Background: an optimization exercise with open tools, aiming at small area and a short achievable clock period. Do not read the settings as production practice.
At most, simulation tests tie the RTL to the original design; equivalence was not proved.
Not every run is shown, and edits may drop behaviour that the tests do not exercise.
Only the layout flow was run in run 5; the RTL was not checked for function there.
The clock port is modelled as an ideal driver; clocking choices that lean on that would not hold on a real chip.

==> design/flow/design.v <==
module debouncer(
    input clk,
    input resetn,
    input noisy_signal,
    output reg debounced_signal
);
    parameter DEBOUNCE_INTERVAL = 100; 
    reg [19:0] counter;  
    reg last_stable_signal;   
    always @(posedge clk or negedge resetn) begin
        if (!resetn) begin
            counter <= 0;
            debounced_signal <= 0;
            last_stable_signal <= 0;
        end else begin
            if (noisy_signal != last_stable_signal) begin
                last_stable_signal <= noisy_signal;
                counter <= 0;
            end else if (counter < DEBOUNCE_INTERVAL) begin
                counter <= counter + 1;
            end else if (counter == DEBOUNCE_INTERVAL) begin
                debounced_signal <= last_stable_signal;
            end
        end
    end
endmodule
module game_logic(
	input clock,
	input resetn,
	input button1,
	input button0,
	input [7:0]player_input,
	output reg [2:0] colour,
	output reg [9:0] x,
	output reg [8:0] y,
	output reg plot
);
	reg win_flag;  
	integer row, col, tally, dir_x, dir_y, jelly;  
	reg [26:0] counter;
	reg done;
	reg [1:0] game_board[7:0][5:0];  
	integer i,j;
	integer count[7:0];  
	reg turn;  
	parameter GRID_LINE_WIDTH = 4;
	parameter CELL_WIDTH = 40;
	parameter CELL_HEIGHT = 40;
	reg GRID_COLOR;  
	wire [9:0] debounced_input;
	wire debounced_resetn;
	debouncer debounce_0(
	.clk(clock),
	.resetn(resetn),
	.noisy_signal(player_input[0]),
	.debounced_signal(debounced_input[0])
	);
	debouncer debounce_1(
	.clk(clock),
	.resetn(resetn),
	.noisy_signal(player_input[1]),
	.debounced_signal(debounced_input[1])
	);
	debouncer debounce_2(
	.clk(clock),
	.resetn(resetn),
	.noisy_signal(player_input[2]),
	.debounced_signal(debounced_input[2])
	);
	debouncer debounce_3(
	.clk(clock),
	.resetn(resetn),
	.noisy_signal(player_input[3]),
	.debounced_signal(debounced_input[3])
	);
	debouncer debounce_4(
	.clk(clock),
	.resetn(resetn),
	.noisy_signal(player_input[4]),
	.debounced_signal(debounced_input[4])
	);
	debouncer debounce_5(
	.clk(clock),
	.resetn(resetn),
	.noisy_signal(player_input[5]),
	.debounced_signal(debounced_input[5])
	);
	debouncer debounce_6(
	.clk(clock),
	.resetn(resetn),
	.noisy_signal(player_input[6]),
	.debounced_signal(debounced_input[6])
	);
	debouncer debounce_7(
	.clk(clock),
	.resetn(resetn),
	.noisy_signal(player_input[7]),
	.debounced_signal(debounced_input[7])
	);
	debouncer debounce_8(
	.clk(clock),
	.resetn(resetn),
	.noisy_signal(button1),
	.debounced_signal(debounced_input[8])
	);
	debouncer debounce_9(
	.clk(clock),
	.resetn(resetn),
	.noisy_signal(button0),
	.debounced_signal(debounced_input[9])
	);
	debouncer debounce_reset(
	.clk(clock),
	.resetn(resetn),
	.noisy_signal(resetn),
	.debounced_signal(debounced_resetn)
	);
	always @(posedge clock) begin
		if (!debounced_resetn) begin
			done <= 0;
			counter <= 0;
			x <= 0;
			y <= 0;
			win_flag <= 0;
			turn <= 0;
			colour <= 3'b000;  
			GRID_COLOR <= 3'b001;  
			plot <= 1'b0;
			for (i = 0; i < 8; i = i + 1) begin
				count[i] <= 5;
				for (j = 0; j < 6; j = j + 1) begin
					game_board[i][j] <= 2'b00;
			end
		end
	end else begin
		for (i = 0; i < 8; i = i + 1) begin
			if (debounced_input[i] && count[i] >= 0) begin
				if ((debounced_input[8] && turn % 2 == 1) ||
					(debounced_input[9] && turn % 2 == 0)) begin
						game_board[i][count[i]] <= (turn % 2 == 0) ? 2'b01 : 2'b10;
						count[i] <= count[i] - 1;
						turn <= turn + 1;
				end
			end
		end
		tally = 0;
		for (col = 0; col < 8; col = col + 1) begin
			for (row = 0; row < 6; row = row + 1) begin
				if (game_board[col][row] == 2'b01) begin
					tally = 1;  
					if (row < 3) begin
						for (jelly = 1; jelly < 4; jelly = jelly + 1) begin
							if (game_board[col][row + jelly] == 2'b01) begin
								tally = tally + 1;
							end
						end
					end
					if (tally == 4) begin
						win_flag <= 1;
					end
					tally = 1;  
					if (row > 2) begin
						for (jelly = 1; jelly < 4; jelly = jelly + 1) begin
							if (game_board[col][row - jelly] == 2'b01) begin
							tally = tally + 1;
							end
						end
					end
					if (tally == 4) begin
						win_flag <= 1;
					end
					tally = 1;  
					if (row < 3 && col < 5) begin
						for (jelly = 1; jelly < 4; jelly = jelly + 1) begin
							if (game_board[col + jelly][row + jelly] == 2'b01) begin
								tally = tally + 1;
							end
						end
					end
					if (tally == 4) begin
						win_flag <= 1;
					end
					tally = 1;  
					if (row > 2 && col < 5) begin
						for (jelly = 1; jelly < 4; jelly = jelly + 1) begin
							if (game_board[col + jelly][row - jelly] == 2'b01) begin
								tally = tally + 1;
							end
						end
					end
					if (tally == 4) begin
						win_flag <= 1;
					end
					tally = 1;  
					if (col < 5) begin
						for (jelly = 1; jelly < 4; jelly = jelly + 1) begin
							if (game_board[col + jelly][row] == 2'b01) begin
								tally = tally + 1;
							end
						end
					end
					if (tally == 4) begin
						win_flag <= 1;
					end
				end else if (game_board[col][row] == 2'b10) begin
					tally = 1;  
					if (row < 3) begin
						for (jelly = 1; jelly < 4; jelly = jelly + 1) begin
							if (game_board[col][row + jelly] == 2'b10) begin
								tally = tally + 1;
							end
						end
					end
					if (tally == 4) begin
						win_flag <= 1;
					end
					tally = 1;  
					if (row > 2) begin
						for (jelly = 1; jelly < 4; jelly = jelly + 1) begin
							if (game_board[col][row - jelly] == 2'b10) begin
								tally = tally + 1;
							end
						end
					end
					if (tally == 4) begin
						win_flag <= 1;
					end
					tally = 1;  
					if (row < 3 && col < 5) begin
						for (jelly = 1; jelly < 4; jelly = jelly + 1) begin
							if (game_board[col + jelly][row + jelly] == 2'b10) begin
								tally = tally + 1;
							end
						end
					end
					if (tally == 4) begin
						win_flag <= 1;
					end
					tally = 1;  
					if (row > 2 && col < 5) begin
						for (jelly = 1; jelly < 4; jelly = jelly + 1) begin
							if (game_board[col + jelly][row - jelly] == 2'b10) begin
								tally = tally + 1;
							end
						end
					end
					if (tally == 4) begin
						win_flag <= 1;
					end
					tally = 1;  
					if (col < 5) begin
						for (jelly = 1; jelly < 4; jelly = jelly + 1) begin
							if (game_board[col + jelly][row] == 2'b10) begin
								tally = tally + 1;
							end
						end
					end
					if (tally == 4) begin
						win_flag <= 1;
					end
				end
			end
		end
		if (!win_flag) begin
			i = x / CELL_WIDTH;
			j = (y / CELL_HEIGHT);
			if ((x % CELL_WIDTH < GRID_LINE_WIDTH) || (y % CELL_HEIGHT < GRID_LINE_WIDTH)) begin
				colour <= GRID_COLOR;  
			end else if (i < 8 && j >= 0 && j < 6) begin
					case (game_board[i][j])
					2'b01: colour <= 3'b100;  
					2'b10: colour <= 3'b010;  
					default: colour <= 3'b111;  
					endcase
				end else begin
					colour <= 3'b111;  
			end
			x <= (x < 360) ? x + 1 : 0;
			y <= (x < 360) ? y : (y < 240) ? y + 1 : 0;
			plot <= 1'b1;
		end else if (win_flag) begin
			if (turn % 2 == 0) begin
				colour <= 3'b010;
				GRID_COLOR <= 3'b010;
			end else begin
				colour <= 3'b100;
				GRID_COLOR <= 3'b100;
			end
			x <= (x < 360) ? x + 1 : 0;
			y <= (x < 360) ? y : (y < 240) ? y + 1 : 0;
			plot <= 1'b1;
		end
		end
	end
endmodule
==> design/flow/run.sh <==
#!/bin/bash
# synth_recipe.tcl (not shown) runs the flow's synth.tcl, then flattens the netlist and writes it again
# the make line also repeats each setting of config.mk as NAME=value (left out here)
make -C /OpenROAD-flow-scripts/flow DESIGN_CONFIG=/design/flow/config.mk WORK_HOME=/design/flow/orfs CLKGATE_MAP_FILE= SYNTH_SCRIPT=/design/flow/synth_recipe.tcl finish
==> design/flow/config.mk <==
export PLATFORM = sky130hd
export DESIGN_NAME = game_logic
export DESIGN_NICKNAME = game_logic
export VERILOG_FILES = /design/flow/design.v
export SDC_FILE = /design/flow/constraint.sdc
export NUM_CORES = 4
export LEC_CHECK = 0
export CAP_MARGIN = 20
export CORE_MARGIN = 2
export CORE_UTILIZATION = 40
export SLEW_MARGIN = 20
==> design/flow/constraint.sdc <==
create_clock -name core_clock -period 8.0 [get_ports {clock}]
set_input_delay 1.6000 -clock core_clock [delete_from_list [all_inputs] [get_ports {clock}]]
set_output_delay 1.6000 -clock core_clock [all_outputs]
set_load 0.01 [all_outputs]
### Cells by drive strength, run 1

(1.5 px per um)
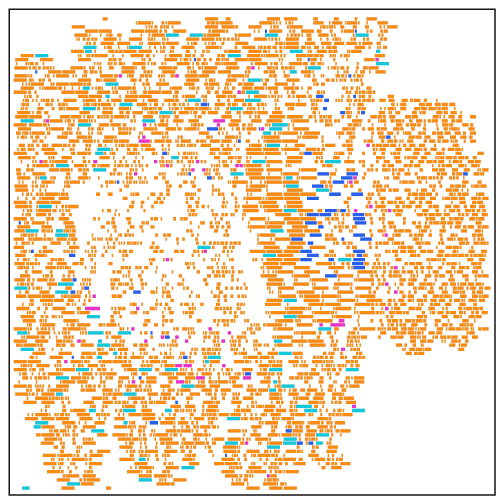
[orange] _0 and _1 cells | cells: 4373 | share: 95% | most used: nor2_1
[blue] _2 cells | cells: 76 | share: 1.6% | most used: mux4_2
[magenta] _3 and _4 cells | cells: 62 | share: 1.3% | most used: buf_4
[cyan] _6 and larger | cells: 106 | share: 2.3% | most used: clkbuf_16
fin worst setup slack: 1038 ps
post-route cell area: 0.04494 sq mm
area grow syn2layout: 10.57%
Non-clk bufs: 83

### I/O nets highlighted, run 1

(1.5 px per um)
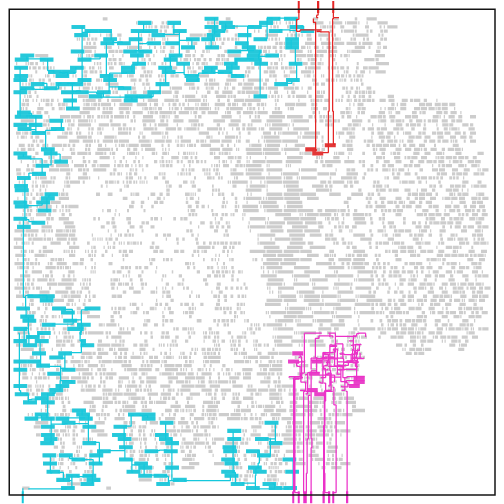
[red] colour | bits: 3 | direction: output | edge: top | end cells: 3 | buffers: 3 | wire: 318 um
[magenta] y | bits: 9 | direction: output | edge: bottom | end cells: 9 | buffers: 9 | wire: 1450 um
[cyan] resetn | bits: 1 | direction: input | edge: bottom | end cells: 245 | buffers: 2 | wire: 1820 um
IO buf count: 34
IO Pins: 35

### Cell placement, run 1

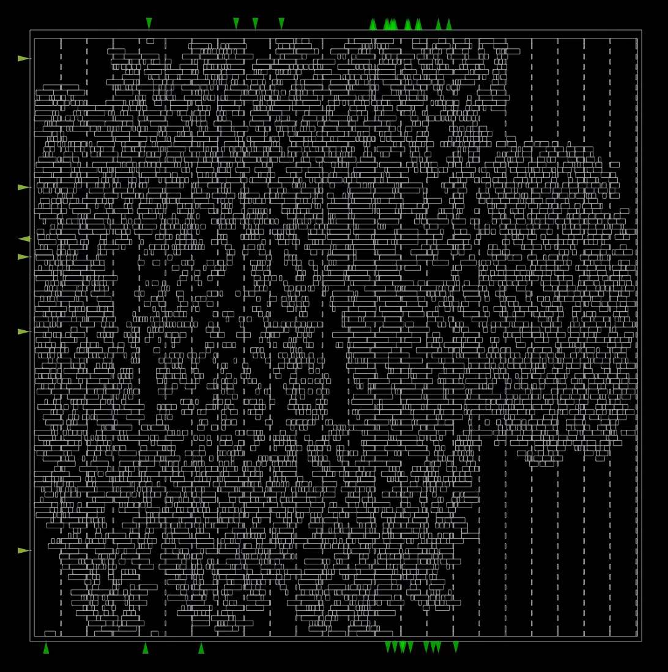
layout sequential cell count: 652
n_taps: 1357
Final Util: 44.74%

==> reports/metrics.yaml, run 1 <==
status:
  status: "timing/DRC/antenna clean"
layout:
  drive_gt1_share_pct: 5.285
  multi_input_area_sq_mm: 0.02364
  fin_cells: 5974
  fin_nets: 4948
  diodes: 0
critical_path:
  endpoint: "colour[0]"
  cp_num_buf_inv: 2
  ff2ff_setup_slack_ps: 1040
  reg2regPathDepth: 26
  cp_slowest_stage_delay_ps: 510
  rr_startpoint: "x[8]"
  critPathLaunchType: "flip-flop"
  path_class: "reg -> reg"
  cp.required_ps: 8470
  r2r-end: "colour[0]"
  crit_top_cell: "ha_1"
  worst_path_max_delay_cell: "dfxtp_1"
  crit_path_max_fanout: 22
  cp_top_family: "compound AO/OA/AOI/OAI gates"
yosys:
  synth-seq-cells: 652
  synth_area_sq_mm: 0.04064
  yosys_warnings: 3
  ys_seq_area_share_pct: 38.25
  ys.flop_type: "dfxtp_1"
  synthArstFlopShare_pct: 37.12
  synth_common_cells: "nor2_1 (699), ha_1 (377), dfxtp_1 (282), nand2_1 (278), dfrtp_1 (242)"
  synth_top_cell_by_area: "dfrtp_1"
  synthCells: 4561
  avgSynthCellArea_sq_um: 8.911
  yosysTopAreaCellShare_pct: 14.90
  synth_edf_count: 128
  synth_most_common_cell: "nor2_1"
  synth_area_leaders: "dfrtp_1 (15%), dfxtp_1 (14%), ha_1 (12%)"
placement:
  dp.cells: 5838
  place_area_sq_mm: 0.04246
  place.detailed.hpwl_um: 94160
global_routing:
  grt_use_total_pct: 24.29
  grt_pass1_wl_um: 197100
  grt_pass1_vias: 32420
  grt-ovfl-total: 0
  grt_max_degree: 144
  antenna_found_initial: 2
clock_tree:
  numCtsBuffers: 72
  clockBufferDepth: 3
  insertion_delay_ps: 640
  cts_root_buf: "clkbuf_16"
  cts_sinks: 652
  postCtsHoldBufs: 0
  clk_pin_slew_ps: 70
  cts-resized-gates: 0
  cts_max_level: 3
  post_cts_buffers: 0
die:
  initial_core_util_pct: 40.47
  core_area_sq_mm: 0.1004
  row_count: 116
detailed_routing:
  drcViolationCount: 0
  num_vias: 34300
  firstDrtPassIters: 10
  wl_um: 128300
  drt_iter0_drc: 3429
  post_drt_wl_per_cell_um: 21.48
sta:
  setup_viol: 0
  finalMaxSlewViolations: 0
  fmax_mhz: 143.6
  fin_crit_ps: 6962
  report.final.hold_viol_count: 0
  slew_headroom_pct: 12.40
  setup-tns-final_ps: 0
hold_path:
  hold_depth: 1
  hold_class: "reg -> reg"
  min_to: "count[4][31]"
  min-delay-start: "count[4][31]"
flow_run:
  drv_cap: 0
==> run 1: final cells by class <==
class	instances	area share, %
clock buffers	99	4.572
clock inverters	35	0.8826
inverters	231	1.946
multi-input cells	3517	52.59
flip-flops and latches	652	34.60
well taps	1357	3.778
repair buffers	83	1.626
==> run 1: sequential cells by signal, indices dropped and copies added, names as in the netlist, 3 cells and up <==
register	cells
debounce_1.counter	20
debounce_2.counter	20
debounce_4.counter	20
game_board	128
debounce_reset.counter	20
debounce_5.counter	20
y	9
count	256
debounce_8.counter	20
debounce_0.counter	20
debounce_9.counter	20
debounce_3.counter	20
debounce_6.counter	20
x	10
debounce_7.counter	20
colour	3
==> run 1: placed cells by master (no fill, tap or decap), drive strengths merged, types with 90 or more instances in the layout <==
cell type,Yosys,routed
nand2,278,278
nor2,700,700
o21ai,141,141
clkbuf,142,100
o22ai,99,99
ha,377,377
dfrtp,242,242
nand3,90,90
inv,230,239
xor2,127,127
xnor2,152,152
a21oi,172,172
nor3,199,199
edfxtp,128,128
nor3b,90,90
nand2b,136,136
nor4,102,102
dfxtp,282,282
or3,102,102
==> run 1: per-layer routing <==
layer / track usage, % / share of wire, % / routed length [um] / vias to the layer above
li1: - / - / - / 16280
met1: 33.18 / 44 / 56760 / 16410
met2: 37.20 / 44 / 56090 / 1254
met3: 5.073 / 7.7 / 9843 / 345
met4: 10.20 / 4.4 / 5585 / 4
met5: 0 / 0.018 / 23 / -
==> run 1: per-stage QoR <==
stage               hold WS, ps  worst slack, ps
detailed placement        446.3             1193
CTS                       460.1             1144
floorplan                 428.0             2001
finish                    454.1             1038
global route              485.0            675.7
global placement          438.4             1250
==> run 1: cell families (layout without fill, tap and decap cells) <==
logic type      after synthesis  count (layout)  share of synthesized area, %
fa+ha+maj                   379             379                         11.70
other cells                   1               1                      0.009227
simple gates               2029            2029                         25.51
xor+xnor                    279             279                         6.012
flops                       652             652                         38.25
compound gates              775             775                         12.63
buf+inv                     392             448                         3.703
mux                          54              54                         2.186
### Cells colored by class, run 1

(1.5 px per um)
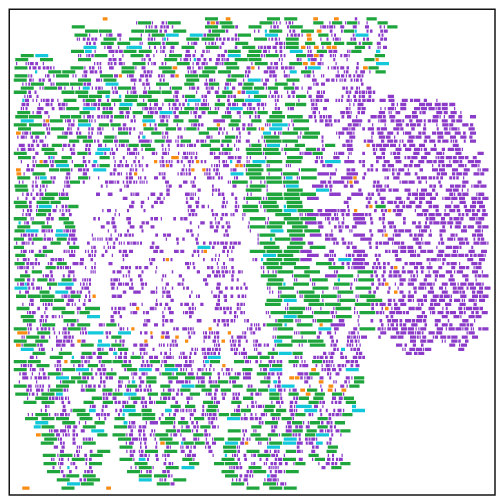

## Run 2: files that changed since run 1, shown whole
==> design/flow/design.v <==
module debouncer(
    input clk,
    input resetn,
    input noisy_signal,
    output reg debounced_signal
);
    reg [6:0] counter;
    reg last_stable_signal;
    wire changed = noisy_signal ^ last_stable_signal;
    wire at_interval = counter == 7'b0010110;
    always @(posedge clk or negedge resetn) begin
        if (!resetn) begin
            debounced_signal <= 0;
            last_stable_signal <= 0;
        end else begin
            last_stable_signal <= noisy_signal;
            if (at_interval && !changed)
                debounced_signal <= last_stable_signal;
        end
    end
    always @(posedge clk)
        counter <= changed ? 7'd0 : {counter[5:0], ~(counter[6] ^ counter[5])};
endmodule
module reset_debouncer(
    input clk,
    input resetn,
    output reg debounced_signal
);
    reg [6:0] counter;
    always @(posedge clk or negedge resetn) begin
        if (!resetn) begin
            counter <= 0;
            debounced_signal <= 0;
        end else begin
            counter <= {counter[5:0], ~(counter[6] ^ counter[5])};
            if (counter == 7'b0101101)
                debounced_signal <= 1'b1;
        end
    end
endmodule
module game_logic(
	input clock,
	input resetn,
	input button1,
	input button0,
	input [7:0]player_input,
	output reg [2:0] colour,
	output [9:0] x,
	output [8:0] y,
	output reg plot
);
	reg [8:0] xr;
	reg [7:0] yr;
	assign x = {1'b0, xr};
	assign y = {1'b0, yr};
	wire [9:0] debounced_input;
	wire debounced_resetn;
	genvar g;
	generate
		for (g = 0; g < 8; g = g + 1) begin : deb_col
			debouncer d(.clk(clock), .resetn(resetn), .noisy_signal(player_input[g]),
				.debounced_signal(debounced_input[g]));
		end
	endgenerate
	debouncer debounce_8(.clk(clock), .resetn(resetn), .noisy_signal(button1),
		.debounced_signal(debounced_input[8]));
	debouncer debounce_9(.clk(clock), .resetn(resetn), .noisy_signal(button0),
		.debounced_signal(debounced_input[9]));
	reset_debouncer debounce_reset(.clk(clock), .resetn(resetn),
		.debounced_signal(debounced_resetn));
	reg [2:0] height [0:7];
	reg [5:0] owner [0:7];
	reg turn;
	reg win_flag;
	function above(input [2:0] h, input integer k);
		case (k)
			0: above = h[2] | h[1] | h[0];
			1: above = h[2] | h[1];
			2: above = h[2] | (h[1] & h[0]);
			3: above = h[2];
			4: above = h[2] & (h[1] | h[0]);
			default: above = h[2] & h[1];
		endcase
	endfunction
	function [2:0] inc(input [2:0] h);
		inc = {h[2] | (h[1] & h[0]), h[1] ^ h[0], ~h[0]};
	endfunction
	reg [5:0] occ [0:7];
	reg [5:0] p1 [0:7];
	reg [5:0] p2 [0:7];
	integer c, k, d;
	always @* begin
		for (c = 0; c < 8; c = c + 1)
			for (k = 0; k < 6; k = k + 1) begin
				occ[c][k] = above(height[c], k);
				p1[c][k] = occ[c][k] & ~owner[c][k];
				p2[c][k] = occ[c][k] & owner[c][k];
			end
	end
	reg line;
	always @* begin
		line = 1'b0;
		for (c = 0; c < 8; c = c + 1)
			for (k = 0; k < 6; k = k + 1) begin
				if (k < 3) begin
					line = line | (p1[c][k] & p1[c][k+1] & p1[c][k+2] & p1[c][k+3]);
					line = line | (p2[c][k] & p2[c][k+1] & p2[c][k+2] & p2[c][k+3]);
				end
				if (c < 5) begin
					line = line | (p1[c][k] & p1[c+1][k] & p1[c+2][k] & p1[c+3][k]);
					line = line | (p2[c][k] & p2[c+1][k] & p2[c+2][k] & p2[c+3][k]);
				end
				if (c < 5 && k < 3) begin
					line = line | (p1[c][k] & p1[c+1][k+1] & p1[c+2][k+2] & p1[c+3][k+3]);
					line = line | (p2[c][k] & p2[c+1][k+1] & p2[c+2][k+2] & p2[c+3][k+3]);
				end
				if (c < 5 && k > 2) begin
					line = line | (p1[c][k] & p1[c+1][k-1] & p1[c+2][k-2] & p1[c+3][k-3]);
					line = line | (p2[c][k] & p2[c+1][k-1] & p2[c+2][k-2] & p2[c+3][k-3]);
				end
			end
	end
	wire button_ok = turn ? debounced_input[8] : debounced_input[9];
	reg [7:0] place;
	always @* begin
		for (c = 0; c < 8; c = c + 1)
			place[c] = debounced_input[c] & ~(height[c][2] & height[c][1]) & button_ok;
	end
	wire [5:0] qx = xr[8:3];
	wire [4:0] qy = yr[7:3];
	reg [3:0] cx;
	reg [2:0] ry;
	reg gx, gy;
	always @* begin
		cx = 4'bx;
		gx = 1'bx;
		for (d = 0; d < 46; d = d + 1)
			if (qx == d) begin
				cx = d / 5;
				gx = (d % 5) == 0;
			end
		ry = 3'bx;
		gy = 1'bx;
		for (d = 0; d < 31; d = d + 1)
			if (qy == d) begin
				ry = d / 5;
				gy = (d % 5) == 0;
			end
	end
	wire grid = (~xr[2] & gx) | (~yr[2] & gy);
	wire in_board = (cx < 8) & (ry < 6);
	wire [2:0] lvl = 3'd5 - ry;
	wire [5:0] ocol = occ[cx[2:0]];
	wire [5:0] wcol = owner[cx[2:0]];
	wire cell_occ = ocol[lvl];
	wire cell_own = wcol[lvl];
	always @(posedge clock) begin
		if (!debounced_resetn) begin
			xr <= 0;
			yr <= 0;
			colour <= 3'b000;
			plot <= 1'b0;
			turn <= 1'b0;
			win_flag <= 1'b0;
			for (c = 0; c < 8; c = c + 1)
				height[c] <= 0;
		end else begin
			for (c = 0; c < 8; c = c + 1)
				if (place[c])
					height[c] <= inc(height[c]);
			if (|place)
				turn <= ~turn;
			if (line)
				win_flag <= 1'b1;
			if (win_flag)
				colour <= turn ? 3'b100 : 3'b010;
			else if (grid)
				colour <= 3'b001;
			else if (in_board && cell_occ)
				colour <= cell_own ? 3'b010 : 3'b100;
			else
				colour <= 3'b111;
			xr <= (xr == 9'd360) ? 9'd0 : xr + 9'd1;
			if (xr == 9'd360)
				yr <= (yr == 8'd240) ? 8'd0 : yr + 8'd1;
			plot <= 1'b1;
		end
	end
	always @(posedge clock) begin
		for (c = 0; c < 8; c = c + 1)
			for (k = 0; k < 6; k = k + 1)
				if (height[c] == k)
					owner[c][k] <= turn;
	end
endmodule
### Cells colored by class, run 2

(3 px per um)
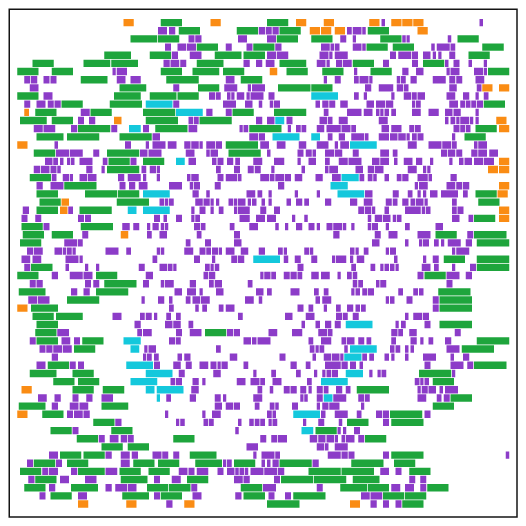
[cyan] clock drivers and dummy loads | cells: 32 | share of their area: 5.2%
[purple] combinational and other logic | cells: 956 | share of their area: 53%
[orange] remaining buffers and delay cells | cells: 37 | share of their area: 3.1%
[green] sequential cells | cells: 193 | share of their area: 39%
post-route cell area: 0.01194 sq mm
Core Area: 0.02680 sq mm
Final Util: 44.55%
row cnt: 60
Seq/total area: 37.56%

### Gate-type map, run 2

(2 px per um)
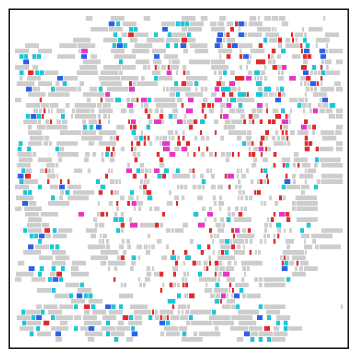
[cyan] and/or cells | cells: 159 | where: widely spread
[magenta] non-inverting ao/oa cells | cells: 40
[blue] xor and xnor cells | cells: 44 | where: widely spread
[red] nand cells | cells: 197
most common cell after layout, fill and taps aside: dfxtp_1
multi-input combinational area share: 49.81%
Final Instance Count excl. Fillers: 1559

### I/O nets highlighted, run 2

(3 px per um)
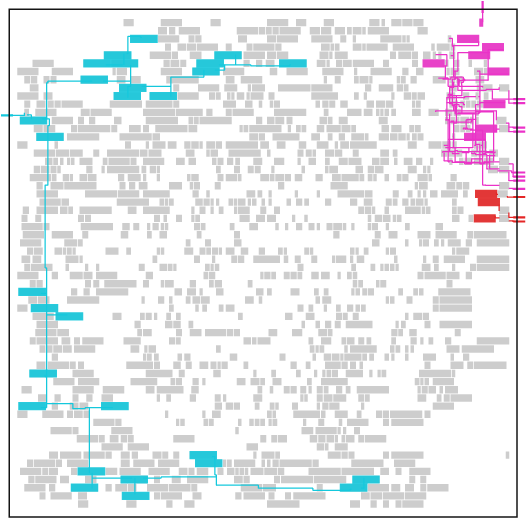
[cyan] resetn | bits: 1 | direction: input | edge: left | end cells: 28 | buffers: 1 | wire: 408 um
[red] colour | bits: 3 | direction: output | edge: right | end cells: 3 | buffers: 3 | wire: 13.8 um
[magenta] y | bits: 9 | direction: output | edge: 8 right, 1 top | end cells: 9 | buffers: 8 | wire: 614 um
IO buf count: 32

==> reports/metrics.yaml, run 2 <==
die:
  ios: 35
  die_h_um: 168.8
  fp.dieW_um: 168.8
  dieArea_sq_mm: 0.02848
  initial_core_util_pct: 40.51
yosys:
  synth_common_cells: "dfxtp_1 (117), and2_1 (111), nand2_1 (96), nor2_1 (75), o21ai_0 (55)"
  yosysUniqueCellTypes: 87
  synthArstFlopShare_pct: 14.51
  avgSynthCellArea_sq_um: 9.011
  synthAdderAreaFrac_pct: 4.264
  synth_area_sq_mm: 0.01086
  synth_top_cell_by_area: "dfxtp_1"
  synth_area_leaders: "dfxtp_1 (22%), edfxtp_1 (13%), dfrtp_1 (6.5%)"
  synth-simple-area-share_pct: 30.04
  yosysTopAreaCellShare_pct: 21.57
  synth.area.mux_share_pct: 1.233
  synth_most_common_cell: "dfxtp_1"
  synth_compound_area_share_pct: 15.61
  synth_edf_count: 48
  synth-xor-area-share_pct: 3.549
  ys_seq_area_share_pct: 41.30
  ys.flop_type: "dfxtp_1"
  synth_top_family_by_area: "simple AND/OR/NAND/NOR gates"
  synthCells: 1205
  yosys_warnings: 8
  synth-seq-cells: 193
global_routing:
  grt-ovfl-total: 0
  grt_use_total_pct: 27.50
  grt_pass1_vias: 9023
  grt_pass1_wl_um: 58380
  antenna_found_initial: 0
  grt_max_degree: 52
sta:
  finClkSkew_ps: 12.46
  tightest_slew_ps: 1056
  fin_hold_ws_ps: 379.5
  fmax_mhz: 273.3
  finalMaxSlewViolations: 0
  fin_crit_ps: 3659
  rsz0062_at_grt: "no"
  slew_headroom_pct: 29.07
  setup_viol: 0
  report.final.hold_viol_count: 0
  period_share_pct: 45.73
  setup-tns-final_ps: 0
clock_tree:
  cts_tree: "yes"
  cts-resized-gates: 0
  post_cts_buffers: 0
  postCtsHoldBufs: 0
  numCtsBuffers: 17
  clockBufferDepth: 2
  insertion_delay_ps: 450
  cts_root_buf: "clkbuf_16"
  clk_pin_slew_ps: 80
  cts_max_level: 4
  cts_sinks: 193
layout:
  reg_top3: "deb_col.d.counter (56), owner (48), height (24)"
  max_flop_register: "deb_col.d.counter"
  diodes: 0
  drive_gt1_share_pct: 6.076
  fillers: 2654
  area_delta_synth_final_pct: 9.968
  largest_reg_flops: 56
  fin_nets: 1254
  layout_common_cells: "dfxtp_1 (117), and2_1 (111), nand2_1 (96)"
critical_path:
  cp-end-kind: "output pin"
  worst_path_max_delay_cell: "dfxtp_1"
  worstPathCellList: "clkdlybuf4s50_1"
  crit_path_max_fanout: 27
  ff2ff_setup_slack_ps: 4670
  cp_num_buf_inv: 1
  cp.required_ps: 6400
  critPathArrivalTime_ps: 2060
  critPathLaunchType: "flip-flop"
  path_class: "reg -> out"
  cp_top_family: "flip-flops"
  reg2regPathDepth: 8
  r2r-end: "win_flag"
  cp_slowest_stage_delay_ps: 920
  rr_startpoint: "height[2][2]"
detailed_routing:
  drcViolationCount: 0
  wl_um: 38790
  viasPerCell: 6.167
  post_drt_wl_per_cell_um: 24.88
  ant_nets: 0
  firstDrtPassIters: 6
  num_vias: 9614
  drt_iter0_drc: 1088
status:
  status: "timing/DRC/antenna clean"
flow_run:
  drv_cap: 0
placement:
  place.detailed.hpwl_um: 29560
  routabilityCongestion: 1.054
hold_path:
  min_to: "debounce_reset.counter[3]"
  hold_depth: 0
  min-delay-start: "debounce_reset.counter[2]"
  hold_class: "reg -> reg"
run 2: cell count changes after synthesis, moves of 133 or more:
cell     delta
a21oi_1   -133
dfrtp_1   -214
nor2_1    -624
dfxtp_1   -165
nand2_1   -182
nor3_1    -146
inv_1     -193
ha_1      -340
run 2: layout make-up:
class | instances | area [sq um] | share of cell area, %
clock buffers | 18 | 429.2 | 3.594
multi-input cells | 920 | 5947 | 49.81
inverters | 36 | 135.1 | 1.132
repair buffers | 37 | 352.8 | 2.955
well taps | 341 | 426.7 | 3.573
clock inverters | 14 | 165.2 | 1.383
flip-flops and latches | 193 | 4484 | 37.56
run 2: stage by stage:
step | utilization (%) | cell area, sq um | cells | setup slack, ps
floorplan | - | 10860 | 1206 | 5501
CTS | 44.55 | 11940 | 1559 | 4357
detailed placement | 42.33 | 11350 | 1527 | 4823
finish | 44.55 | 11940 | 1559 | 4341
global placement | 42.33 | 11350 | 1527 | 4772
global route | 44.55 | 11940 | 1559 | 4256
run 2: how the worst max path moves through the flow:
stage | start | to | slack [ps] | cells after the start
after floorplan | player_input[0] | deb_col[0].d.debounced_signal | 5500 | 4
after global placement | xr[5] | colour[0] | 4770 | 8
after detailed placement | button1 | debounce_8.debounced_signal | 4820 | 5
after CTS | xr[5] | x[5] | 4360 | 1
after global routing | xr[5] | x[5] | 4260 | 1
final | xr[5] | x[5] | 4340 | 1
run 2: kinds of logic (layout without fill, tap and decap cells):
| kind of cell | count (synthesis) | count (layout) |
|---|---|---|
| adder cells (fa/ha/maj) | 37 | 37 |
| other | 1 | 2 |
| flip-flops | 193 | 193 |
| AO/OA/AOI/OAI | 245 | 245 |
| XOR/XNOR | 44 | 44 |
| buffers and inverters | 93 | 105 |
| multiplexers | 12 | 12 |
| AND/OR/NAND/NOR | 580 | 580 |
run 2: per-layer routing:
layer  track usage, %  part of all wire (%)  wire length [um]
met5                0                     0                 0
met4            13.04                   5.1              1965
met3            4.933                   7.8              3039
met2            41.20                    43             16690
met1            38.42                    44             17100
### Cells by drive strength, run 2

(3 px per um)
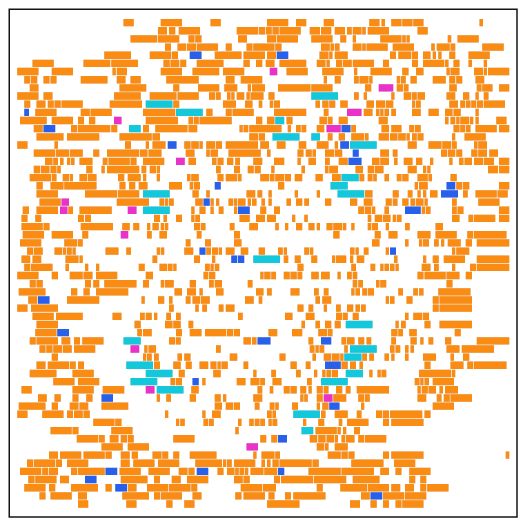

--- run 3 (changed files replaced; the others as in run 2) ---
==> design/flow/design.v <==
module debouncer(
    input clk,
    input resetn,
    input noisy_signal,
    output reg debounced_signal
);
    reg [6:0] counter;
    reg last_stable_signal;
    wire changed = noisy_signal ^ last_stable_signal;
    wire at_interval = ~counter[5] & ~counter[3] & counter[2] & ~counter[1] & counter[0];
    always @(posedge clk or negedge resetn) begin
        if (!resetn) begin
            debounced_signal <= 0;
            last_stable_signal <= 0;
        end else begin
            last_stable_signal <= noisy_signal;
            if (at_interval && !changed)
                debounced_signal <= last_stable_signal;
        end
    end
    always @(posedge clk)
        counter <= changed ? 7'd0 : {~counter[5:0], ~(counter[0] ^ counter[6])};
endmodule
module reset_debouncer(
    input clk,
    input resetn,
    output reg debounced_signal
);
    reg [6:0] counter;
    always @(posedge clk or negedge resetn) begin
        if (!resetn) begin
            counter <= 0;
            debounced_signal <= 0;
        end else begin
            counter <= {counter[5:0], ~(counter[6] ^ counter[5])};
            if (counter == 7'b0101101)
                debounced_signal <= 1'b1;
        end
    end
endmodule
module game_logic(
	input clock,
	input resetn,
	input button1,
	input button0,
	input [7:0]player_input,
	output reg [2:0] colour,
	output [9:0] x,
	output [8:0] y,
	output reg plot
);
	reg [8:0] xr;
	reg [7:0] yr;
	assign x = {1'b0, xr};
	assign y = {1'b0, yr};
	wire [9:0] debounced_input;
	wire debounced_resetn;
	genvar g;
	generate
		for (g = 0; g < 8; g = g + 1) begin : deb_col
			debouncer d(.clk(clock), .resetn(resetn), .noisy_signal(player_input[g]),
				.debounced_signal(debounced_input[g]));
		end
	endgenerate
	debouncer debounce_8(.clk(clock), .resetn(resetn), .noisy_signal(button1),
		.debounced_signal(debounced_input[8]));
	debouncer debounce_9(.clk(clock), .resetn(resetn), .noisy_signal(button0),
		.debounced_signal(debounced_input[9]));
	reset_debouncer debounce_reset(.clk(clock), .resetn(resetn),
		.debounced_signal(debounced_resetn));
	reg [2:0] height [0:7];
	reg [5:0] owner [0:7];
	reg turn;
	reg win_flag;
	function above(input [2:0] h, input integer k);
		case (k)
			0: above = h[2] | h[1] | h[0];
			1: above = h[2] | h[1];
			2: above = h[2] | (h[1] & h[0]);
			3: above = h[2];
			4: above = h[2] & (h[1] | h[0]);
			default: above = h[2] & h[1];
		endcase
	endfunction
	function [2:0] inc(input [2:0] h);
		inc = {h[2] | (h[1] & h[0]), h[1] ^ h[0], ~h[0]};
	endfunction
	reg [5:0] mine [0:7];
	integer c, k, d;
	always @* begin
		for (c = 0; c < 8; c = c + 1)
			for (k = 0; k < 6; k = k + 1)
				mine[c][k] = above(height[c], k) & (owner[c][k] ^ turn);
	end
	reg line;
	always @* begin
		line = 1'b0;
		for (c = 0; c < 8; c = c + 1)
			for (k = 0; k < 6; k = k + 1) begin
				if (k < 3)
					line = line | (mine[c][k] & mine[c][k+1] & mine[c][k+2] & mine[c][k+3]);
				if (c < 5)
					line = line | (mine[c][k] & mine[c+1][k] & mine[c+2][k] & mine[c+3][k]);
				if (c < 5 && k < 3)
					line = line | (mine[c][k] & mine[c+1][k+1] & mine[c+2][k+2] & mine[c+3][k+3]);
				if (c < 5 && k > 2)
					line = line | (mine[c][k] & mine[c+1][k-1] & mine[c+2][k-2] & mine[c+3][k-3]);
			end
	end
	wire button_ok = turn ? debounced_input[8] : debounced_input[9];
	reg [7:0] place;
	always @* begin
		for (c = 0; c < 8; c = c + 1)
			place[c] = debounced_input[c] & ~(height[c][2] & height[c][1]) & button_ok;
	end
	wire x_wrap = xr == 9'd360;
	wire [8:0] x_next = x_wrap ? 9'd0 : xr + 9'd1;
	wire [7:0] y_next = x_wrap ? ((yr == 8'd240) ? 8'd0 : yr + 8'd1) : yr;
	wire [5:0] qx = x_next[8:3];
	wire [4:0] qy = y_next[7:3];
	reg [3:0] cx;
	reg [2:0] ry;
	reg gx, gy;
	always @* begin
		cx = 4'bx;
		gx = 1'bx;
		for (d = 0; d < 46; d = d + 1)
			if (qx == d) begin
				cx = d / 5;
				gx = (d % 5) == 0;
			end
		ry = 3'bx;
		gy = 1'bx;
		for (d = 0; d < 31; d = d + 1)
			if (qy == d) begin
				ry = d / 5;
				gy = (d % 5) == 0;
			end
	end
	wire grid_next = (~x_next[2] & gx) | (~y_next[2] & gy);
	wire cell_next = ~grid_next & ~cx[3] & (ry != 3'd6);
	reg [2:0] col;       
	reg [2:0] lvl;       
	reg on_grid;
	reg on_cell;
	wire [2:0] hcol = height[col];
	wire [5:0] wcol = owner[col];
	wire cell_occ = hcol > lvl;
	wire cell_own = wcol[lvl];
	always @(posedge clock) begin
		if (!debounced_resetn) begin
			xr <= 0;
			yr <= 0;
			colour <= 3'b000;
			plot <= 1'b0;
			col <= 3'd0;
			lvl <= 3'd5;
			on_grid <= 1'b1;
			on_cell <= 1'b0;
			turn <= 1'b0;
			win_flag <= 1'b0;
			for (c = 0; c < 8; c = c + 1)
				height[c] <= 0;
		end else begin
			for (c = 0; c < 8; c = c + 1)
				if (place[c])
					height[c] <= inc(height[c]);
			if (|place)
				turn <= ~turn;
			if (line)
				win_flag <= 1'b1;
			if (win_flag)
				colour <= turn ? 3'b100 : 3'b010;
			else if (on_grid)
				colour <= 3'b001;
			else if (on_cell && cell_occ)
				colour <= cell_own ? 3'b010 : 3'b100;
			else
				colour <= 3'b111;
			xr <= x_next;
			yr <= y_next;
			col <= cx[2:0];
			lvl <= 3'd5 - ry;
			on_grid <= grid_next;
			on_cell <= cell_next;
			plot <= 1'b1;
		end
	end
	always @(posedge clock) begin
		for (c = 0; c < 8; c = c + 1)
			for (k = 0; k < 6; k = k + 1)
				if (height[c] == k)
					owner[c][k] <= turn;
	end
endmodule
==> design/flow/config.mk <==
export PLATFORM = sky130hd
export DESIGN_NAME = game_logic
export DESIGN_NICKNAME = game_logic
export VERILOG_FILES = /design/flow/design.v
export SDC_FILE = /design/flow/constraint.sdc
export NUM_CORES = 4
export LEC_CHECK = 0
export CAP_MARGIN = 20
export CORE_MARGIN = 2
export CORE_UTILIZATION = 55
export SETUP_SLACK_MARGIN = 5.0
export SLEW_MARGIN = 20
### Cells by drive strength, run 3

(3 px per um)
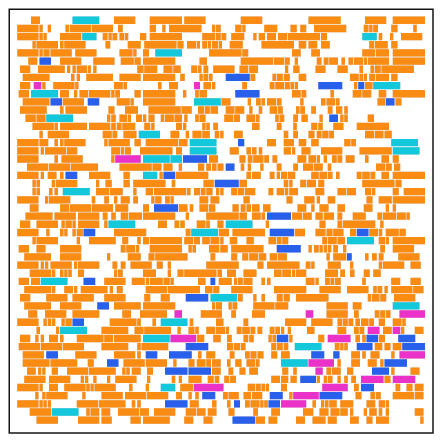
[magenta] _3 and _4 cells | cells: 19 | share: 1.7% | most used: dfxtp_4
[cyan] _6 and larger | cells: 31 | share: 2.8% | most used: clkbuf_16
[orange] _0 and _1 cells | cells: 1014 | share: 91% | most used: nor2_1
[blue] _2 cells | cells: 52 | share: 4.7% | most used: mux2_2
area grow syn2layout: 12.19%
fin worst setup slack: 5059 ps
Non-clk bufs: 38
post-route cell area: 0.01155 sq mm

### Gate-type map, run 3

(3 px per um)
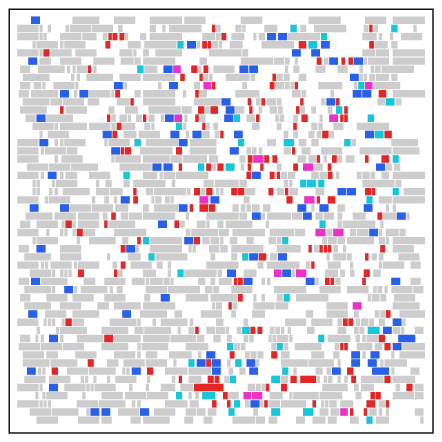
[blue] xor and xnor cells | cells: 94 | where: widely spread
[cyan] and/or cells | cells: 50
[red] nand cells | cells: 159 | where: widely spread
[magenta] non-inverting ao/oa cells | cells: 17
most common cell after layout, fill and taps aside: nor2_1
Final Instance Count excl. Fillers: 1350
multi-input combinational area share: 46.35%

==> reports/metrics.yaml, run 3 <==
status:
  status: "timing/DRC/antenna clean"
layout:
  max_flop_register: "deb_col.d.counter"
  drive_gt1_share_pct: 9.140
  fin_nets: 1151
  largest_reg_flops: 56
  diodes: 0
  fillers: 1596
  reg_top3: "deb_col.d.counter (56), owner (48), height (24)"
  layout_common_cells: "nor2_1 (168), dfxtp_1 (107), nand2_1 (67)"
clock_tree:
  cts_max_level: 1
  insertion_delay_ps: 510
  cts_tree: "yes"
  cts_sinks: 201
  clk_pin_slew_ps: 60
  numCtsBuffers: 22
sta:
  report.final.hold_viol_count: 0
  fmax_mhz: 340.1
  rsz0062_at_grt: "no"
  slew_headroom_pct: 38.69
  setup_viol: 0
  fin_crit_ps: 2941
  period_share_pct: 36.76
  tightest_slew_ps: 913.0
detailed_routing:
  viasPerCell: 5.912
  ant_nets: 0
  num_vias: 7981
  drcViolationCount: 0
  wl_um: 24900
die:
  die_h_um: 140.8
  dieArea_sq_mm: 0.01982
  initial_core_util_pct: 55.57
  ios: 35
  row_count: 50
  core_area_sq_mm: 0.01852
global_routing:
  grt_max_degree: 62
  grt_pass1_vias: 7250
  grt_pass1_wl_um: 39480
  grt_use_total_pct: 24.80
  grt-ovfl-total: 0
  antenna_found_initial: 0
yosys:
  avgSynthCellArea_sq_um: 9.467
  synth-seq-cells: 201
  synth_area_sq_mm: 0.01029
  synth_common_cells: "nor2_1 (169), dfxtp_1 (125), nand2_1 (67), xnor2_1 (49), edfxtp_1 (48)"
  synth_area_leaders: "dfxtp_1 (24%), edfxtp_1 (14%), dfrtp_1 (6.8%)"
  synthAdderAreaFrac_pct: 4.742
  synthArstFlopShare_pct: 13.93
  ys.flop_type: "dfxtp_1"
  synthCells: 1087
  synth_most_common_cell: "nor2_1"
  synth-simple-area-share_pct: 22.55
  synth-xor-area-share_pct: 8.073
  ys_seq_area_share_pct: 45.13
  synth_compound_area_share_pct: 11.21
  yosysTopAreaCellShare_pct: 24.32
placement:
  routabilityCongestion: 1.011
  place.detailed.hpwl_um: 17590
critical_path:
  cp.required_ps: 6400
  cp_num_buf_inv: 1
  crit_path_max_fanout: 1
  cp_slowest_stage_delay_ps: 530
  critPathArrivalTime_ps: 1340
  path_class: "reg -> out"
  worst_path_max_delay_cell: "clkdlybuf4s50_1"
  worstPathCellList: "clkdlybuf4s50_1"
flow_run:
  drv_cap: 0
hold_path:
  hold_class: "reg -> reg"
### I/O nets highlighted, run 3

(3 px per um)
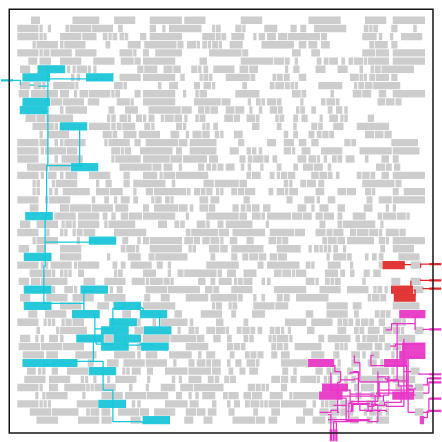
[magenta] y | bits: 9 | direction: output | edge: 6 right, 3 bottom | end cells: 9 | buffers: 8 | wire: 485 um
[cyan] resetn | bits: 1 | direction: input | edge: left | end cells: 28 | buffers: 2 | wire: 305 um
[red] colour | bits: 3 | direction: output | edge: right | end cells: 3 | buffers: 3 | wire: 18.6 um

## run 3: metrics by stage
stage	worst slack [ps]	cell area (sq um)	util [%]	hold slack, ps	std cells
final	5059	11550	62.35	366.6	1350
after floorplan	5165	10290	-	345.4	1088
after CTS	4898	11490	62.05	365.2	1349
after detailed placement	4797	10730	57.96	359.5	1309
after global placement	4845	10730	57.96	360.7	1309
after global routing	5002	11550	62.35	369.0	1350
## run 3: layout make-up
class	instances	area (sq um)	area share, %
multi-input cells	805	5351	46.35
flip-flops and latches	201	4687	40.59
clock buffers	36	706.9	6.123
repair buffers	38	364.1	3.153
well taps	234	292.8	2.536
inverters	32	120.1	1.040
clock inverters	4	23.77	0.2059
## run 3: per-layer routing
layer,GRT usage (%),wire length [um]
met1,38.03,11910
met2,36.02,10520
met3,4.110,1734
met4,7.316,729
met5,0,0
## run 3: what timing repair did
action / in CTS / in global routing
setup buffers: 0 / 1
hold buffers: 0 / 0
gates resized for setup: 41 / 7
endpoints found under the setup margin: 21 / 7
## run 3: cell families after synthesis
logic type,Yosys count
buffers and inverters,82
xor gates and xnor gates,94
AOI/OAI and AO/OA,172
and+or+nand+nor,460
other,1
adders and majority gates,39
muxes,38
DFF,201
## run 3: final timing paths
kind	startpoint	to	slack [ps]	depth (start not counted)
min in group asynchronous	resetn	deb_col[3].d.debounced_signal	1480	2
max reg2reg	xr[0]	col[0]	5210	9
min reg2reg	debounce_reset.counter[2]	debounce_reset.counter[3]	370	0
max	plot	plot	5060	1
max in group asynchronous	resetn	deb_col[4].d.debounced_signal	6230	2
min	debounce_reset.counter[2]	debounce_reset.counter[3]	370	0
### Cell placement, run 3

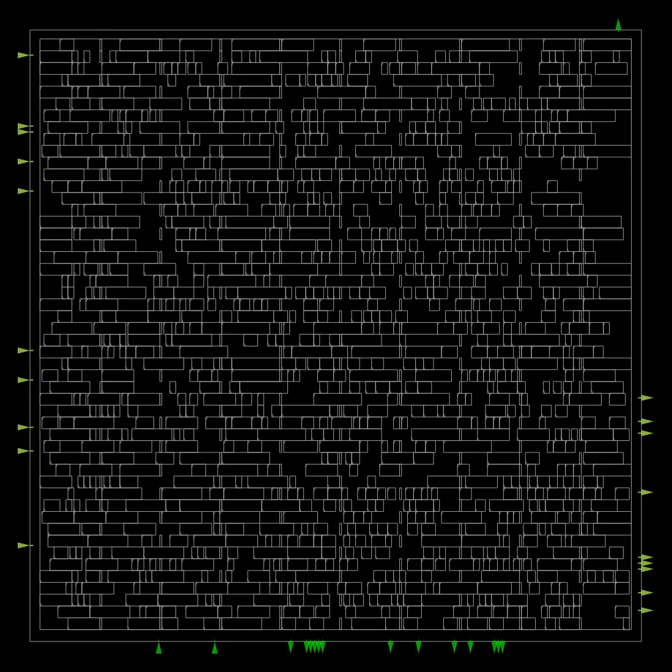

==> run 4: changes to the inputs <==
--- a/design/flow/design.v
+++ b/design/flow/design.v
@@ -71,3 +71,3 @@
 	reg [2:0] height [0:7];
-	reg [5:0] owner [0:7];
+	reg [5:0] same [0:7];
 	reg turn;
@@ -92,3 +92,3 @@
 			for (k = 0; k < 6; k = k + 1)
-				mine[c][k] = above(height[c], k) & (owner[c][k] ^ turn);
+				mine[c][k] = above(height[c], k) & same[c][k];
 	end
@@ -115,36 +115,26 @@
 	end
-	wire x_wrap = xr == 9'd360;
-	wire [8:0] x_next = x_wrap ? 9'd0 : xr + 9'd1;
-	wire [7:0] y_next = x_wrap ? ((yr == 8'd240) ? 8'd0 : yr + 8'd1) : yr;
-	wire [5:0] qx = x_next[8:3];
-	wire [4:0] qy = y_next[7:3];
-	reg [3:0] cx;
-	reg [2:0] ry;
-	reg gx, gy;
-	always @* begin
-		cx = 4'bx;
-		gx = 1'bx;
-		for (d = 0; d < 46; d = d + 1)
-			if (qx == d) begin
-				cx = d / 5;
-				gx = (d % 5) == 0;
-			end
-		ry = 3'bx;
-		gy = 1'bx;
-		for (d = 0; d < 31; d = d + 1)
-			if (qy == d) begin
-				ry = d / 5;
-				gy = (d % 5) == 0;
-			end
-	end
-	wire grid_next = (~x_next[2] & gx) | (~y_next[2] & gy);
-	wire cell_next = ~grid_next & ~cx[3] & (ry != 3'd6);
-	reg [2:0] col;       
+	wire any_place = |place;
+	function mod5is(input [5:0] q, input integer r);
+		integer n;
+		begin
+			mod5is = 1'b0;
+			for (n = r; n < 46; n = n + 5)
+				if (q == n) mod5is = 1'b1;
+		end
+	endfunction
+	wire x_wrap = xr[8] & xr[6] & xr[5] & xr[3];    
+	wire y_wrap = yr[7] & yr[6] & yr[5] & yr[4];    
+	wire x_cell_end = (xr[2:0] == 3'd7) & mod5is(xr[8:3], 4);
+	wire x_grid_end = (xr[2:0] == 3'd3) & mod5is(xr[8:3], 0);
+	wire y_cell_end = (yr[2:0] == 3'd7) & mod5is({1'b0, yr[7:3]}, 4);
+	wire y_grid_end = (yr[2:0] == 3'd3) & mod5is({1'b0, yr[7:3]}, 0);
+	reg [3:0] col;       
 	reg [2:0] lvl;       
-	reg on_grid;
-	reg on_cell;
-	wire [2:0] hcol = height[col];
-	wire [5:0] wcol = owner[col];
+	reg x_grid, y_grid;
+	wire on_grid = x_grid | y_grid;
+	wire on_cell = ~col[3] & (lvl != 3'd7);
+	wire [2:0] hcol = height[col[2:0]];
+	wire [5:0] wcol = same[col[2:0]];
 	wire cell_occ = hcol > lvl;
-	wire cell_own = wcol[lvl];
+	wire cell_own = wcol[lvl] ^ turn;
 	always @(posedge clock) begin
@@ -155,6 +145,6 @@
 			plot <= 1'b0;
-			col <= 3'd0;
+			col <= 4'd0;
 			lvl <= 3'd5;
-			on_grid <= 1'b1;
-			on_cell <= 1'b0;
+			x_grid <= 1'b1;
+			y_grid <= 1'b1;
 			turn <= 1'b0;
@@ -167,3 +157,3 @@
 					height[c] <= inc(height[c]);
-			if (|place)
+			if (any_place)
 				turn <= ~turn;
@@ -179,8 +169,26 @@
 				colour <= 3'b111;
-			xr <= x_next;
-			yr <= y_next;
-			col <= cx[2:0];
-			lvl <= 3'd5 - ry;
-			on_grid <= grid_next;
-			on_cell <= cell_next;
+			if (x_wrap) begin
+				xr <= 9'd0;
+				col <= 4'd0;
+				x_grid <= 1'b1;
+				if (y_wrap) begin
+					yr <= 8'd0;
+					lvl <= 3'd5;
+					y_grid <= 1'b1;
+				end else begin
+					yr <= yr + 8'd1;
+					if (y_cell_end) begin
+						lvl <= lvl - 3'd1;
+						y_grid <= 1'b1;
+					end else if (y_grid_end)
+						y_grid <= 1'b0;
+				end
+			end else begin
+				xr <= xr + 9'd1;
+				if (x_cell_end) begin
+					col <= col + 4'd1;
+					x_grid <= 1'b1;
+				end else if (x_grid_end)
+					x_grid <= 1'b0;
+			end
 			plot <= 1'b1;
@@ -191,4 +199,3 @@
 			for (k = 0; k < 6; k = k + 1)
-				if (height[c] == k)
-					owner[c][k] <= turn;
+				same[c][k] <= ~above(height[c], k) | (same[c][k] ^ any_place);
 	end
### Cell placement, run 4

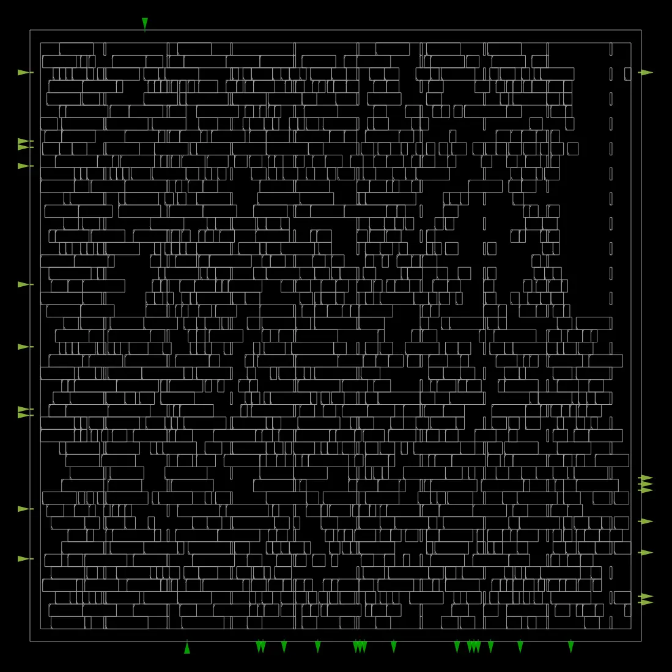
Seq/total area: 40.34%
layout sequential cell count: 202

### Cells colored by class, run 4

(4 px per um)
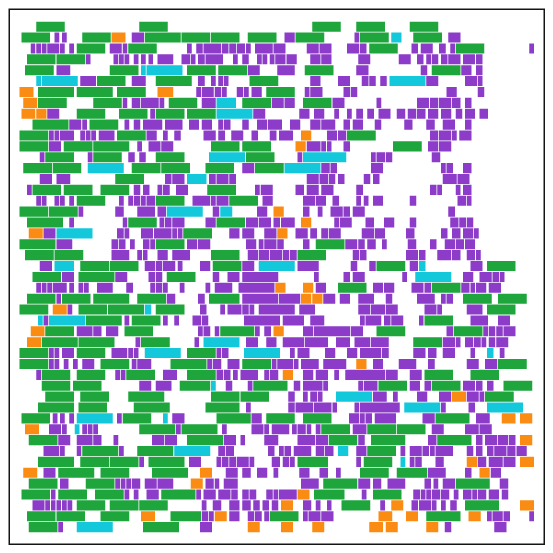
[green] sequential cells | cells: 202 | share of their area: 41%
[orange] remaining buffers and delay cells | cells: 48 | share of their area: 4.2%
[purple] combinational and other logic | cells: 739 | share of their area: 48%
[cyan] clock drivers and dummy loads | cells: 38 | share of their area: 6.5%
row cnt: 47
Final Util: 63.78%
post-route cell area: 0.01050 sq mm

### Gate-type map, run 4

(3 px per um)
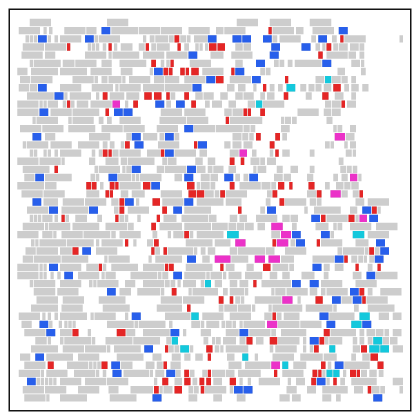
[blue] xor and xnor cells | cells: 93 | where: widely spread
[cyan] and/or cells | cells: 19
[red] nand cells | cells: 143
[magenta] non-inverting ao/oa cells | cells: 16
Final Instance Count excl. Fillers: 1247
most common cell after layout, fill and taps aside: dfxtp_1

==> reports/metrics.yaml, run 4 <==
clock_tree:
  cts_tree: "yes"
  postCtsHoldBufs: 0
  insertion_delay_ps: 500
  cts_max_level: 1
  cts_root_buf: "clkbuf_16"
  cts_sinks: 202
  numCtsBuffers: 21
  clk_pin_slew_ps: 60
  clockBufferDepth: 3
layout:
  fillers: 1387
  max_flop_register: "deb_col.d.counter"
  layout_common_cells: "dfxtp_1 (156), nor2_1 (125), xor2_1 (74)"
  reg_top3: "deb_col.d.counter (56), same (48), height (24)"
  largest_reg_flops: 56
  area_delta_synth_final_pct: 14.10
  multi_input_area_sq_mm: 0.004768
  diodes: 0
  fin_nets: 1057
  drive_gt1_share_pct: 10.42
  register_area_sq_mm: 0.004237
status:
  status: "timing/DRC/antenna clean"
detailed_routing:
  firstDrtPassIters: 6
  drt_iter0_drc: 614
  wl_um: 23760
  wl_met1_um: 10900
  post_drt_wl_per_cell_um: 19.05
  viasPerCell: 6.032
  drcViolationCount: 0
  topRoutingLayerUsed: "met4"
  route.met2.wl_um: 10700
  ant_nets: 0
  num_vias: 7522
  wl_met3_um: 1520
die:
  core_area_sq_mm: 0.01647
  initial_core_util_pct: 55.90
  ios: 35
  dieArea_sq_mm: 0.01779
  fp.dieW_um: 133.4
  die_h_um: 133.4
yosys:
  synth_most_common_cell: "dfxtp_1"
  yosysTopAreaCellShare_pct: 37.84
  ys.flop_type: "dfxtp_1"
  synth_area_sq_mm: 0.009205
  synth-xor-area-share_pct: 8.849
  yosysUniqueCellTypes: 74
  synth-simple-area-share_pct: 18.16
  synth_top_cell_by_area: "dfxtp_1"
  synth_edf_count: 0
  synth_common_cells: "dfxtp_1 (174), nor2_1 (126), xor2_1 (74), nand2_1 (60), o21ai_0 (51)"
  avgSynthCellArea_sq_um: 9.205
  synth.area.mux_share_pct: 1.781
  synthAdderAreaFrac_pct: 4.486
  ys_seq_area_share_pct: 45.45
  synthCells: 1000
  synth_compound_area_share_pct: 16.77
  synth_top_family_by_area: "simple AND/OR/NAND/NOR gates"
  synth-seq-cells: 202
  synthArstFlopShare_pct: 13.86
  yosys_warnings: 6
  synth_area_leaders: "dfxtp_1 (38%), dfrtp_1 (7.6%), xor2_1 (7.0%)"
global_routing:
  grt_pass1_vias: 7089
  grt_use_met1_pct: 38.03
  grt_busiest_layer: "met2"
  grt_use_total_pct: 26.62
  met2_usage_pct: 41.78
  antenna_found_initial: 0
  grt_pass1_wl_um: 38160
  met3_usage_pct: 4.110
  grt-ovfl-total: 0
  grt_max_degree: 49
sta:
  slew_headroom_pct: 33.76
  period_share_pct: 37.08
  setup-tns-final_ps: 0
  setup_viol: 0
  fmax_mhz: 337.1
  finClkSkew_ps: 17.09
  fin_crit_ps: 2966
  finalMaxSlewViolations: 0
  report.final.hold_viol_count: 0
  setup_ws_ps: 5034
  rsz0062_at_grt: "yes"
  tightest_slew_ps: 987.5
critical_path:
  cp_top_family: "buffers and inverters"
  critPathArrivalTime_ps: 1370
  cp_slowest_stage_delay_ps: 540
  worstSetupPathDepth: 1
  reg2regPathDepth: 13
  worstPathCellList: "clkdlybuf4s50_1"
  cp-end-kind: "output pin"
  cp.required_ps: 6400
  crit_path_max_fanout: 1
  worst_path_max_delay_cell: "clkdlybuf4s50_1"
  path_class: "reg -> out"
  critPathLaunchType: "flip-flop"
  cp_num_buf_inv: 1
flow_run:
  drv_cap: 0
hold_path:
  hold_class: "reg -> reg"
  hold_depth: 0
placement:
  routabilityCongestion: 0.9179
  place_area_sq_mm: 0.009564
  dp_slack_ps: 4641
  place.detailed.hpwl_um: 17040
  portBuffers: 32
run 4: cell types whose count changed after synthesis, moves of 19 or more:
cell      before  now
nor2b_1       39    5
o21ai_0       32   51
nor2_1       169  126
xnor2_1       49   19
and2_1        24    1
xor2_1        44   74
dfxtp_1      125  174
edfxtp_1      48    0
run 4: layout make-up:
cell class / count / share of cell area (%)
timing repair buffer: 48 / 4.051
clock inverter: 7 / 0.6552
sequential: 202 / 40.34
clock buffer: 31 / 5.647
multi-input combinational: 703 / 45.40
inverter: 36 / 1.287
tap: 220 / 2.621
run 4: final timing paths:
path / startpoint / slack [ps] / endpoint
max in group asynchronous: resetn / 6220 / deb_col[3].d.last_stable_signal
min in group asynchronous: resetn / 1500 / debounce_8.last_stable_signal
min reg2reg: debounce_reset.counter[2] / 380 / debounce_reset.counter[3]
min: debounce_reset.counter[2] / 380 / debounce_reset.counter[3]
max: colour[2] / 5030 / colour[2]
max reg2reg: col[1] / 5040 / colour[2]
run 4: repair_timing:
action	4_1_cts	5_1_grt
pin swaps	0	11
buffers inserted	3	10
gates resized for setup	44	27
setup endpoints to repair	20	51
hold endpoints to repair	0	0
run 4: metrics by stage:
| stage | util, % | hold slack, ps | instances |
|---|---|---|---|
| 5_1_grt | 63.78 | 382.9 | 1247 |
| 3_5_place_dp | 58.09 | 367.5 | 1196 |
| 4_1_cts | 62.46 | 381.6 | 1237 |
| 2_1_floorplan | - | 345.4 | 1001 |
| 3_3_place_gp | 58.09 | 355.3 | 1196 |
| 6_report | 63.78 | 381.8 | 1247 |
run 4: kinds of logic (layout without fill, tap and decap cells):
kind of cell    Yosys count  after routing
simple gates            341            341
compound gates          219            219
flops                   202            202
buf+inv                  96            122
xor+xnor                 93             93
fa+ha+maj                33             33
mux                      15             15
other cells               1              2
### I/O nets highlighted, run 4

(4 px per um)
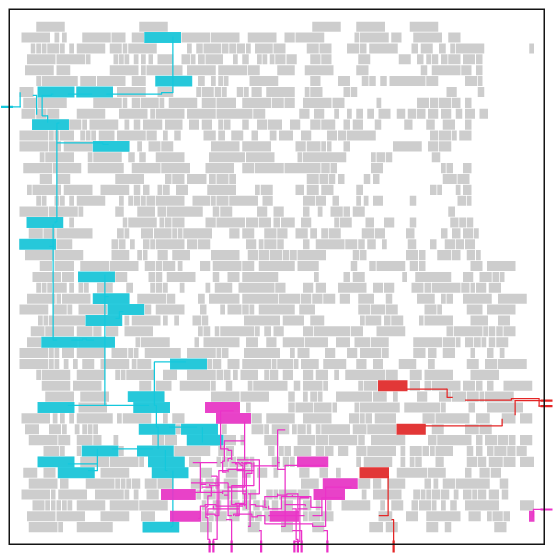

==> run 5: changes to the inputs <==
--- a/design/flow/design.v
+++ b/design/flow/design.v
@@ -130,11 +130,17 @@
 	wire y_grid_end = (yr[2:0] == 3'd3) & mod5is({1'b0, yr[7:3]}, 0);
-	reg [3:0] col;       
-	reg [2:0] lvl;       
+	reg [7:0] col;       
+	reg [5:0] lvl;       
 	reg x_grid, y_grid;
 	wire on_grid = x_grid | y_grid;
-	wire on_cell = ~col[3] & (lvl != 3'd7);
-	wire [2:0] hcol = height[col[2:0]];
-	wire [5:0] wcol = same[col[2:0]];
-	wire cell_occ = hcol > lvl;
-	wire cell_own = wcol[lvl] ^ turn;
+	reg cell_occ, cell_same;
+	always @* begin
+		cell_occ = 1'b0;
+		cell_same = 1'b0;
+		for (c = 0; c < 8; c = c + 1)
+			for (k = 0; k < 6; k = k + 1) begin
+				cell_occ = cell_occ | (col[c] & lvl[k] & above(height[c], k));
+				cell_same = cell_same | (col[c] & lvl[k] & same[c][k]);
+			end
+	end
+	wire cell_own = cell_same ^ turn;
 	always @(posedge clock) begin
@@ -145,4 +151,4 @@
 			plot <= 1'b0;
-			col <= 4'd0;
-			lvl <= 3'd5;
+			col <= 8'd1;
+			lvl <= 6'b100000;
 			x_grid <= 1'b1;
@@ -165,3 +171,3 @@
 				colour <= 3'b001;
-			else if (on_cell && cell_occ)
+			else if (cell_occ)
 				colour <= cell_own ? 3'b010 : 3'b100;
@@ -171,3 +177,3 @@
 				xr <= 9'd0;
-				col <= 4'd0;
+				col <= 8'd1;
 				x_grid <= 1'b1;
@@ -175,3 +181,3 @@
 					yr <= 8'd0;
-					lvl <= 3'd5;
+					lvl <= 6'b100000;
 					y_grid <= 1'b1;
@@ -180,3 +186,3 @@
 					if (y_cell_end) begin
-						lvl <= lvl - 3'd1;
+						lvl <= lvl >> 1;
 						y_grid <= 1'b1;
@@ -188,3 +194,3 @@
 				if (x_cell_end) begin
-					col <= col + 4'd1;
+					col <= col << 1;
 					x_grid <= 1'b1;
==> design/flow/flow/run.sh (new file) <==
#!/bin/bash
set -euo pipefail
MARGIN=${MARGIN:-5.5}
bash standard.sh CORE_UTILIZATION=55 SETUP_SLACK_MARGIN=$MARGIN finish > standard.log 2>&1
==> design/flow/standard.sh (new file) <==
#!/bin/bash
# synth_recipe.tcl (not shown) runs the flow's synth.tcl, then flattens the netlist and writes it again
# the make line also repeats each setting of config.mk as NAME=value (left out here)
make -C /OpenROAD-flow-scripts/flow DESIGN_CONFIG=/design/flow/config.mk WORK_HOME=/design/flow/orfs CLKGATE_MAP_FILE= SYNTH_SCRIPT=/design/flow/synth_recipe.tcl "${@:-finish}"
--- a/design/flow/config.mk
+++ b/design/flow/config.mk
@@ -9,4 +9,3 @@
 export CORE_MARGIN = 2
-export CORE_UTILIZATION = 55
-export SETUP_SLACK_MARGIN = 5.0
+export CORE_UTILIZATION = 40
 export SLEW_MARGIN = 20
removed: design/flow/run.sh
### I/O nets highlighted, run 5

(4 px per um)
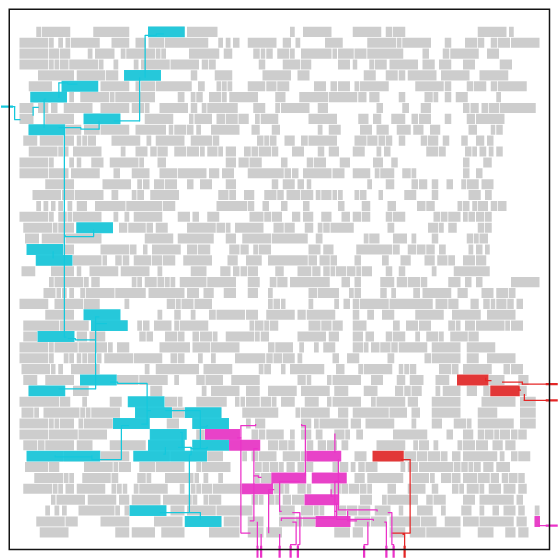
[cyan] resetn | bits: 1 | direction: input | edge: left | end cells: 28 | buffers: 2 | wire: 286 um
[magenta] y | bits: 9 | direction: output | edge: 8 bottom, 1 right | end cells: 9 | buffers: 8 | wire: 227 um
[red] colour | bits: 3 | direction: output | edge: 2 right, 1 bottom | end cells: 3 | buffers: 3 | wire: 51.1 um

### Cells by drive strength, run 5

(4 px per um)
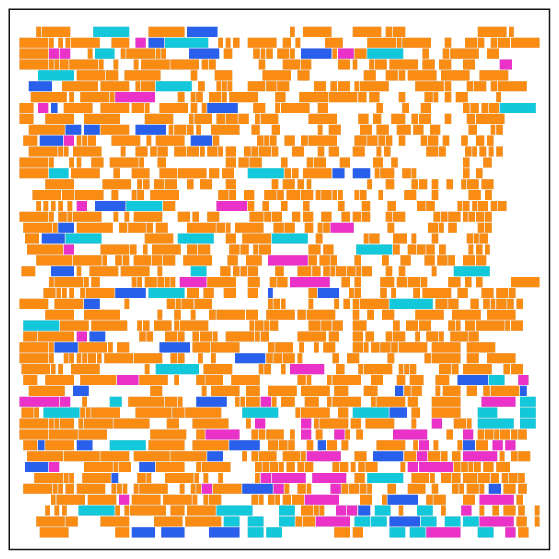
[orange] _0 and _1 cells | cells: 931 | share: 86% | most used: dfxtp_1
[cyan] _6 and larger | cells: 50 | share: 4.6% | most used: clkbuf_16
[blue] _2 cells | cells: 50 | share: 4.6% | most used: dfxtp_2
[magenta] _3 and _4 cells | cells: 56 | share: 5.2% | most used: buf_4
fin worst setup slack: 5416 ps
Non-clk bufs: 65

==> reports/metrics.yaml, run 5 <==
layout:
  final_common_cell: "dfxtp_1"
  diodes: 0
  fin_nets: 1105
  reg_top3: "deb_col.d.counter (56), same (48), height (24)"
  layout_common_cells: "dfxtp_1 (150), nor2_1 (130), xnor2_1 (62)"
  largest_reg_flops: 56
  max_flop_register: "deb_col.d.counter"
  drive_gt1_share_pct: 14.35
  area_delta_synth_final_pct: 16.79
  fin_cells: 1307
critical_path:
  reg2regPathDepth: 7
  critPathLaunchType: "flip-flop"
  path_class: "reg -> out"
  rr_startpoint: "height[5][1]"
  cp_num_buf_inv: 1
  critPathArrivalTime_ps: 980
  worst_path_max_delay_cell: "dfxtp_4"
  r2r-end: "win_flag"
  crit_path_max_fanout: 2
  worstPathCellList: "buf_6"
  cp.required_ps: 6400
  cp_slowest_stage_delay_ps: 350
  cp_top_family: "flip-flops"
  ff2ff_setup_slack_ps: 5560
  cp-end-kind: "output pin"
yosys:
  synth_area_leaders: "dfxtp_1 (39%), dfrtp_1 (7.5%), xnor2_1 (5.8%)"
  ys_seq_area_share_pct: 46.05
  yosysUniqueCellTypes: 75
  synth_area_sq_mm: 0.009390
  synth_common_cells: "dfxtp_1 (181), nor2_1 (130), xnor2_1 (62), nand2_1 (59), nand3_1 (59)"
  yosysTopAreaCellShare_pct: 38.59
  synth-seq-cells: 209
  synthCells: 1040
  yosys_warnings: 6
  synth_top_cell_by_area: "dfxtp_1"
  synth_edf_count: 0
  synthArstFlopShare_pct: 13.40
  ys.flop_type: "dfxtp_1"
  synth_most_common_cell: "dfxtp_1"
  avgSynthCellArea_sq_um: 9.029
placement:
  dp.cells: 1237
  portBuffers: 32
  place.detailed.hpwl_um: 17250
  routabilityCongestion: 1.016
hold_path:
  hold_depth: 0
  hold_class: "reg -> reg"
  min-delay-start: "debounce_reset.counter[1]"
  min_to: "debounce_reset.counter[2]"
clock_tree:
  cts_tree: "yes"
  clk_pin_slew_ps: 60
  cts_max_level: 1
  numCtsBuffers: 22
  cts_sinks: 209
  clockBufferDepth: 3
  insertion_delay_ps: 520
  cts_root_buf: "clkbuf_16"
detailed_routing:
  drcViolationCount: 0
  drt_iter0_drc: 866
  post_drt_wl_per_cell_um: 19.29
  num_vias: 8044
  wl_um: 25210
  ant_nets: 0
  viasPerCell: 6.155
  firstDrtPassIters: 6
sta:
  setup-tns-final_ps: 0
  fin_crit_ps: 2584
  finalMaxSlewViolations: 0
  setup_viol: 0
  report.final.hold_viol_count: 0
  rsz0062_at_grt: "yes"
  finClkSkew_ps: 16.30
  period_share_pct: 32.29
  fin_hold_ws_ps: 366.0
  fmax_mhz: 387.1
  tightest_slew_ps: 839.0
  slew_headroom_pct: 43.59
status:
  status: "timing/DRC/antenna clean"
die:
  dieArea_sq_mm: 0.01813
  initial_core_util_pct: 56.42
  row_count: 47
  die_h_um: 134.7
  core_area_sq_mm: 0.01664
  ios: 35
  fp.dieW_um: 134.7
global_routing:
  antenna_found_initial: 0
  grt_use_total_pct: 27.95
  grt_pass1_vias: 7610
  grt_pass1_wl_um: 40580
  grt_max_degree: 50
  grt-ovfl-total: 0
flow_run:
  drv_cap: 0
### Cells colored by class, run 5

(4 px per um)
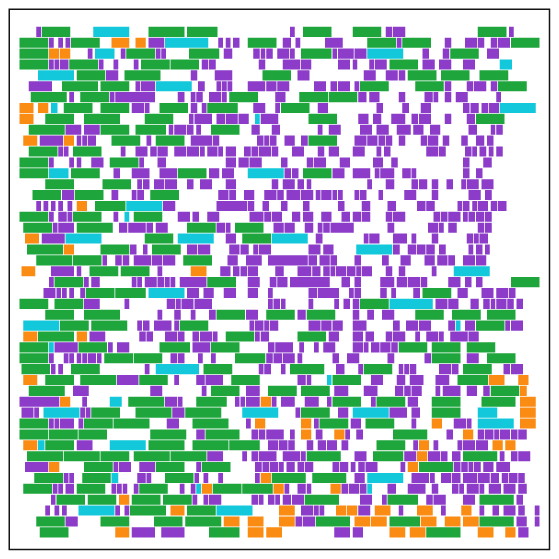
[orange] remaining buffers and delay cells | cells: 65 | share of their area: 5.6%
[purple] combinational and other logic | cells: 773 | share of their area: 46%
[cyan] clock drivers and dummy loads | cells: 40 | share of their area: 6.9%
[green] sequential cells | cells: 209 | share of their area: 41%
post-route cell area: 0.01097 sq mm
Seq/total area: 40.10%
Final Util: 65.90%

[run 5: final cells by class]
type	count	area (sq um)
Clock inverter	8	122.6
Inverter	35	131.4
Sequential cell	209	4398
Timing Repair Buffer	65	594.3
Fill cell	1347	5675
Clock buffer	32	618.1
Multi-Input combinational cell	738	4827
Tap cell	220	275.3
[run 5: worst max path at each step]
stage	startpoint	endpoint	slack, ps	depth (start not counted)
global route	yr[2]	y[2]	5390	1
detailed placement	player_input[5]	deb_col[5].d.debounced_signal	4890	5
finish	yr[2]	y[2]	5420	1
global placement	player_input[7]	deb_col[7].d.debounced_signal	4960	5
floorplan	player_input[0]	deb_col[0].d.debounced_signal	5560	4
CTS	yr[2]	y[2]	5400	1
[run 5: timing repair]
item | in CTS | in global routing
cloned | 0 | 0
setup endpoints to repair | 79 | 48
pin swaps | 8 | 4
hold buffers | 0 | 0
buffers inserted | 25 | 5
resized for setup | 143 | 19
[run 5: routing by layer]
metal | global-route usage, % | wire (um)
met3 | 5.706 | 2303
met1 | 39.24 | 10890
met4 | 11.40 | 1055
met5 | 0 | 0
met2 | 42.27 | 10960
[run 5: cell families after synthesis]
| group | after synthesis | share of synthesized area (%) |
|---|---|---|
| and+or+nand+nor | 375 | 19.55 |
| AOI/OAI and AO/OA | 230 | 16.78 |
| DFF | 209 | 46.05 |
| buffers and inverters | 94 | 4.104 |
| xor gates and xnor gates | 91 | 8.488 |
| adders and majority gates | 22 | 2.931 |
| muxes | 18 | 2.065 |
| other | 1 | 0.03994 |
[run 5: per-stage QoR]
| stage | setup WS [ps] | instance area, sq um | util (%) |
|---|---|---|---|
| 2_1_floorplan | 5560 | 9469 | - |
| 3_3_place_gp | 4957 | 9844 | 59.15 |
| 3_5_place_dp | 4891 | 9844 | 59.15 |
| 4_1_cts | 5396 | 10850 | 65.21 |
| 5_1_grt | 5388 | 10970 | 65.90 |
| 6_report | 5416 | 10970 | 65.90 |
### Gate-type map, run 5

(3 px per um)
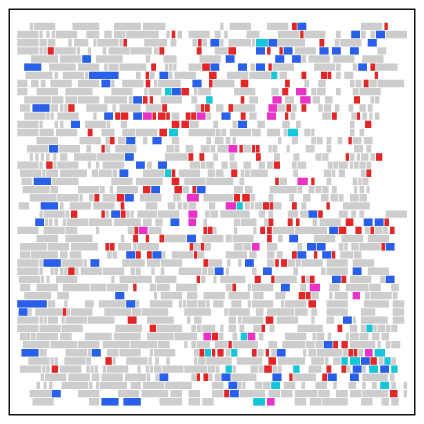

==> run 6: changes to the inputs <==
--- a/design/flow/design.v
+++ b/design/flow/design.v
@@ -34,4 +34,4 @@
         end else begin
-            counter <= {counter[5:0], ~(counter[6] ^ counter[5])};
-            if (counter == 7'b0101101)
+            counter <= {~counter[5:0], ~(counter[0] ^ counter[6])};
+            if (counter[6] & counter[4] & ~counter[3] & counter[2] & ~counter[1])
                 debounced_signal <= 1'b1;
@@ -135,10 +135,17 @@
 	reg cell_occ, cell_same;
-	always @* begin
+	reg [2:0] hsel;
+	reg [5:0] ssel;
+	always @* begin
+		hsel = 3'd0;
+		ssel = 6'd0;
+		for (c = 0; c < 8; c = c + 1) begin
+			hsel = hsel | ({3{col[c]}} & height[c]);
+			ssel = ssel | ({6{col[c]}} & same[c]);
+		end
 		cell_occ = 1'b0;
 		cell_same = 1'b0;
-		for (c = 0; c < 8; c = c + 1)
-			for (k = 0; k < 6; k = k + 1) begin
-				cell_occ = cell_occ | (col[c] & lvl[k] & above(height[c], k));
-				cell_same = cell_same | (col[c] & lvl[k] & same[c][k]);
-			end
+		for (k = 0; k < 6; k = k + 1) begin
+			cell_occ = cell_occ | (lvl[k] & above(hsel, k));
+			cell_same = cell_same | (lvl[k] & ssel[k]);
+		end
 	end
==> design/flow/flow/run.sh (replaced) <==
#!/bin/bash
set -euo pipefail
MARGIN=${MARGIN:-5.6}
bash standard.sh CORE_UTILIZATION=55 SETUP_SLACK_MARGIN=$MARGIN finish > standard.log 2>&1
### Gate-type map, run 6

(3 px per um)
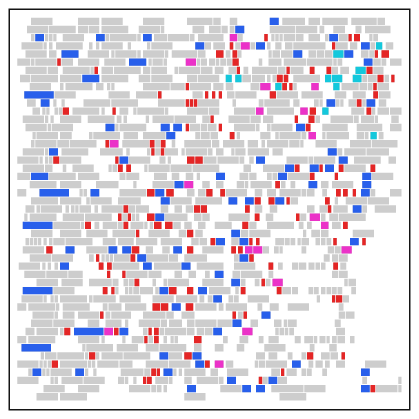
[blue] xor and xnor cells | cells: 90 | where: widely spread
[red] nand cells | cells: 148
[magenta] non-inverting ao/oa cells | cells: 19
[cyan] and/or cells | cells: 12 | where: upper right
multi-input combinational area share: 42.97%
Final Instance Count excl. Fillers: 1251

### I/O nets highlighted, run 6

(4 px per um)
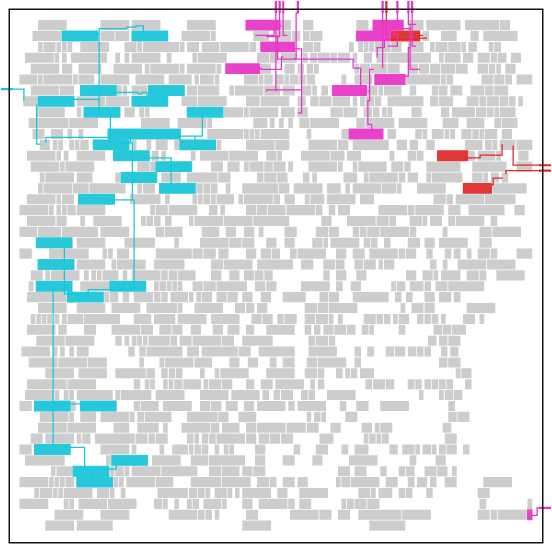
[red] colour | bits: 3 | direction: output | edge: 2 right, 1 top | end cells: 3 | buffers: 3 | wire: 57.8 um
[cyan] resetn | bits: 1 | direction: input | edge: left | end cells: 28 | buffers: 2 | wire: 288 um
[magenta] y | bits: 9 | direction: output | edge: 8 top, 1 right | end cells: 9 | buffers: 8 | wire: 224 um

==> reports/metrics.yaml, run 6 <==
status:
  status: "timing/DRC/antenna clean"
critical_path:
  worstPathCellList: "buf_6"
  cp_slowest_stage_delay_ps: 380
  crit_path_max_fanout: 6
  cp.required_ps: 6400
  path_class: "reg -> out"
  critPathLaunchType: "flip-flop"
  worst_path_max_delay_cell: "dfxtp_4"
  worstSetupStartpoint: "xr[7]"
  ff2ff_setup_slack_ps: 5730
  critPathArrivalTime_ps: 1000
  cp-end-kind: "output pin"
  rr_startpoint: "height[4][0]"
  cp_num_buf_inv: 1
  cp_top_family: "flip-flops"
layout:
  reg_top3: "deb_col.d.counter (56), same (48), height (24)"
  area_delta_synth_final_pct: 16.95
  max_flop_register: "deb_col.d.counter"
  fin_nets: 1049
  largest_reg_flops: 56
  layout_common_cells: "dfxtp_1 (153), nor2_1 (129), xnor2_1 (62)"
  final_common_cell: "dfxtp_1"
  diodes: 0
  drive_gt1_share_pct: 14.74
yosys:
  yosysUniqueCellTypes: 65
  synthCells: 990
  synth_most_common_cell: "dfxtp_1"
  synthArstFlopShare_pct: 13.40
  yosys_warnings: 6
  synth_top_cell_by_area: "dfxtp_1"
  synth_area_leaders: "dfxtp_1 (40%), dfrtp_1 (7.7%), xnor2_1 (5.9%)"
  synth_edf_count: 0
  synth-seq-cells: 209
  synth_common_cells: "dfxtp_1 (181), nor2_1 (129), xnor2_1 (62), nand2_1 (58), nand3_1 (48)"
  ys.flop_type: "dfxtp_1"
  yosysTopAreaCellShare_pct: 39.60
  synth_area_sq_mm: 0.009151
  ys_seq_area_share_pct: 47.25
  avgSynthCellArea_sq_um: 9.244
sta:
  finClkSkew_ps: 12.72
  finalMaxSlewViolations: 0
  rsz0062_at_grt: "yes"
  slew_headroom_pct: 29.43
  setup_viol: 0
  fmax_mhz: 384.9
  setup-tns-final_ps: 0
  period_share_pct: 32.47
  fin_crit_ps: 2598
  report.final.hold_viol_count: 0
  tightest_slew_ps: 1057
clock_tree:
  cts_root_buf: "clkbuf_16"
  clockBufferDepth: 3
  numCtsBuffers: 23
  cts_max_level: 1
  insertion_delay_ps: 510
  clk_pin_slew_ps: 60
  cts_sinks: 209
  cts_tree: "yes"
die:
  ios: 35
  initial_core_util_pct: 55.78
  core_area_sq_mm: 0.01641
  die_h_um: 133.0
  row_count: 47
  fp.dieW_um: 133.0
global_routing:
  grt_pass1_vias: 7533
  grt-ovfl-total: 0
  grt_use_total_pct: 27.12
  grt_max_degree: 50
  grt_pass1_wl_um: 38810
  antenna_found_initial: 0
detailed_routing:
  num_vias: 7618
  post_drt_wl_per_cell_um: 19.23
  ant_nets: 0
  viasPerCell: 6.090
  drt_iter0_drc: 749
  drcViolationCount: 0
  wl_um: 24060
  firstDrtPassIters: 5
hold_path:
  min-delay-start: "deb_col[3].d.counter[4]"
  hold_class: "reg -> reg"
placement:
  portBuffers: 32
  place_area_sq_mm: 0.009617
  place.detailed.hpwl_um: 16620
  routabilityCongestion: 0.9497
flow_run:
  drv_cap: 0
### Finished layout with every layer on, run 6

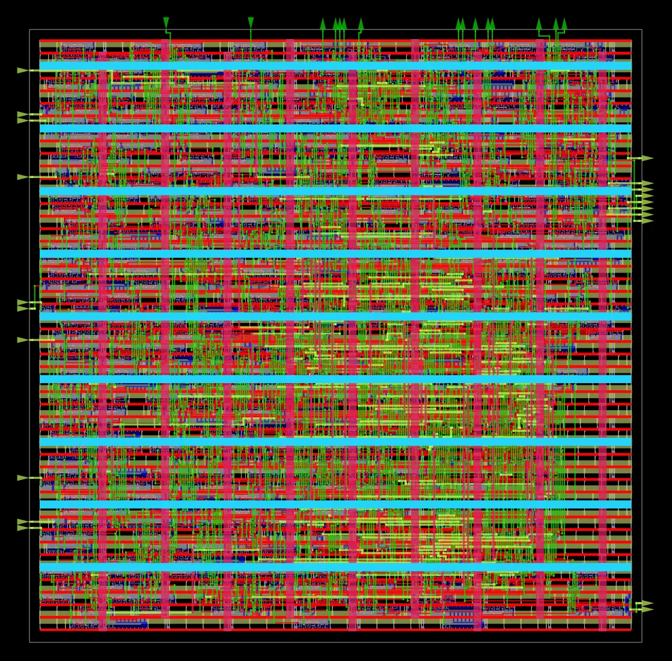
post-route cell area: 0.01070 sq mm
Die Area: 0.01769 sq mm

## run 6: per-stage QoR
stage          hold slack [ps]  utilization, %  setup WS, ps  std cells
3_3_place_gp             372.3           58.61          4982       1185
4_1_cts                  381.8           64.61          5372       1247
6_report                 380.0           65.23          5402       1251
2_1_floorplan            345.4               -          5560        991
5_1_grt                  395.3           65.23          5379       1251
3_5_place_dp             374.7           58.61          4913       1185
## run 6: timing repair
action / in CTS / in global routing
hold buffers: 0 / 0
setup endpoints to repair: 81 / 74
resized for setup: 143 / 24
pin swaps: 4 / 0
setup buffers: 21 / 4
## run 6: layout make-up
class | count | area, sq um
clock inverters | 8 | 97.59
inverters | 35 | 131.4
well taps | 220 | 275.3
repair buffers | 59 | 534.3
clock buffers | 33 | 673.1
flip-flops and latches | 209 | 4392
fillers | 1285 | 5704
multi-input cells | 687 | 4599
## run 6: worst register-to-register path, cell delays in order (launching register included)
cell and delay, ps:
dfxtp_1 460, inv_1 120, ha_1 220, nand3b_1 450, nor3_1 400, o221ai_1 180
o21ai_0 120, a21oi_1 60, a41oi_1 200
## run 6: path summary, 6_finish.rpt
| path | to | cells past startpoint |
|---|---|---|
| setup / recovery | x[7] | 1 |
| hold / removal | deb_col[3].d.counter[5] | 1 |
| setup reg to reg | win_flag | 8 |
| hold reg to reg | deb_col[3].d.counter[5] | 1 |
| max in group asynchronous | deb_col[3].d.debounced_signal | 2 |
| min in group asynchronous | deb_col[4].d.debounced_signal | 2 |
## run 6: metal layers
| metal | track usage [%] | share of wire, % |
|---|---|---|
| met2 | 43.49 | 46 |
| met1 | 36.69 | 43 |
| met3 | 4.330 | 7.2 |
| met4 | 11.17 | 3.9 |
| met5 | 0 | 0 |
## run 6: kinds of logic (layout without fill, tap and decap cells)
family	count (synthesis)	after routing	share of synthesized area, %
simple gates	334	334	17.28
compound gates	215	215	16.33
flops	209	209	47.25
buf+inv	95	135	4.703
xor+xnor	90	90	8.614
mux	24	24	2.775
fa+ha+maj	22	22	3.008
other cells	1	2	0.04098
### Cells by drive strength, run 6

(4 px per um)
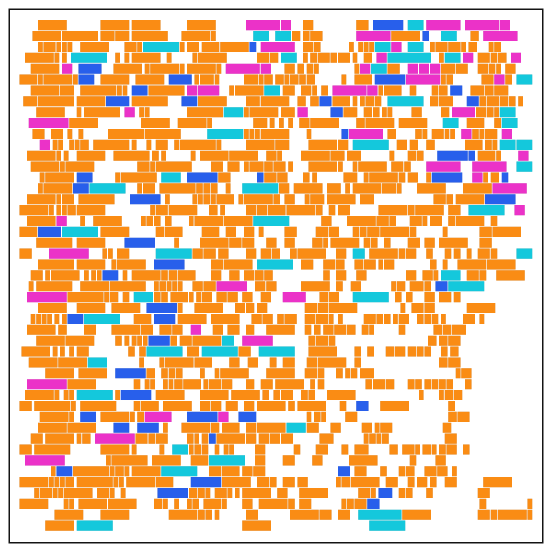

==> run 7: changes to the inputs <==
==> design/flow/flow/run.sh (replaced) <==
#!/bin/bash
set -euo pipefail
MARGIN=${MARGIN:-5.6}
KNOBS="CORE_UTILIZATION=55 SETUP_SLACK_MARGIN=$MARGIN CTS_BUF_LIST=sky130_fd_sc_hd__clkbuf_8"
bash standard.sh $KNOBS cts > standard_cts.log 2>&1
R=orfs/results/sky130hd/game_logic/base
ODB=$R/4_cts.odb ODB_OUT=$R/4_cts.odb openroad -no_init -exit flow/drop_root.tcl > drop_root.log 2>&1
bash standard.sh $KNOBS finish > standard.log 2>&1
==> design/flow/flow/drop_root.tcl (new file) <==
# Remove the clock tree's root buffer: the clock port drives the tree's first
# level of buffers directly (two to four cell pins), which takes one buffer
# delay out of every register's clock arrival alike.
read_db $::env(ODB)
set block [ord::get_db_block]
set port_net [$block findNet clock]
set drv ""
foreach it [$port_net getITerms] {
  lappend drv $it
}
if { [llength $drv] != 1 } { error "clock port net has [llength $drv] cell pins" }
set root [[lindex $drv 0] getInst]
set root_name [$root getName]
set out_net ""
foreach it [$root getITerms] {
  if { [$it isOutputSignal] } { set out_net [$it getNet] }
}
set loads {}
foreach it [$out_net getITerms] {
  if { [$it getInst] != $root } { lappend loads $it }
}
puts "root $root_name drives [llength $loads] pins on [$out_net getName]"
if { [llength $loads] > 4 } { error "too many loads for the clock port" }
foreach it $loads {
  $it disconnect
  $it connect $port_net
}
odb::dbInst_destroy $root
odb::dbNet_destroy $out_net
puts "clock port now drives [llength [$port_net getITerms]] cell pins"
write_db $::env(ODB_OUT)
### Cells by drive strength, run 7

(4 px per um)
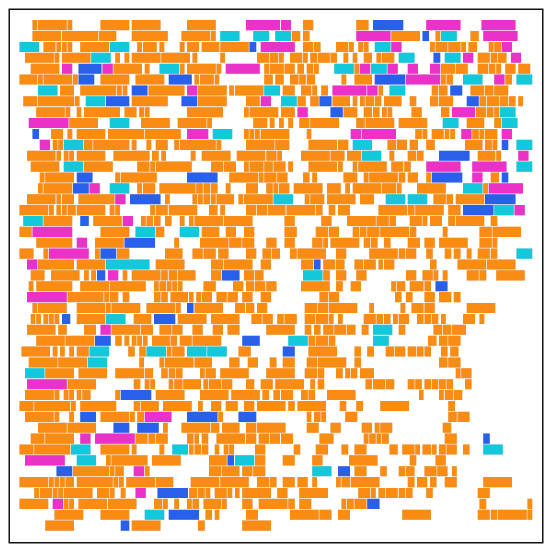
[magenta] _3 and _4 cells | cells: 57 | share: 5.4% | most used: buf_4
[blue] _2 cells | cells: 53 | share: 5.0% | most used: dfxtp_2
[cyan] _6 and larger | cells: 60 | share: 5.7% | most used: clkbuf_8
[orange] _0 and _1 cells | cells: 888 | share: 84% | most used: dfxtp_1
area grow syn2layout: 16.20%
post-route cell area: 0.01063 sq mm

### Cells colored by class, run 7

(4 px per um)
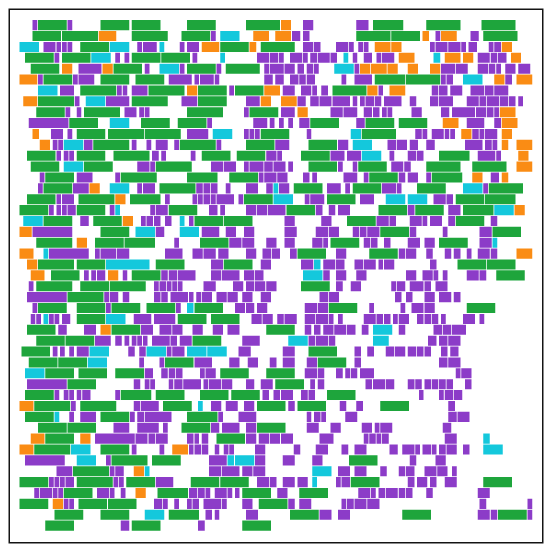
[purple] combinational and other logic | cells: 722 | share of their area: 46%
[orange] remaining buffers and delay cells | cells: 66 | share of their area: 5.6%
[green] sequential cells | cells: 209 | share of their area: 42%
[cyan] clock drivers and dummy loads | cells: 61 | share of their area: 6.5%
Final Util: 64.81%
Core Area: 0.01641 sq mm
Seq/total area: 41.28%

==> reports/metrics.yaml, run 7 <==
die:
  ios: 35
  dieArea_sq_mm: 0.01769
  fp.dieW_um: 133.0
  row_count: 47
  die_h_um: 133.0
  initial_core_util_pct: 55.78
clock_tree:
  cts_root_buf: "clkbuf_8"
  numCtsBuffers: 35
  cts_max_level: 2
  insertion_delay_ps: 350
  cts_sinks: 209
  cts_tree: "yes"
  clk_pin_slew_ps: 60
  clockBufferDepth: 3
  postCtsHoldBufs: 0
global_routing:
  antenna_found_initial: 0
  grt_max_degree: 50
  grt_pass1_wl_um: 39180
  grt_pass1_vias: 7532
  grt_use_total_pct: 27.50
  grt-ovfl-total: 0
detailed_routing:
  drcViolationCount: 0
  ant_nets: 0
  drt_iter0_drc: 595
  post_drt_wl_per_cell_um: 19.10
  num_vias: 7625
  firstDrtPassIters: 6
  wl_um: 24410
  viasPerCell: 5.966
layout:
  reg_top3: "deb_col.d.counter (56), same (48), height (24)"
  max_flop_register: "deb_col.d.counter"
  largest_reg_flops: 56
  final_common_cell: "dfxtp_1"
  diodes: 0
  fin_nets: 1067
  layout_common_cells: "dfxtp_1 (155), nor2_1 (125), xnor2_1 (62)"
  drive_gt1_share_pct: 16.07
yosys:
  synthCells: 990
  synth_edf_count: 0
  yosysTopAreaCellShare_pct: 39.60
  yosysUniqueCellTypes: 65
  ys.flop_type: "dfxtp_1"
  avgSynthCellArea_sq_um: 9.244
  synth_area_sq_mm: 0.009151
  synth_common_cells: "dfxtp_1 (181), nor2_1 (129), xnor2_1 (62), nand2_1 (58), nand3_1 (48)"
  synth-seq-cells: 209
  synth_most_common_cell: "dfxtp_1"
  ys_seq_area_share_pct: 47.25
  yosys_warnings: 6
  synth_area_leaders: "dfxtp_1 (40%), dfrtp_1 (7.7%), xnor2_1 (5.9%)"
  synth_top_cell_by_area: "dfxtp_1"
  synthArstFlopShare_pct: 13.40
critical_path:
  ff2ff_setup_slack_ps: 5560
  worstPathCellList: "o31ai_2 -> nor3_1 -> o21bai_1 -> o2111ai_1 -> nor4_1 -> a41oi_1"
  critPathLaunchType: "flip-flop"
  crit_path_max_fanout: 19
  cp_slowest_stage_delay_ps: 850
  critPathArrivalTime_ps: 2610
  worst_path_max_delay_cell: "o31ai_2"
  cp-end-kind: "flip-flop"
  path_class: "reg -> reg"
  cp.required_ps: 8170
hold_path:
  hold_class: "reg -> reg"
status:
  status: "timing/DRC/antenna clean"
sta:
  finalMaxSlewViolations: 0
  slew_headroom_pct: 31.08
  fmax_mhz: 410.5
  tightest_slew_ps: 1033
  rsz0062_at_grt: "yes"
  setup-tns-final_ps: 0
  setup_viol: 0
  report.final.hold_viol_count: 0
  fin_crit_ps: 2436
  setup_ws_ps: 5564
  finClkSkew_ps: 22.70
  period_share_pct: 30.45
placement:
  dp_slack_ps: 4913
  place.detailed.hpwl_um: 16620
  portBuffers: 32
  routabilityCongestion: 0.9497
flow_run:
  drv_cap: 0
### I/O nets highlighted, run 7

(4 px per um)
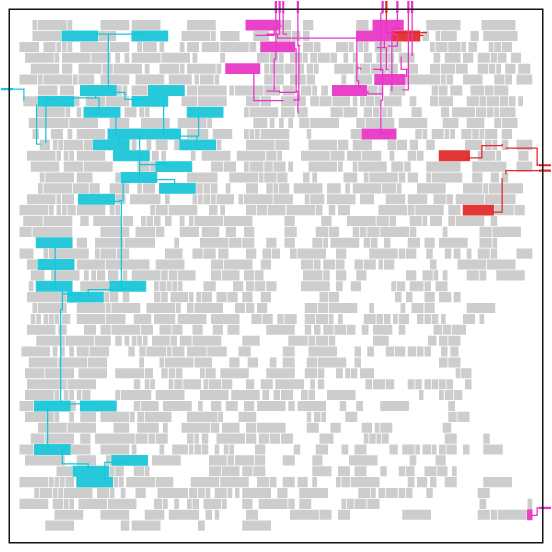
[magenta] y | bits: 9 | direction: output | edge: 8 top, 1 right | end cells: 9 | buffers: 8 | wire: 266 um
[cyan] resetn | bits: 1 | direction: input | edge: left | end cells: 28 | buffers: 2 | wire: 278 um
[red] colour | bits: 3 | direction: output | edge: 2 right, 1 top | end cells: 3 | buffers: 3 | wire: 63.2 um

[run 7: logic make-up after synthesis]
family                   Yosys count  synth area share (%)
AND/OR/NAND/NOR                  334                 17.28
other                              1               0.04098
adder cells (fa/ha/maj)           22                 3.008
buffers and inverters             95                 4.703
flip-flops                       209                 47.25
multiplexers                      24                 2.775
XOR/XNOR                          90                 8.614
AO/OA/AOI/OAI                    215                 16.33
[run 7: path summary, 6_finish.rpt]
check,start,cells after the start,endpoint
min,deb_col[3].d.counter[4],1,deb_col[3].d.counter[5]
max,height[4][2],6,win_flag
max in group asynchronous,resetn,2,deb_col[1].d.last_stable_signal
max reg2reg,height[4][2],6,win_flag
min reg2reg,deb_col[3].d.counter[4],1,deb_col[3].d.counter[5]
min in group asynchronous,resetn,2,deb_col[2].d.debounced_signal
[run 7: per-stage QoR]
| stage | cells | util, % | hold WS (ps) | area [sq um] |
|---|---|---|---|---|
| floorplan | 991 | - | 345.4 | 9298 |
| global placement | 1185 | 58.61 | 372.3 | 9617 |
| detailed placement | 1185 | 58.61 | 374.7 | 9617 |
| CTS | 1268 | 64.16 | 384.3 | 10530 |
| global route | 1278 | 64.81 | 395.4 | 10630 |
| finish | 1278 | 64.81 | 381.6 | 10630 |
[run 7: what timing repair did]
| action | in CTS | in global routing |
|---|---|---|
| pin swaps | 4 | 2 |
| setup buffers | 21 | 11 |
| setup endpoints to repair | 81 | 79 |
| resized for setup | 144 | 25 |
| endpoints found under the hold margin | 0 | 0 |
[run 7: worst max-delay path, delay by kind of cell (launching register included)]
kind	cells	cell delay, ps
flip-flops	1	530
AND/OR/NAND/NOR	2	430
AO/OA/AOI/OAI	4	1300
[run 7: final cells by class]
cell class                      instances  area (sq um)
Sequential cell                       209          4389
Clock buffer                           40         550.5
Tap cell                              220         275.3
Clock inverter                         21         122.6
Fill cell                            1298          5773
Inverter                               35         131.4
Timing Repair Buffer                   66         581.8
Multi-Input combinational cell        687          4583
[run 7: routing by layer]
layer	up-vias	wire, um	GRT usage [%]
met5	-	0	0
met4	0	973	12.66
met3	72	1343	4.176
met2	266	11430	44.27
met1	3698	10660	36.63
li1	3589	-	-
### Gate-type map, run 7

(3 px per um)
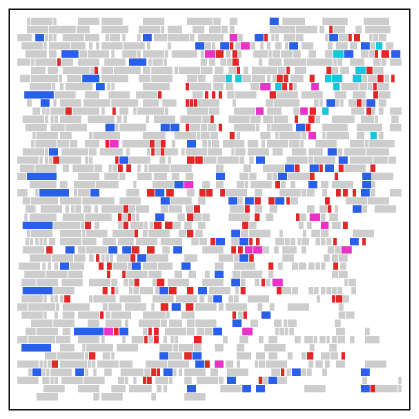

==> run 8: changes to the inputs <==
--- a/design/flow/flow/run.sh
+++ b/design/flow/flow/run.sh
@@ -3,3 +3,3 @@
 MARGIN=${MARGIN:-5.6}
-KNOBS="CORE_UTILIZATION=55 SETUP_SLACK_MARGIN=$MARGIN CTS_BUF_LIST=sky130_fd_sc_hd__clkbuf_8"
+KNOBS="CORE_UTILIZATION=55 SETUP_SLACK_MARGIN=$MARGIN"
 bash standard.sh $KNOBS cts > standard_cts.log 2>&1
### Gate-type map, run 8

(3 px per um)
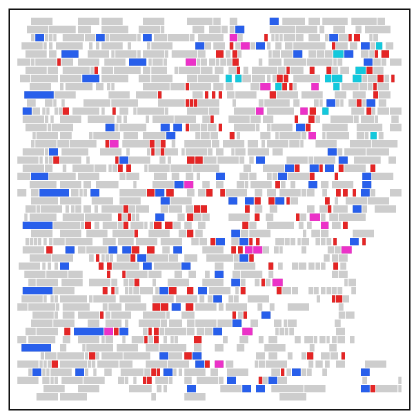
[cyan] and/or cells | cells: 12 | where: upper right
[magenta] non-inverting ao/oa cells | cells: 19
[red] nand cells | cells: 148
[blue] xor and xnor cells | cells: 90 | where: widely spread
multi-input combinational area share: 42.63%
Final Instance Count excl. Fillers: 1259

### I/O nets highlighted, run 8

(4 px per um)
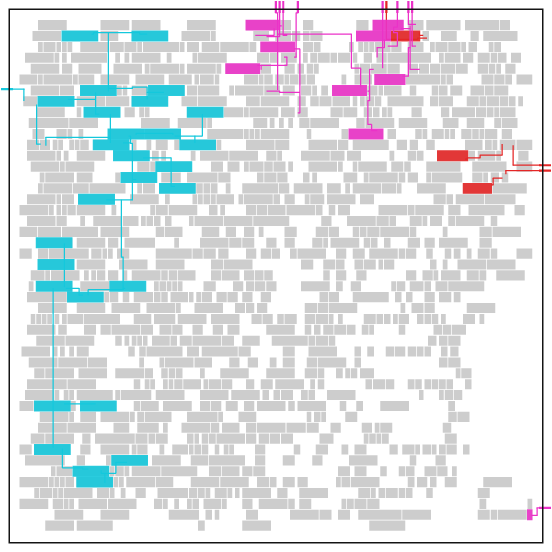
[cyan] resetn | bits: 1 | direction: input | edge: left | end cells: 28 | buffers: 2 | wire: 288 um
[red] colour | bits: 3 | direction: output | edge: 2 right, 1 top | end cells: 3 | buffers: 3 | wire: 57.8 um
[magenta] y | bits: 9 | direction: output | edge: 8 top, 1 right | end cells: 9 | buffers: 8 | wire: 224 um

==> reports/metrics.yaml, run 8 <==
critical_path:
  critPathArrivalTime_ps: 860
  worst_path_max_delay_cell: "dfxtp_4"
  worstSetupStartpoint: "xr[7]"
  worstPathCellList: "buf_6"
  worstSetupPathDepth: 1
  cp_slowest_stage_delay_ps: 380
  reg2regPathDepth: 6
  ff2ff_setup_slack_ps: 5550
  cp_num_buf_inv: 1
  cp_top_family: "flip-flops"
  critPathLaunchType: "flip-flop"
  cp-end-kind: "output pin"
global_routing:
  grt-ovfl-total: 0
  grt_pass1_vias: 7523
  grt_max_degree: 50
  grt_pass1_wl_um: 38750
  antenna_found_initial: 0
yosys:
  synth_most_common_cell: "dfxtp_1"
  synthArstFlopShare_pct: 13.40
  synth_common_cells: "dfxtp_1 (181), nor2_1 (129), xnor2_1 (62), nand2_1 (58), nand3_1 (48)"
  synth_area_leaders: "dfxtp_1 (40%), dfrtp_1 (7.7%), xnor2_1 (5.9%)"
  yosysTopAreaCellShare_pct: 39.60
  synth_edf_count: 0
  yosysUniqueCellTypes: 65
sta:
  fin_crit_ps: 2461
  tightest_slew_ps: 1027
  slew_headroom_pct: 31.45
  period_share_pct: 30.77
  setup-tns-final_ps: 0
  rsz0062_at_grt: "yes"
  finalMaxSlewViolations: 0
  setup_viol: 0
die:
  fp.dieW_um: 133.0
  row_count: 47
  initial_core_util_pct: 55.78
  core_area_sq_mm: 0.01641
layout:
  area_delta_synth_final_pct: 17.08
  fin_nets: 1057
  drive_gt1_share_pct: 14.92
  final_common_cell: "dfxtp_1"
  max_flop_register: "deb_col.d.counter"
  layout_common_cells: "dfxtp_1 (157), nor2_1 (127), xnor2_1 (62)"
  reg_top3: "deb_col.d.counter (56), same (48), height (24)"
detailed_routing:
  firstDrtPassIters: 5
  drcViolationCount: 0
  drt_iter0_drc: 571
clock_tree:
  cts_sinks: 209
  clk_pin_slew_ps: 60
  numCtsBuffers: 23
  cts_root_buf: "clkbuf_16"
  insertion_delay_ps: 370
  cts_tree: "yes"
placement:
  routabilityCongestion: 0.9497
  dp.cells: 1185
  portBuffers: 32
status:
  status: "timing/DRC/antenna clean"
### Cell placement, run 8

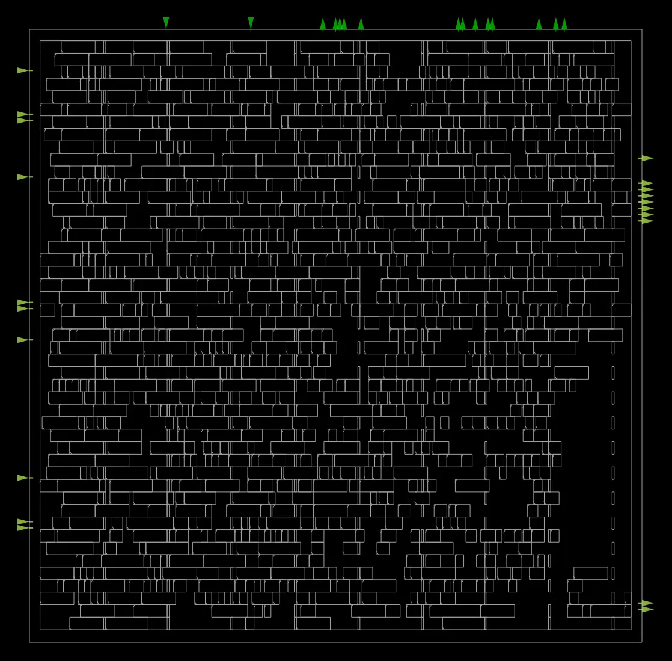
Seq/total area: 40.94%
layout sequential cell count: 209
Final Util: 65.30%
n_taps: 220

==> run 8: cell counts after synthesis <==
Identical to the previous run, type by type.
==> run 8: area by class of cell <==
type | count | area (sq um)
inverters | 35 | 131.4
clock buffers | 32 | 648.1
repair buffers | 68 | 608.1
well taps | 220 | 275.3
multi-input cells | 687 | 4567
clock inverters | 8 | 97.59
flip-flops and latches | 209 | 4387
fillers | 1286 | 5693
==> run 8: routing by layer <==
metal	vias up	wire [um]	global-route usage, %
met2	270	11140	43.41
met3	76	1594	3.985
met5	-	0	0
met4	0	956	10.81
li1	3564	-	-
met1	3664	10370	36.69
==> run 8: cell families (layout without fill, tap and decap cells) <==
group	count (synthesis)	after routing	synth area share, %
AOI/OAI and AO/OA	215	215	16.33
xor gates and xnor gates	90	90	8.614
adders and majority gates	22	22	3.008
buffers and inverters	95	143	4.703
DFF	209	209	47.25
muxes	24	24	2.775
other	1	2	0.04098
and+or+nand+nor	334	334	17.28
==> run 8: worst paths after layout <==
path / endpoint
max: x[7]
max in group asynchronous: deb_col[3].d.debounced_signal
min in group asynchronous: deb_col[4].d.debounced_signal
min reg2reg: deb_col[3].d.counter[5]
max reg2reg: win_flag
min: deb_col[3].d.counter[5]
==> run 8: through the flow <==
step / setup slack, ps / instance area (sq um)
finish: 5539 / 10710
detailed placement: 4913 / 9617
floorplan: 5560 / 9298
global route: 5439 / 10710
global placement: 4982 / 9617
CTS: 5372 / 10600
==> run 8: what timing repair did <==
action,in CTS,in global routing
endpoints found under the setup margin,81,81
hold buffers,0,0
gates resized for setup,143,18
buffers inserted,21,13
pin swaps,4,0
### Cells colored by class, run 8

(4 px per um)
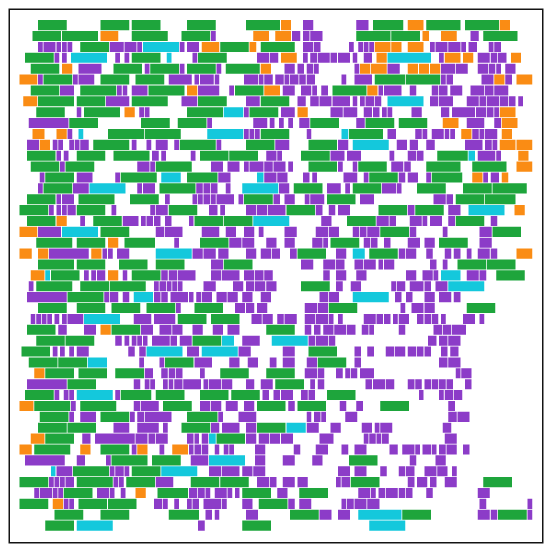

==> run 9: changes to the inputs <==
--- a/design/flow/design.v
+++ b/design/flow/design.v
@@ -128,7 +128,10 @@
 	wire x_grid_end = (xr[2:0] == 3'd3) & mod5is(xr[8:3], 0);
-	wire y_cell_end = (yr[2:0] == 3'd7) & mod5is({1'b0, yr[7:3]}, 4);
-	wire y_grid_end = (yr[2:0] == 3'd3) & mod5is({1'b0, yr[7:3]}, 0);
 	reg [7:0] col;       
-	reg [5:0] lvl;       
-	reg x_grid, y_grid;
+	reg x_grid;
+	reg [5:0] lvl;
+	always @* begin
+		for (k = 0; k < 6; k = k + 1)
+			lvl[k] = (yr >= 40 * (5 - k)) && (yr < 40 * (6 - k));
+	end
+	wire y_grid = ~yr[2] & mod5is({1'b0, yr[7:3]}, 0);
 	wire on_grid = x_grid | y_grid;
@@ -159,5 +162,3 @@
 			col <= 8'd1;
-			lvl <= 6'b100000;
 			x_grid <= 1'b1;
-			y_grid <= 1'b1;
 			turn <= 1'b0;
@@ -186,14 +187,6 @@
 				x_grid <= 1'b1;
-				if (y_wrap) begin
+				if (y_wrap)
 					yr <= 8'd0;
-					lvl <= 6'b100000;
-					y_grid <= 1'b1;
-				end else begin
+				else
 					yr <= yr + 8'd1;
-					if (y_cell_end) begin
-						lvl <= lvl >> 1;
-						y_grid <= 1'b1;
-					end else if (y_grid_end)
-						y_grid <= 1'b0;
-				end
 			end else begin
--- a/design/flow/flow/run.sh
+++ b/design/flow/flow/run.sh
@@ -3,3 +3,3 @@
 MARGIN=${MARGIN:-5.6}
-KNOBS="CORE_UTILIZATION=55 SETUP_SLACK_MARGIN=$MARGIN"
+KNOBS="CORE_UTILIZATION=55 SETUP_SLACK_MARGIN=$MARGIN CTS_CLUSTER_SIZE=25 CTS_CLUSTER_DIAMETER=60"
 bash standard.sh $KNOBS cts > standard_cts.log 2>&1
### Cells colored by class, run 9

(4 px per um)
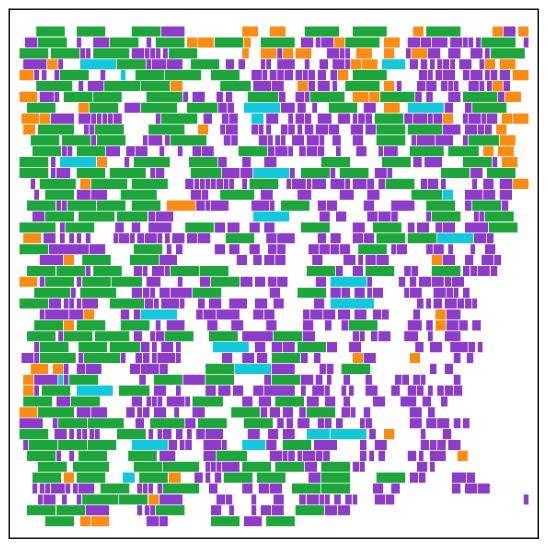
[cyan] clock drivers and dummy loads | cells: 23 | share of their area: 4.6%
[green] sequential cells | cells: 202 | share of their area: 42%
[purple] combinational and other logic | cells: 718 | share of their area: 47%
[orange] remaining buffers and delay cells | cells: 73 | share of their area: 6.6%
Seq/total area: 41.13%
Core Area: 0.01594 sq mm
Final Util: 65.14%
post-route cell area: 0.01039 sq mm

### Cells by drive strength, run 9

(4 px per um)
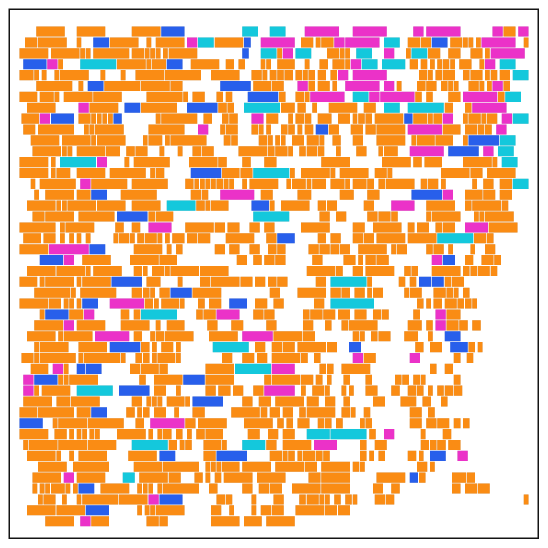
[blue] _2 cells | cells: 53 | share: 5.2% | most used: dfxtp_2
[magenta] _3 and _4 cells | cells: 70 | share: 6.9% | most used: buf_4
[orange] _0 and _1 cells | cells: 854 | share: 84% | most used: dfxtp_1
[cyan] _6 and larger | cells: 39 | share: 3.8% | most used: buf_6
fin worst setup slack: 5582 ps
area grow syn2layout: 15.47%
Non-clk bufs: 73

### Gate-type map, run 9

(3 px per um)
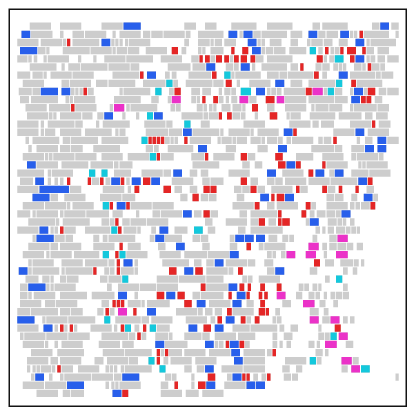
[magenta] non-inverting ao/oa cells | cells: 19
[blue] xor and xnor cells | cells: 94 | where: widely spread
[red] nand cells | cells: 143
[cyan] and/or cells | cells: 29
Final Instance Count excl. Fillers: 1232
multi-input combinational area share: 44.16%

==> reports/metrics.yaml, run 9 <==
detailed_routing:
  post_drt_wl_per_cell_um: 19.13
  viasPerCell: 5.998
  wl_um: 23570
  ant_nets: 0
  firstDrtPassIters: 5
  drt_iter0_drc: 536
  drcViolationCount: 0
  num_vias: 7389
critical_path:
  cp_slowest_stage_delay_ps: 360
  cp_num_buf_inv: 1
  worst_path_max_delay_cell: "dfxtp_4"
  worstPathCellList: "buf_6"
  ff2ff_setup_slack_ps: 5580
  critPathArrivalTime_ps: 820
  crit_path_max_fanout: 2
  cp_top_family: "flip-flops"
  critPathLaunchType: "flip-flop"
  cp.required_ps: 6400
  path_class: "reg -> out"
  cp-end-kind: "output pin"
clock_tree:
  cts_tree: "yes"
  cts_sinks: 202
  insertion_delay_ps: 350
  cts_root_buf: "clkbuf_16"
  clockBufferDepth: 3
  postCtsHoldBufs: 0
  clk_pin_slew_ps: 90
  numCtsBuffers: 14
  cts_max_level: 1
layout:
  fin_nets: 1041
  largest_reg_flops: 56
  final_common_cell: "dfxtp_1"
  drive_gt1_share_pct: 15.94
  max_flop_register: "deb_col.d.counter"
  fillers: 1295
  layout_common_cells: "dfxtp_1 (142), nor2_1 (115), nand2_1 (71)"
  reg_top3: "deb_col.d.counter (56), same (48), height (24)"
  diodes: 0
placement:
  place.detailed.hpwl_um: 16940
  portBuffers: 32
  dp_slack_ps: 4888
  dp.cells: 1171
  routabilityCongestion: 0.9258
die:
  ios: 35
  initial_core_util_pct: 56.41
  fp.dieW_um: 131.9
  row_count: 46
  die_h_um: 131.9
  dieArea_sq_mm: 0.01739
sta:
  finalMaxSlewViolations: 0
  setup_viol: 0
  rsz0062_at_grt: "yes"
  slew_headroom_pct: 53.59
  setup-tns-final_ps: 0
  fin_crit_ps: 2418
  tightest_slew_ps: 695.2
  fmax_mhz: 413.6
  finClkSkew_ps: 20.17
  fin_hold_ws_ps: 376.1
  period_share_pct: 30.23
  report.final.hold_viol_count: 0
yosys:
  yosysTopAreaCellShare_pct: 38.73
  ys.flop_type: "dfxtp_1"
  synth_area_leaders: "dfxtp_1 (39%), dfrtp_1 (7.8%), xor2_1 (7.4%)"
  synth_area_sq_mm: 0.008994
  avgSynthCellArea_sq_um: 9.243
  yosysUniqueCellTypes: 70
  yosys_warnings: 6
  synth_most_common_cell: "dfxtp_1"
  synth_common_cells: "dfxtp_1 (174), nor2_1 (117), xor2_1 (76), nand2_1 (71)"
  synth-seq-cells: 202
  synthArstFlopShare_pct: 13.86
  synthCells: 973
  synth_top_cell_by_area: "dfxtp_1"
  synth_edf_count: 0
  ys_seq_area_share_pct: 46.52
status:
  status: "timing/DRC/antenna clean"
flow_run:
  drv_cap: 0
global_routing:
  grt-ovfl-total: 0
  grt_use_total_pct: 26.94
  grt_pass1_wl_um: 38250
  antenna_found_initial: 0
  grt_pass1_vias: 7334
  grt_max_degree: 49
hold_path:
  hold_class: "reg -> reg"
run 9: cell types whose count changed in the layout (fill, tap and decap cells not counted), moves of 13 or more:
cell / delta
and2_1: +16
dfxtp_1: -15
nand2_1: +13
nand3_1: -15
xnor2_1: -44
xor2_1: +48
run 9: worst paths after layout:
kind,start,end,cells past startpoint
hold reg to reg,debounce_reset.counter[5],debounce_reset.counter[6],1
hold / removal,debounce_reset.counter[5],debounce_reset.counter[6],1
max in group asynchronous,resetn,deb_col[7].d.debounced_signal,2
setup / recovery,xr[2],x[2],1
min in group asynchronous,resetn,debounce_reset.counter[6],2
setup reg to reg,height[3][1],win_flag,8
run 9: logic make-up (layout without fill, tap and decap cells):
logic type	after synthesis	count (layout)	synth area share (%)
flops	202	202	46.52
mux	19	19	2.282
simple gates	356	356	19.51
compound gates	191	191	14.96
buf+inv	88	130	4.507
xor+xnor	94	94	9.154
fa+ha+maj	22	22	3.033
other cells	1	2	0.04170
run 9: routing by layer:
metal  share of wire [%]  GRT usage (%)  wire (um)
met5                   0              0          0
met4                 4.5          11.17       1067
met3                 5.7          3.153       1344
met2                  47          45.11      11130
met1                  43          35.52      10030
run 9: final cells by class:
class                           instances  area, sq um  area share (%)
Clock inverter                          7        103.9           1.000
Multi-Input combinational cell        684         4586           44.16
Inverter                               34        127.6           1.229
Tap cell                              216        270.3           2.602
Sequential cell                       202         4272           41.13
Clock buffer                           16        357.8           3.446
Timing Repair Buffer                   73        668.1           6.434
run 9: metrics by stage:
stage	area [sq um]
2_1_floorplan	9072
3_3_place_gp	9415
3_5_place_dp	9415
4_1_cts	10320
5_1_grt	10390
6_report	10390
run 9: what timing repair did:
action	4_1_cts	5_1_grt
setup endpoints to repair	80	72
gates resized for setup	168	17
pin swaps	14	6
buffers inserted	33	5
==> run 10: changes to the inputs <==
--- a/design/flow/flow/drop_root.tcl
+++ b/design/flow/flow/drop_root.tcl
@@ -22,3 +22,7 @@
 puts "root $root_name drives [llength $loads] pins on [$out_net getName]"
-if { [llength $loads] > 4 } { error "too many loads for the clock port" }
+if { [llength $loads] > 4 } {
+  puts "more than 4 loads: the tree is left as it is"
+  write_db $::env(ODB_OUT)
+  exit
+}
 foreach it $loads {
### Cell placement, run 10

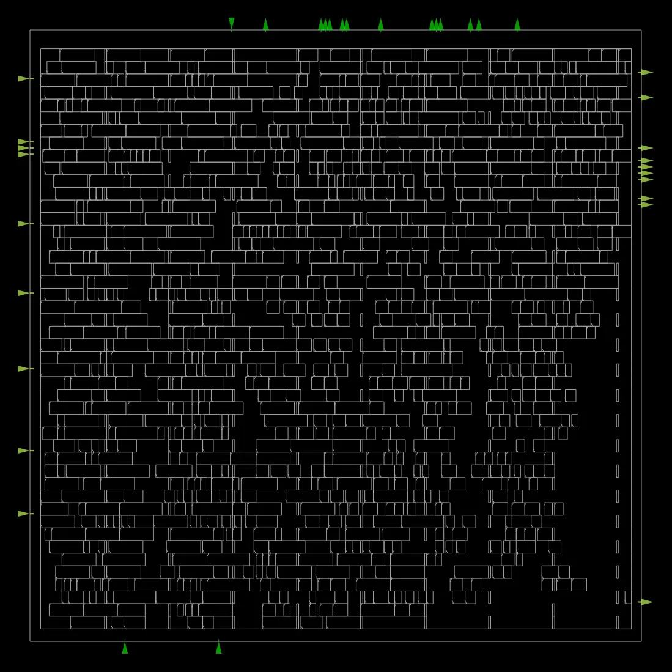
layout sequential cell count: 202
filler cell count: 1295
n_taps: 216
row cnt: 46

### I/O nets highlighted, run 10

(4 px per um)
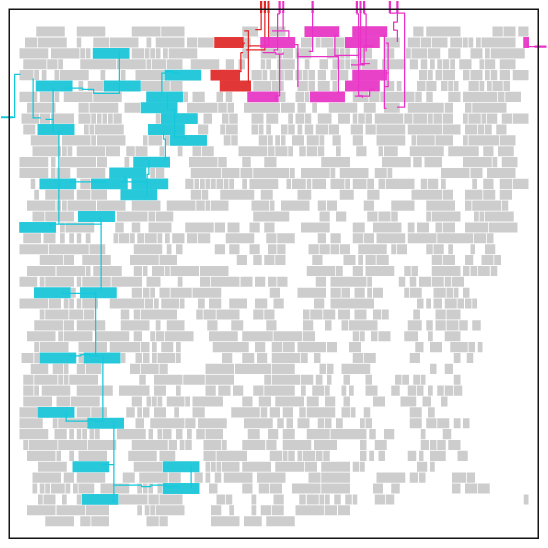
[magenta] y | bits: 9 | direction: output | edge: 8 top, 1 right | end cells: 9 | buffers: 8 | wire: 234 um
[cyan] resetn | bits: 1 | direction: input | edge: left | end cells: 28 | buffers: 2 | wire: 285 um
[red] colour | bits: 3 | direction: output | edge: top | end cells: 3 | buffers: 3 | wire: 54.6 um

==> reports/metrics.yaml, run 10 <==
status:
  status: "timing/DRC/antenna clean"
yosys:
  ys.flop_type: "dfxtp_1"
  synth_edf_count: 0
  yosysTopAreaCellShare_pct: 38.73
  synth_top_cell_by_area: "dfxtp_1"
  synth_area_sq_mm: 0.008994
  synth_area_leaders: "dfxtp_1 (39%), dfrtp_1 (7.8%), xor2_1 (7.4%)"
  yosys_warnings: 6
  synth_most_common_cell: "dfxtp_1"
  avgSynthCellArea_sq_um: 9.243
  ys_seq_area_share_pct: 46.52
  synthArstFlopShare_pct: 13.86
  synth-seq-cells: 202
  yosysUniqueCellTypes: 70
  synth_common_cells: "dfxtp_1 (174), nor2_1 (117), xor2_1 (76), nand2_1 (71)"
  synthCells: 973
clock_tree:
  cts_max_level: 1
  clockBufferDepth: 3
  numCtsBuffers: 14
  cts_sinks: 202
  clk_pin_slew_ps: 90
  insertion_delay_ps: 350
  cts_tree: "yes"
  cts_root_buf: "clkbuf_16"
layout:
  final_common_cell: "dfxtp_1"
  final_area_sq_mm: 0.01039
  diodes: 0
  fin_cells: 1232
  layout_common_cells: "dfxtp_1 (142), nor2_1 (115), nand2_1 (71)"
  reg_top3: "deb_col.d.counter (56), same (48), height (24)"
  largest_reg_flops: 56
  fin_nets: 1041
  max_flop_register: "deb_col.d.counter"
  drive_gt1_share_pct: 15.94
  area_delta_synth_final_pct: 15.47
critical_path:
  cp-end-kind: "output pin"
  r2r-end: "win_flag"
  path_class: "reg -> out"
  ff2ff_setup_slack_ps: 5580
  endpoint: "x[2]"
  critPathLaunchType: "flip-flop"
  worstSetupPathDepth: 1
  worstSetupStartpoint: "xr[2]"
  cp_slowest_stage_delay_ps: 360
  critPathArrivalTime_ps: 820
  crit_path_max_fanout: 2
  cp_num_buf_inv: 1
  cp_top_family: "flip-flops"
  reg2regPathDepth: 8
  rr_startpoint: "height[3][1]"
  worst_path_max_delay_cell: "dfxtp_4"
  cp.required_ps: 6400
  worstPathCellList: "buf_6"
hold_path:
  hold_class: "reg -> reg"
  hold_depth: 1
die:
  initial_core_util_pct: 56.41
  core_area_sq_mm: 0.01594
  ios: 35
global_routing:
  antenna_found_initial: 0
  grt_use_total_pct: 26.94
  grt_pass1_wl_um: 38250
  grt_max_degree: 49
  grt-ovfl-total: 0
  grt_pass1_vias: 7334
sta:
  period_share_pct: 30.23
  fin_crit_ps: 2418
  report.final.hold_viol_count: 0
  slew_headroom_pct: 53.59
  tightest_slew_ps: 695.2
  finClkSkew_ps: 20.17
  rsz0062_at_grt: "yes"
  fmax_mhz: 413.6
  finalMaxSlewViolations: 0
  setup_viol: 0
  setup-tns-final_ps: 0
placement:
  place.detailed.hpwl_um: 16940
  routabilityCongestion: 0.9258
  place_area_sq_mm: 0.009415
  portBuffers: 32
  dp.cells: 1171
detailed_routing:
  num_vias: 7389
  post_drt_wl_per_cell_um: 19.13
  firstDrtPassIters: 5
  viasPerCell: 5.998
  ant_nets: 0
  drt_iter0_drc: 536
  drcViolationCount: 0
flow_run:
  drv_cap: 0
### Finished layout with every layer on, run 10

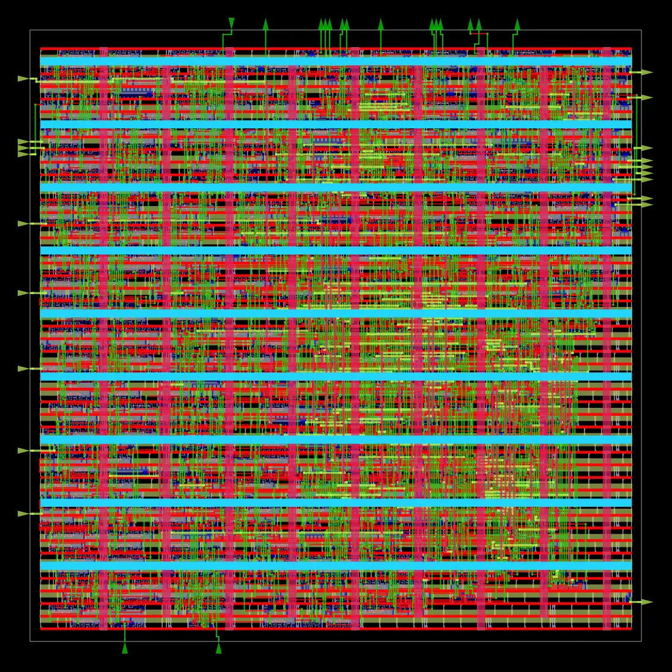
Die Y-Extent: 131.9 um
Die Area: 0.01739 sq mm
Post-Route WL: 23570 um
Die W: 131.9 um

==> run 10: cell counts after synthesis <==
Identical to the previous run, type by type.
==> run 10: what timing repair did <==
action | 4_1_cts | 5_1_grt
setup buffers | 33 | 5
pin swaps | 14 | 6
hold buffers | 0 | 0
setup endpoints to repair | 80 | 72
resized for setup | 168 | 17
==> run 10: kinds of logic after synthesis <==
family          count (synthesis)  synth area share, %
simple gates                  356                19.51
buf+inv                        88                4.507
other cells                     1              0.04170
flops                         202                46.52
mux                            19                2.282
fa+ha+maj                      22                3.033
xor+xnor                       94                9.154
compound gates                191                14.96
==> run 10: layer usage <==
layer  share of wire [%]  track usage, %  vias up  wire length (um)
met5                   0               0        -                 0
met4                 4.5           11.17        0              1067
met3                 5.7           3.153       86              1344
met2                  47           45.11      286             11130
met1                  43           35.52     3548             10030
li1                    -               -     3469                 -
==> run 10: how the worst min path moves through the flow <==
| stage | from | end | slack (ps) |
|---|---|---|---|
| global placement | deb_col[7].d.counter[4] | deb_col[7].d.counter[5] | 370 |
| floorplan | deb_col[0].d.counter[4] | deb_col[0].d.counter[5] | 370 |
| detailed placement | deb_col[2].d.counter[4] | deb_col[2].d.counter[5] | 380 |
| global route | deb_col[6].d.counter[4] | deb_col[6].d.counter[5] | 410 |
| finish | debounce_reset.counter[5] | debounce_reset.counter[6] | 380 |
| CTS | debounce_reset.counter[5] | debounce_reset.counter[6] | 390 |
==> run 10: stage by stage <==
stage | util, % | hold WS (ps) | setup slack [ps]
after global placement | 59.06 | 372.6 | 4992
after global routing | 65.14 | 407.2 | 5472
after CTS | 64.76 | 390.4 | 5436
final | 65.14 | 376.1 | 5582
after detailed placement | 59.06 | 376.8 | 4888
after floorplan | - | 368.2 | 5560
==> run 10: layout make-up <==
| type | instances | area (sq um) |
|---|---|---|
| fillers | 1295 | 5558 |
| flip-flops and latches | 202 | 4272 |
| multi-input cells | 684 | 4586 |
| clock inverters | 7 | 103.9 |
| repair buffers | 73 | 668.1 |
| inverters | 34 | 127.6 |
| well taps | 216 | 270.3 |
| clock buffers | 16 | 357.8 |

[re-timing with driven ports]
Ports are ideal in the flow. The routed layouts listed here were re-timed in OpenROAD.
Step 1, drivers: a clkbuf_16 drives clock and a buf_2 each remaining input, both assumed.
Step 2 also shifts input and output timing later by t, the mid clock arrival at the registers, as if the neighbouring blocks saw the same clock.
Three values: no drivers, after step 1, after step 2; two values: the first two.
run	t, ns	slack for setup (ns)	latest minus earliest clock arrival (ns)	worst register clock-pin slew, ns	worst data-port slew with drivers (ns)
run 1	0.691	1.038 / 1.038 / 1.038	0.032 / 0.031	0.07 / 0.07	0.06
run 2	0.493	4.341 / 4.293 / 4.669	0.014 / 0.014	0.08 / 0.08	0.03
run 3	0.550	5.059 / 5.010 / 4.772	0.019 / 0.019	0.06 / 0.06	0.03
run 4	0.538	5.034 / 4.988 / 4.785	0.018 / 0.017	0.07 / 0.07	0.03
run 5	0.558	5.416 / 5.372 / 5.022	0.017 / 0.016	0.07 / 0.07	0.03
run 6	0.547	5.402 / 5.357 / 5.098	0.012 / 0.012	0.06 / 0.06	0.03
run 7	0.412	5.564 / 5.493 / 5.236	0.023 / 0.023	0.07 / 0.07	0.03
run 8	0.422	5.539 / 5.483 / 5.205	0.014 / 0.013	0.06 / 0.06	0.03
run 9	0.394	5.582 / 5.526 / 5.275	0.020 / 0.021	0.09 / 0.09	0.03
run 10	0.394	5.582 / 5.526 / 5.275	0.020 / 0.021	0.09 / 0.09	0.03
After both steps every run listed still meets setup and hold. For run 5, which loses most, drivers alone change the setup slack by -0.044 ns; drivers and shift together by -0.394 ns.
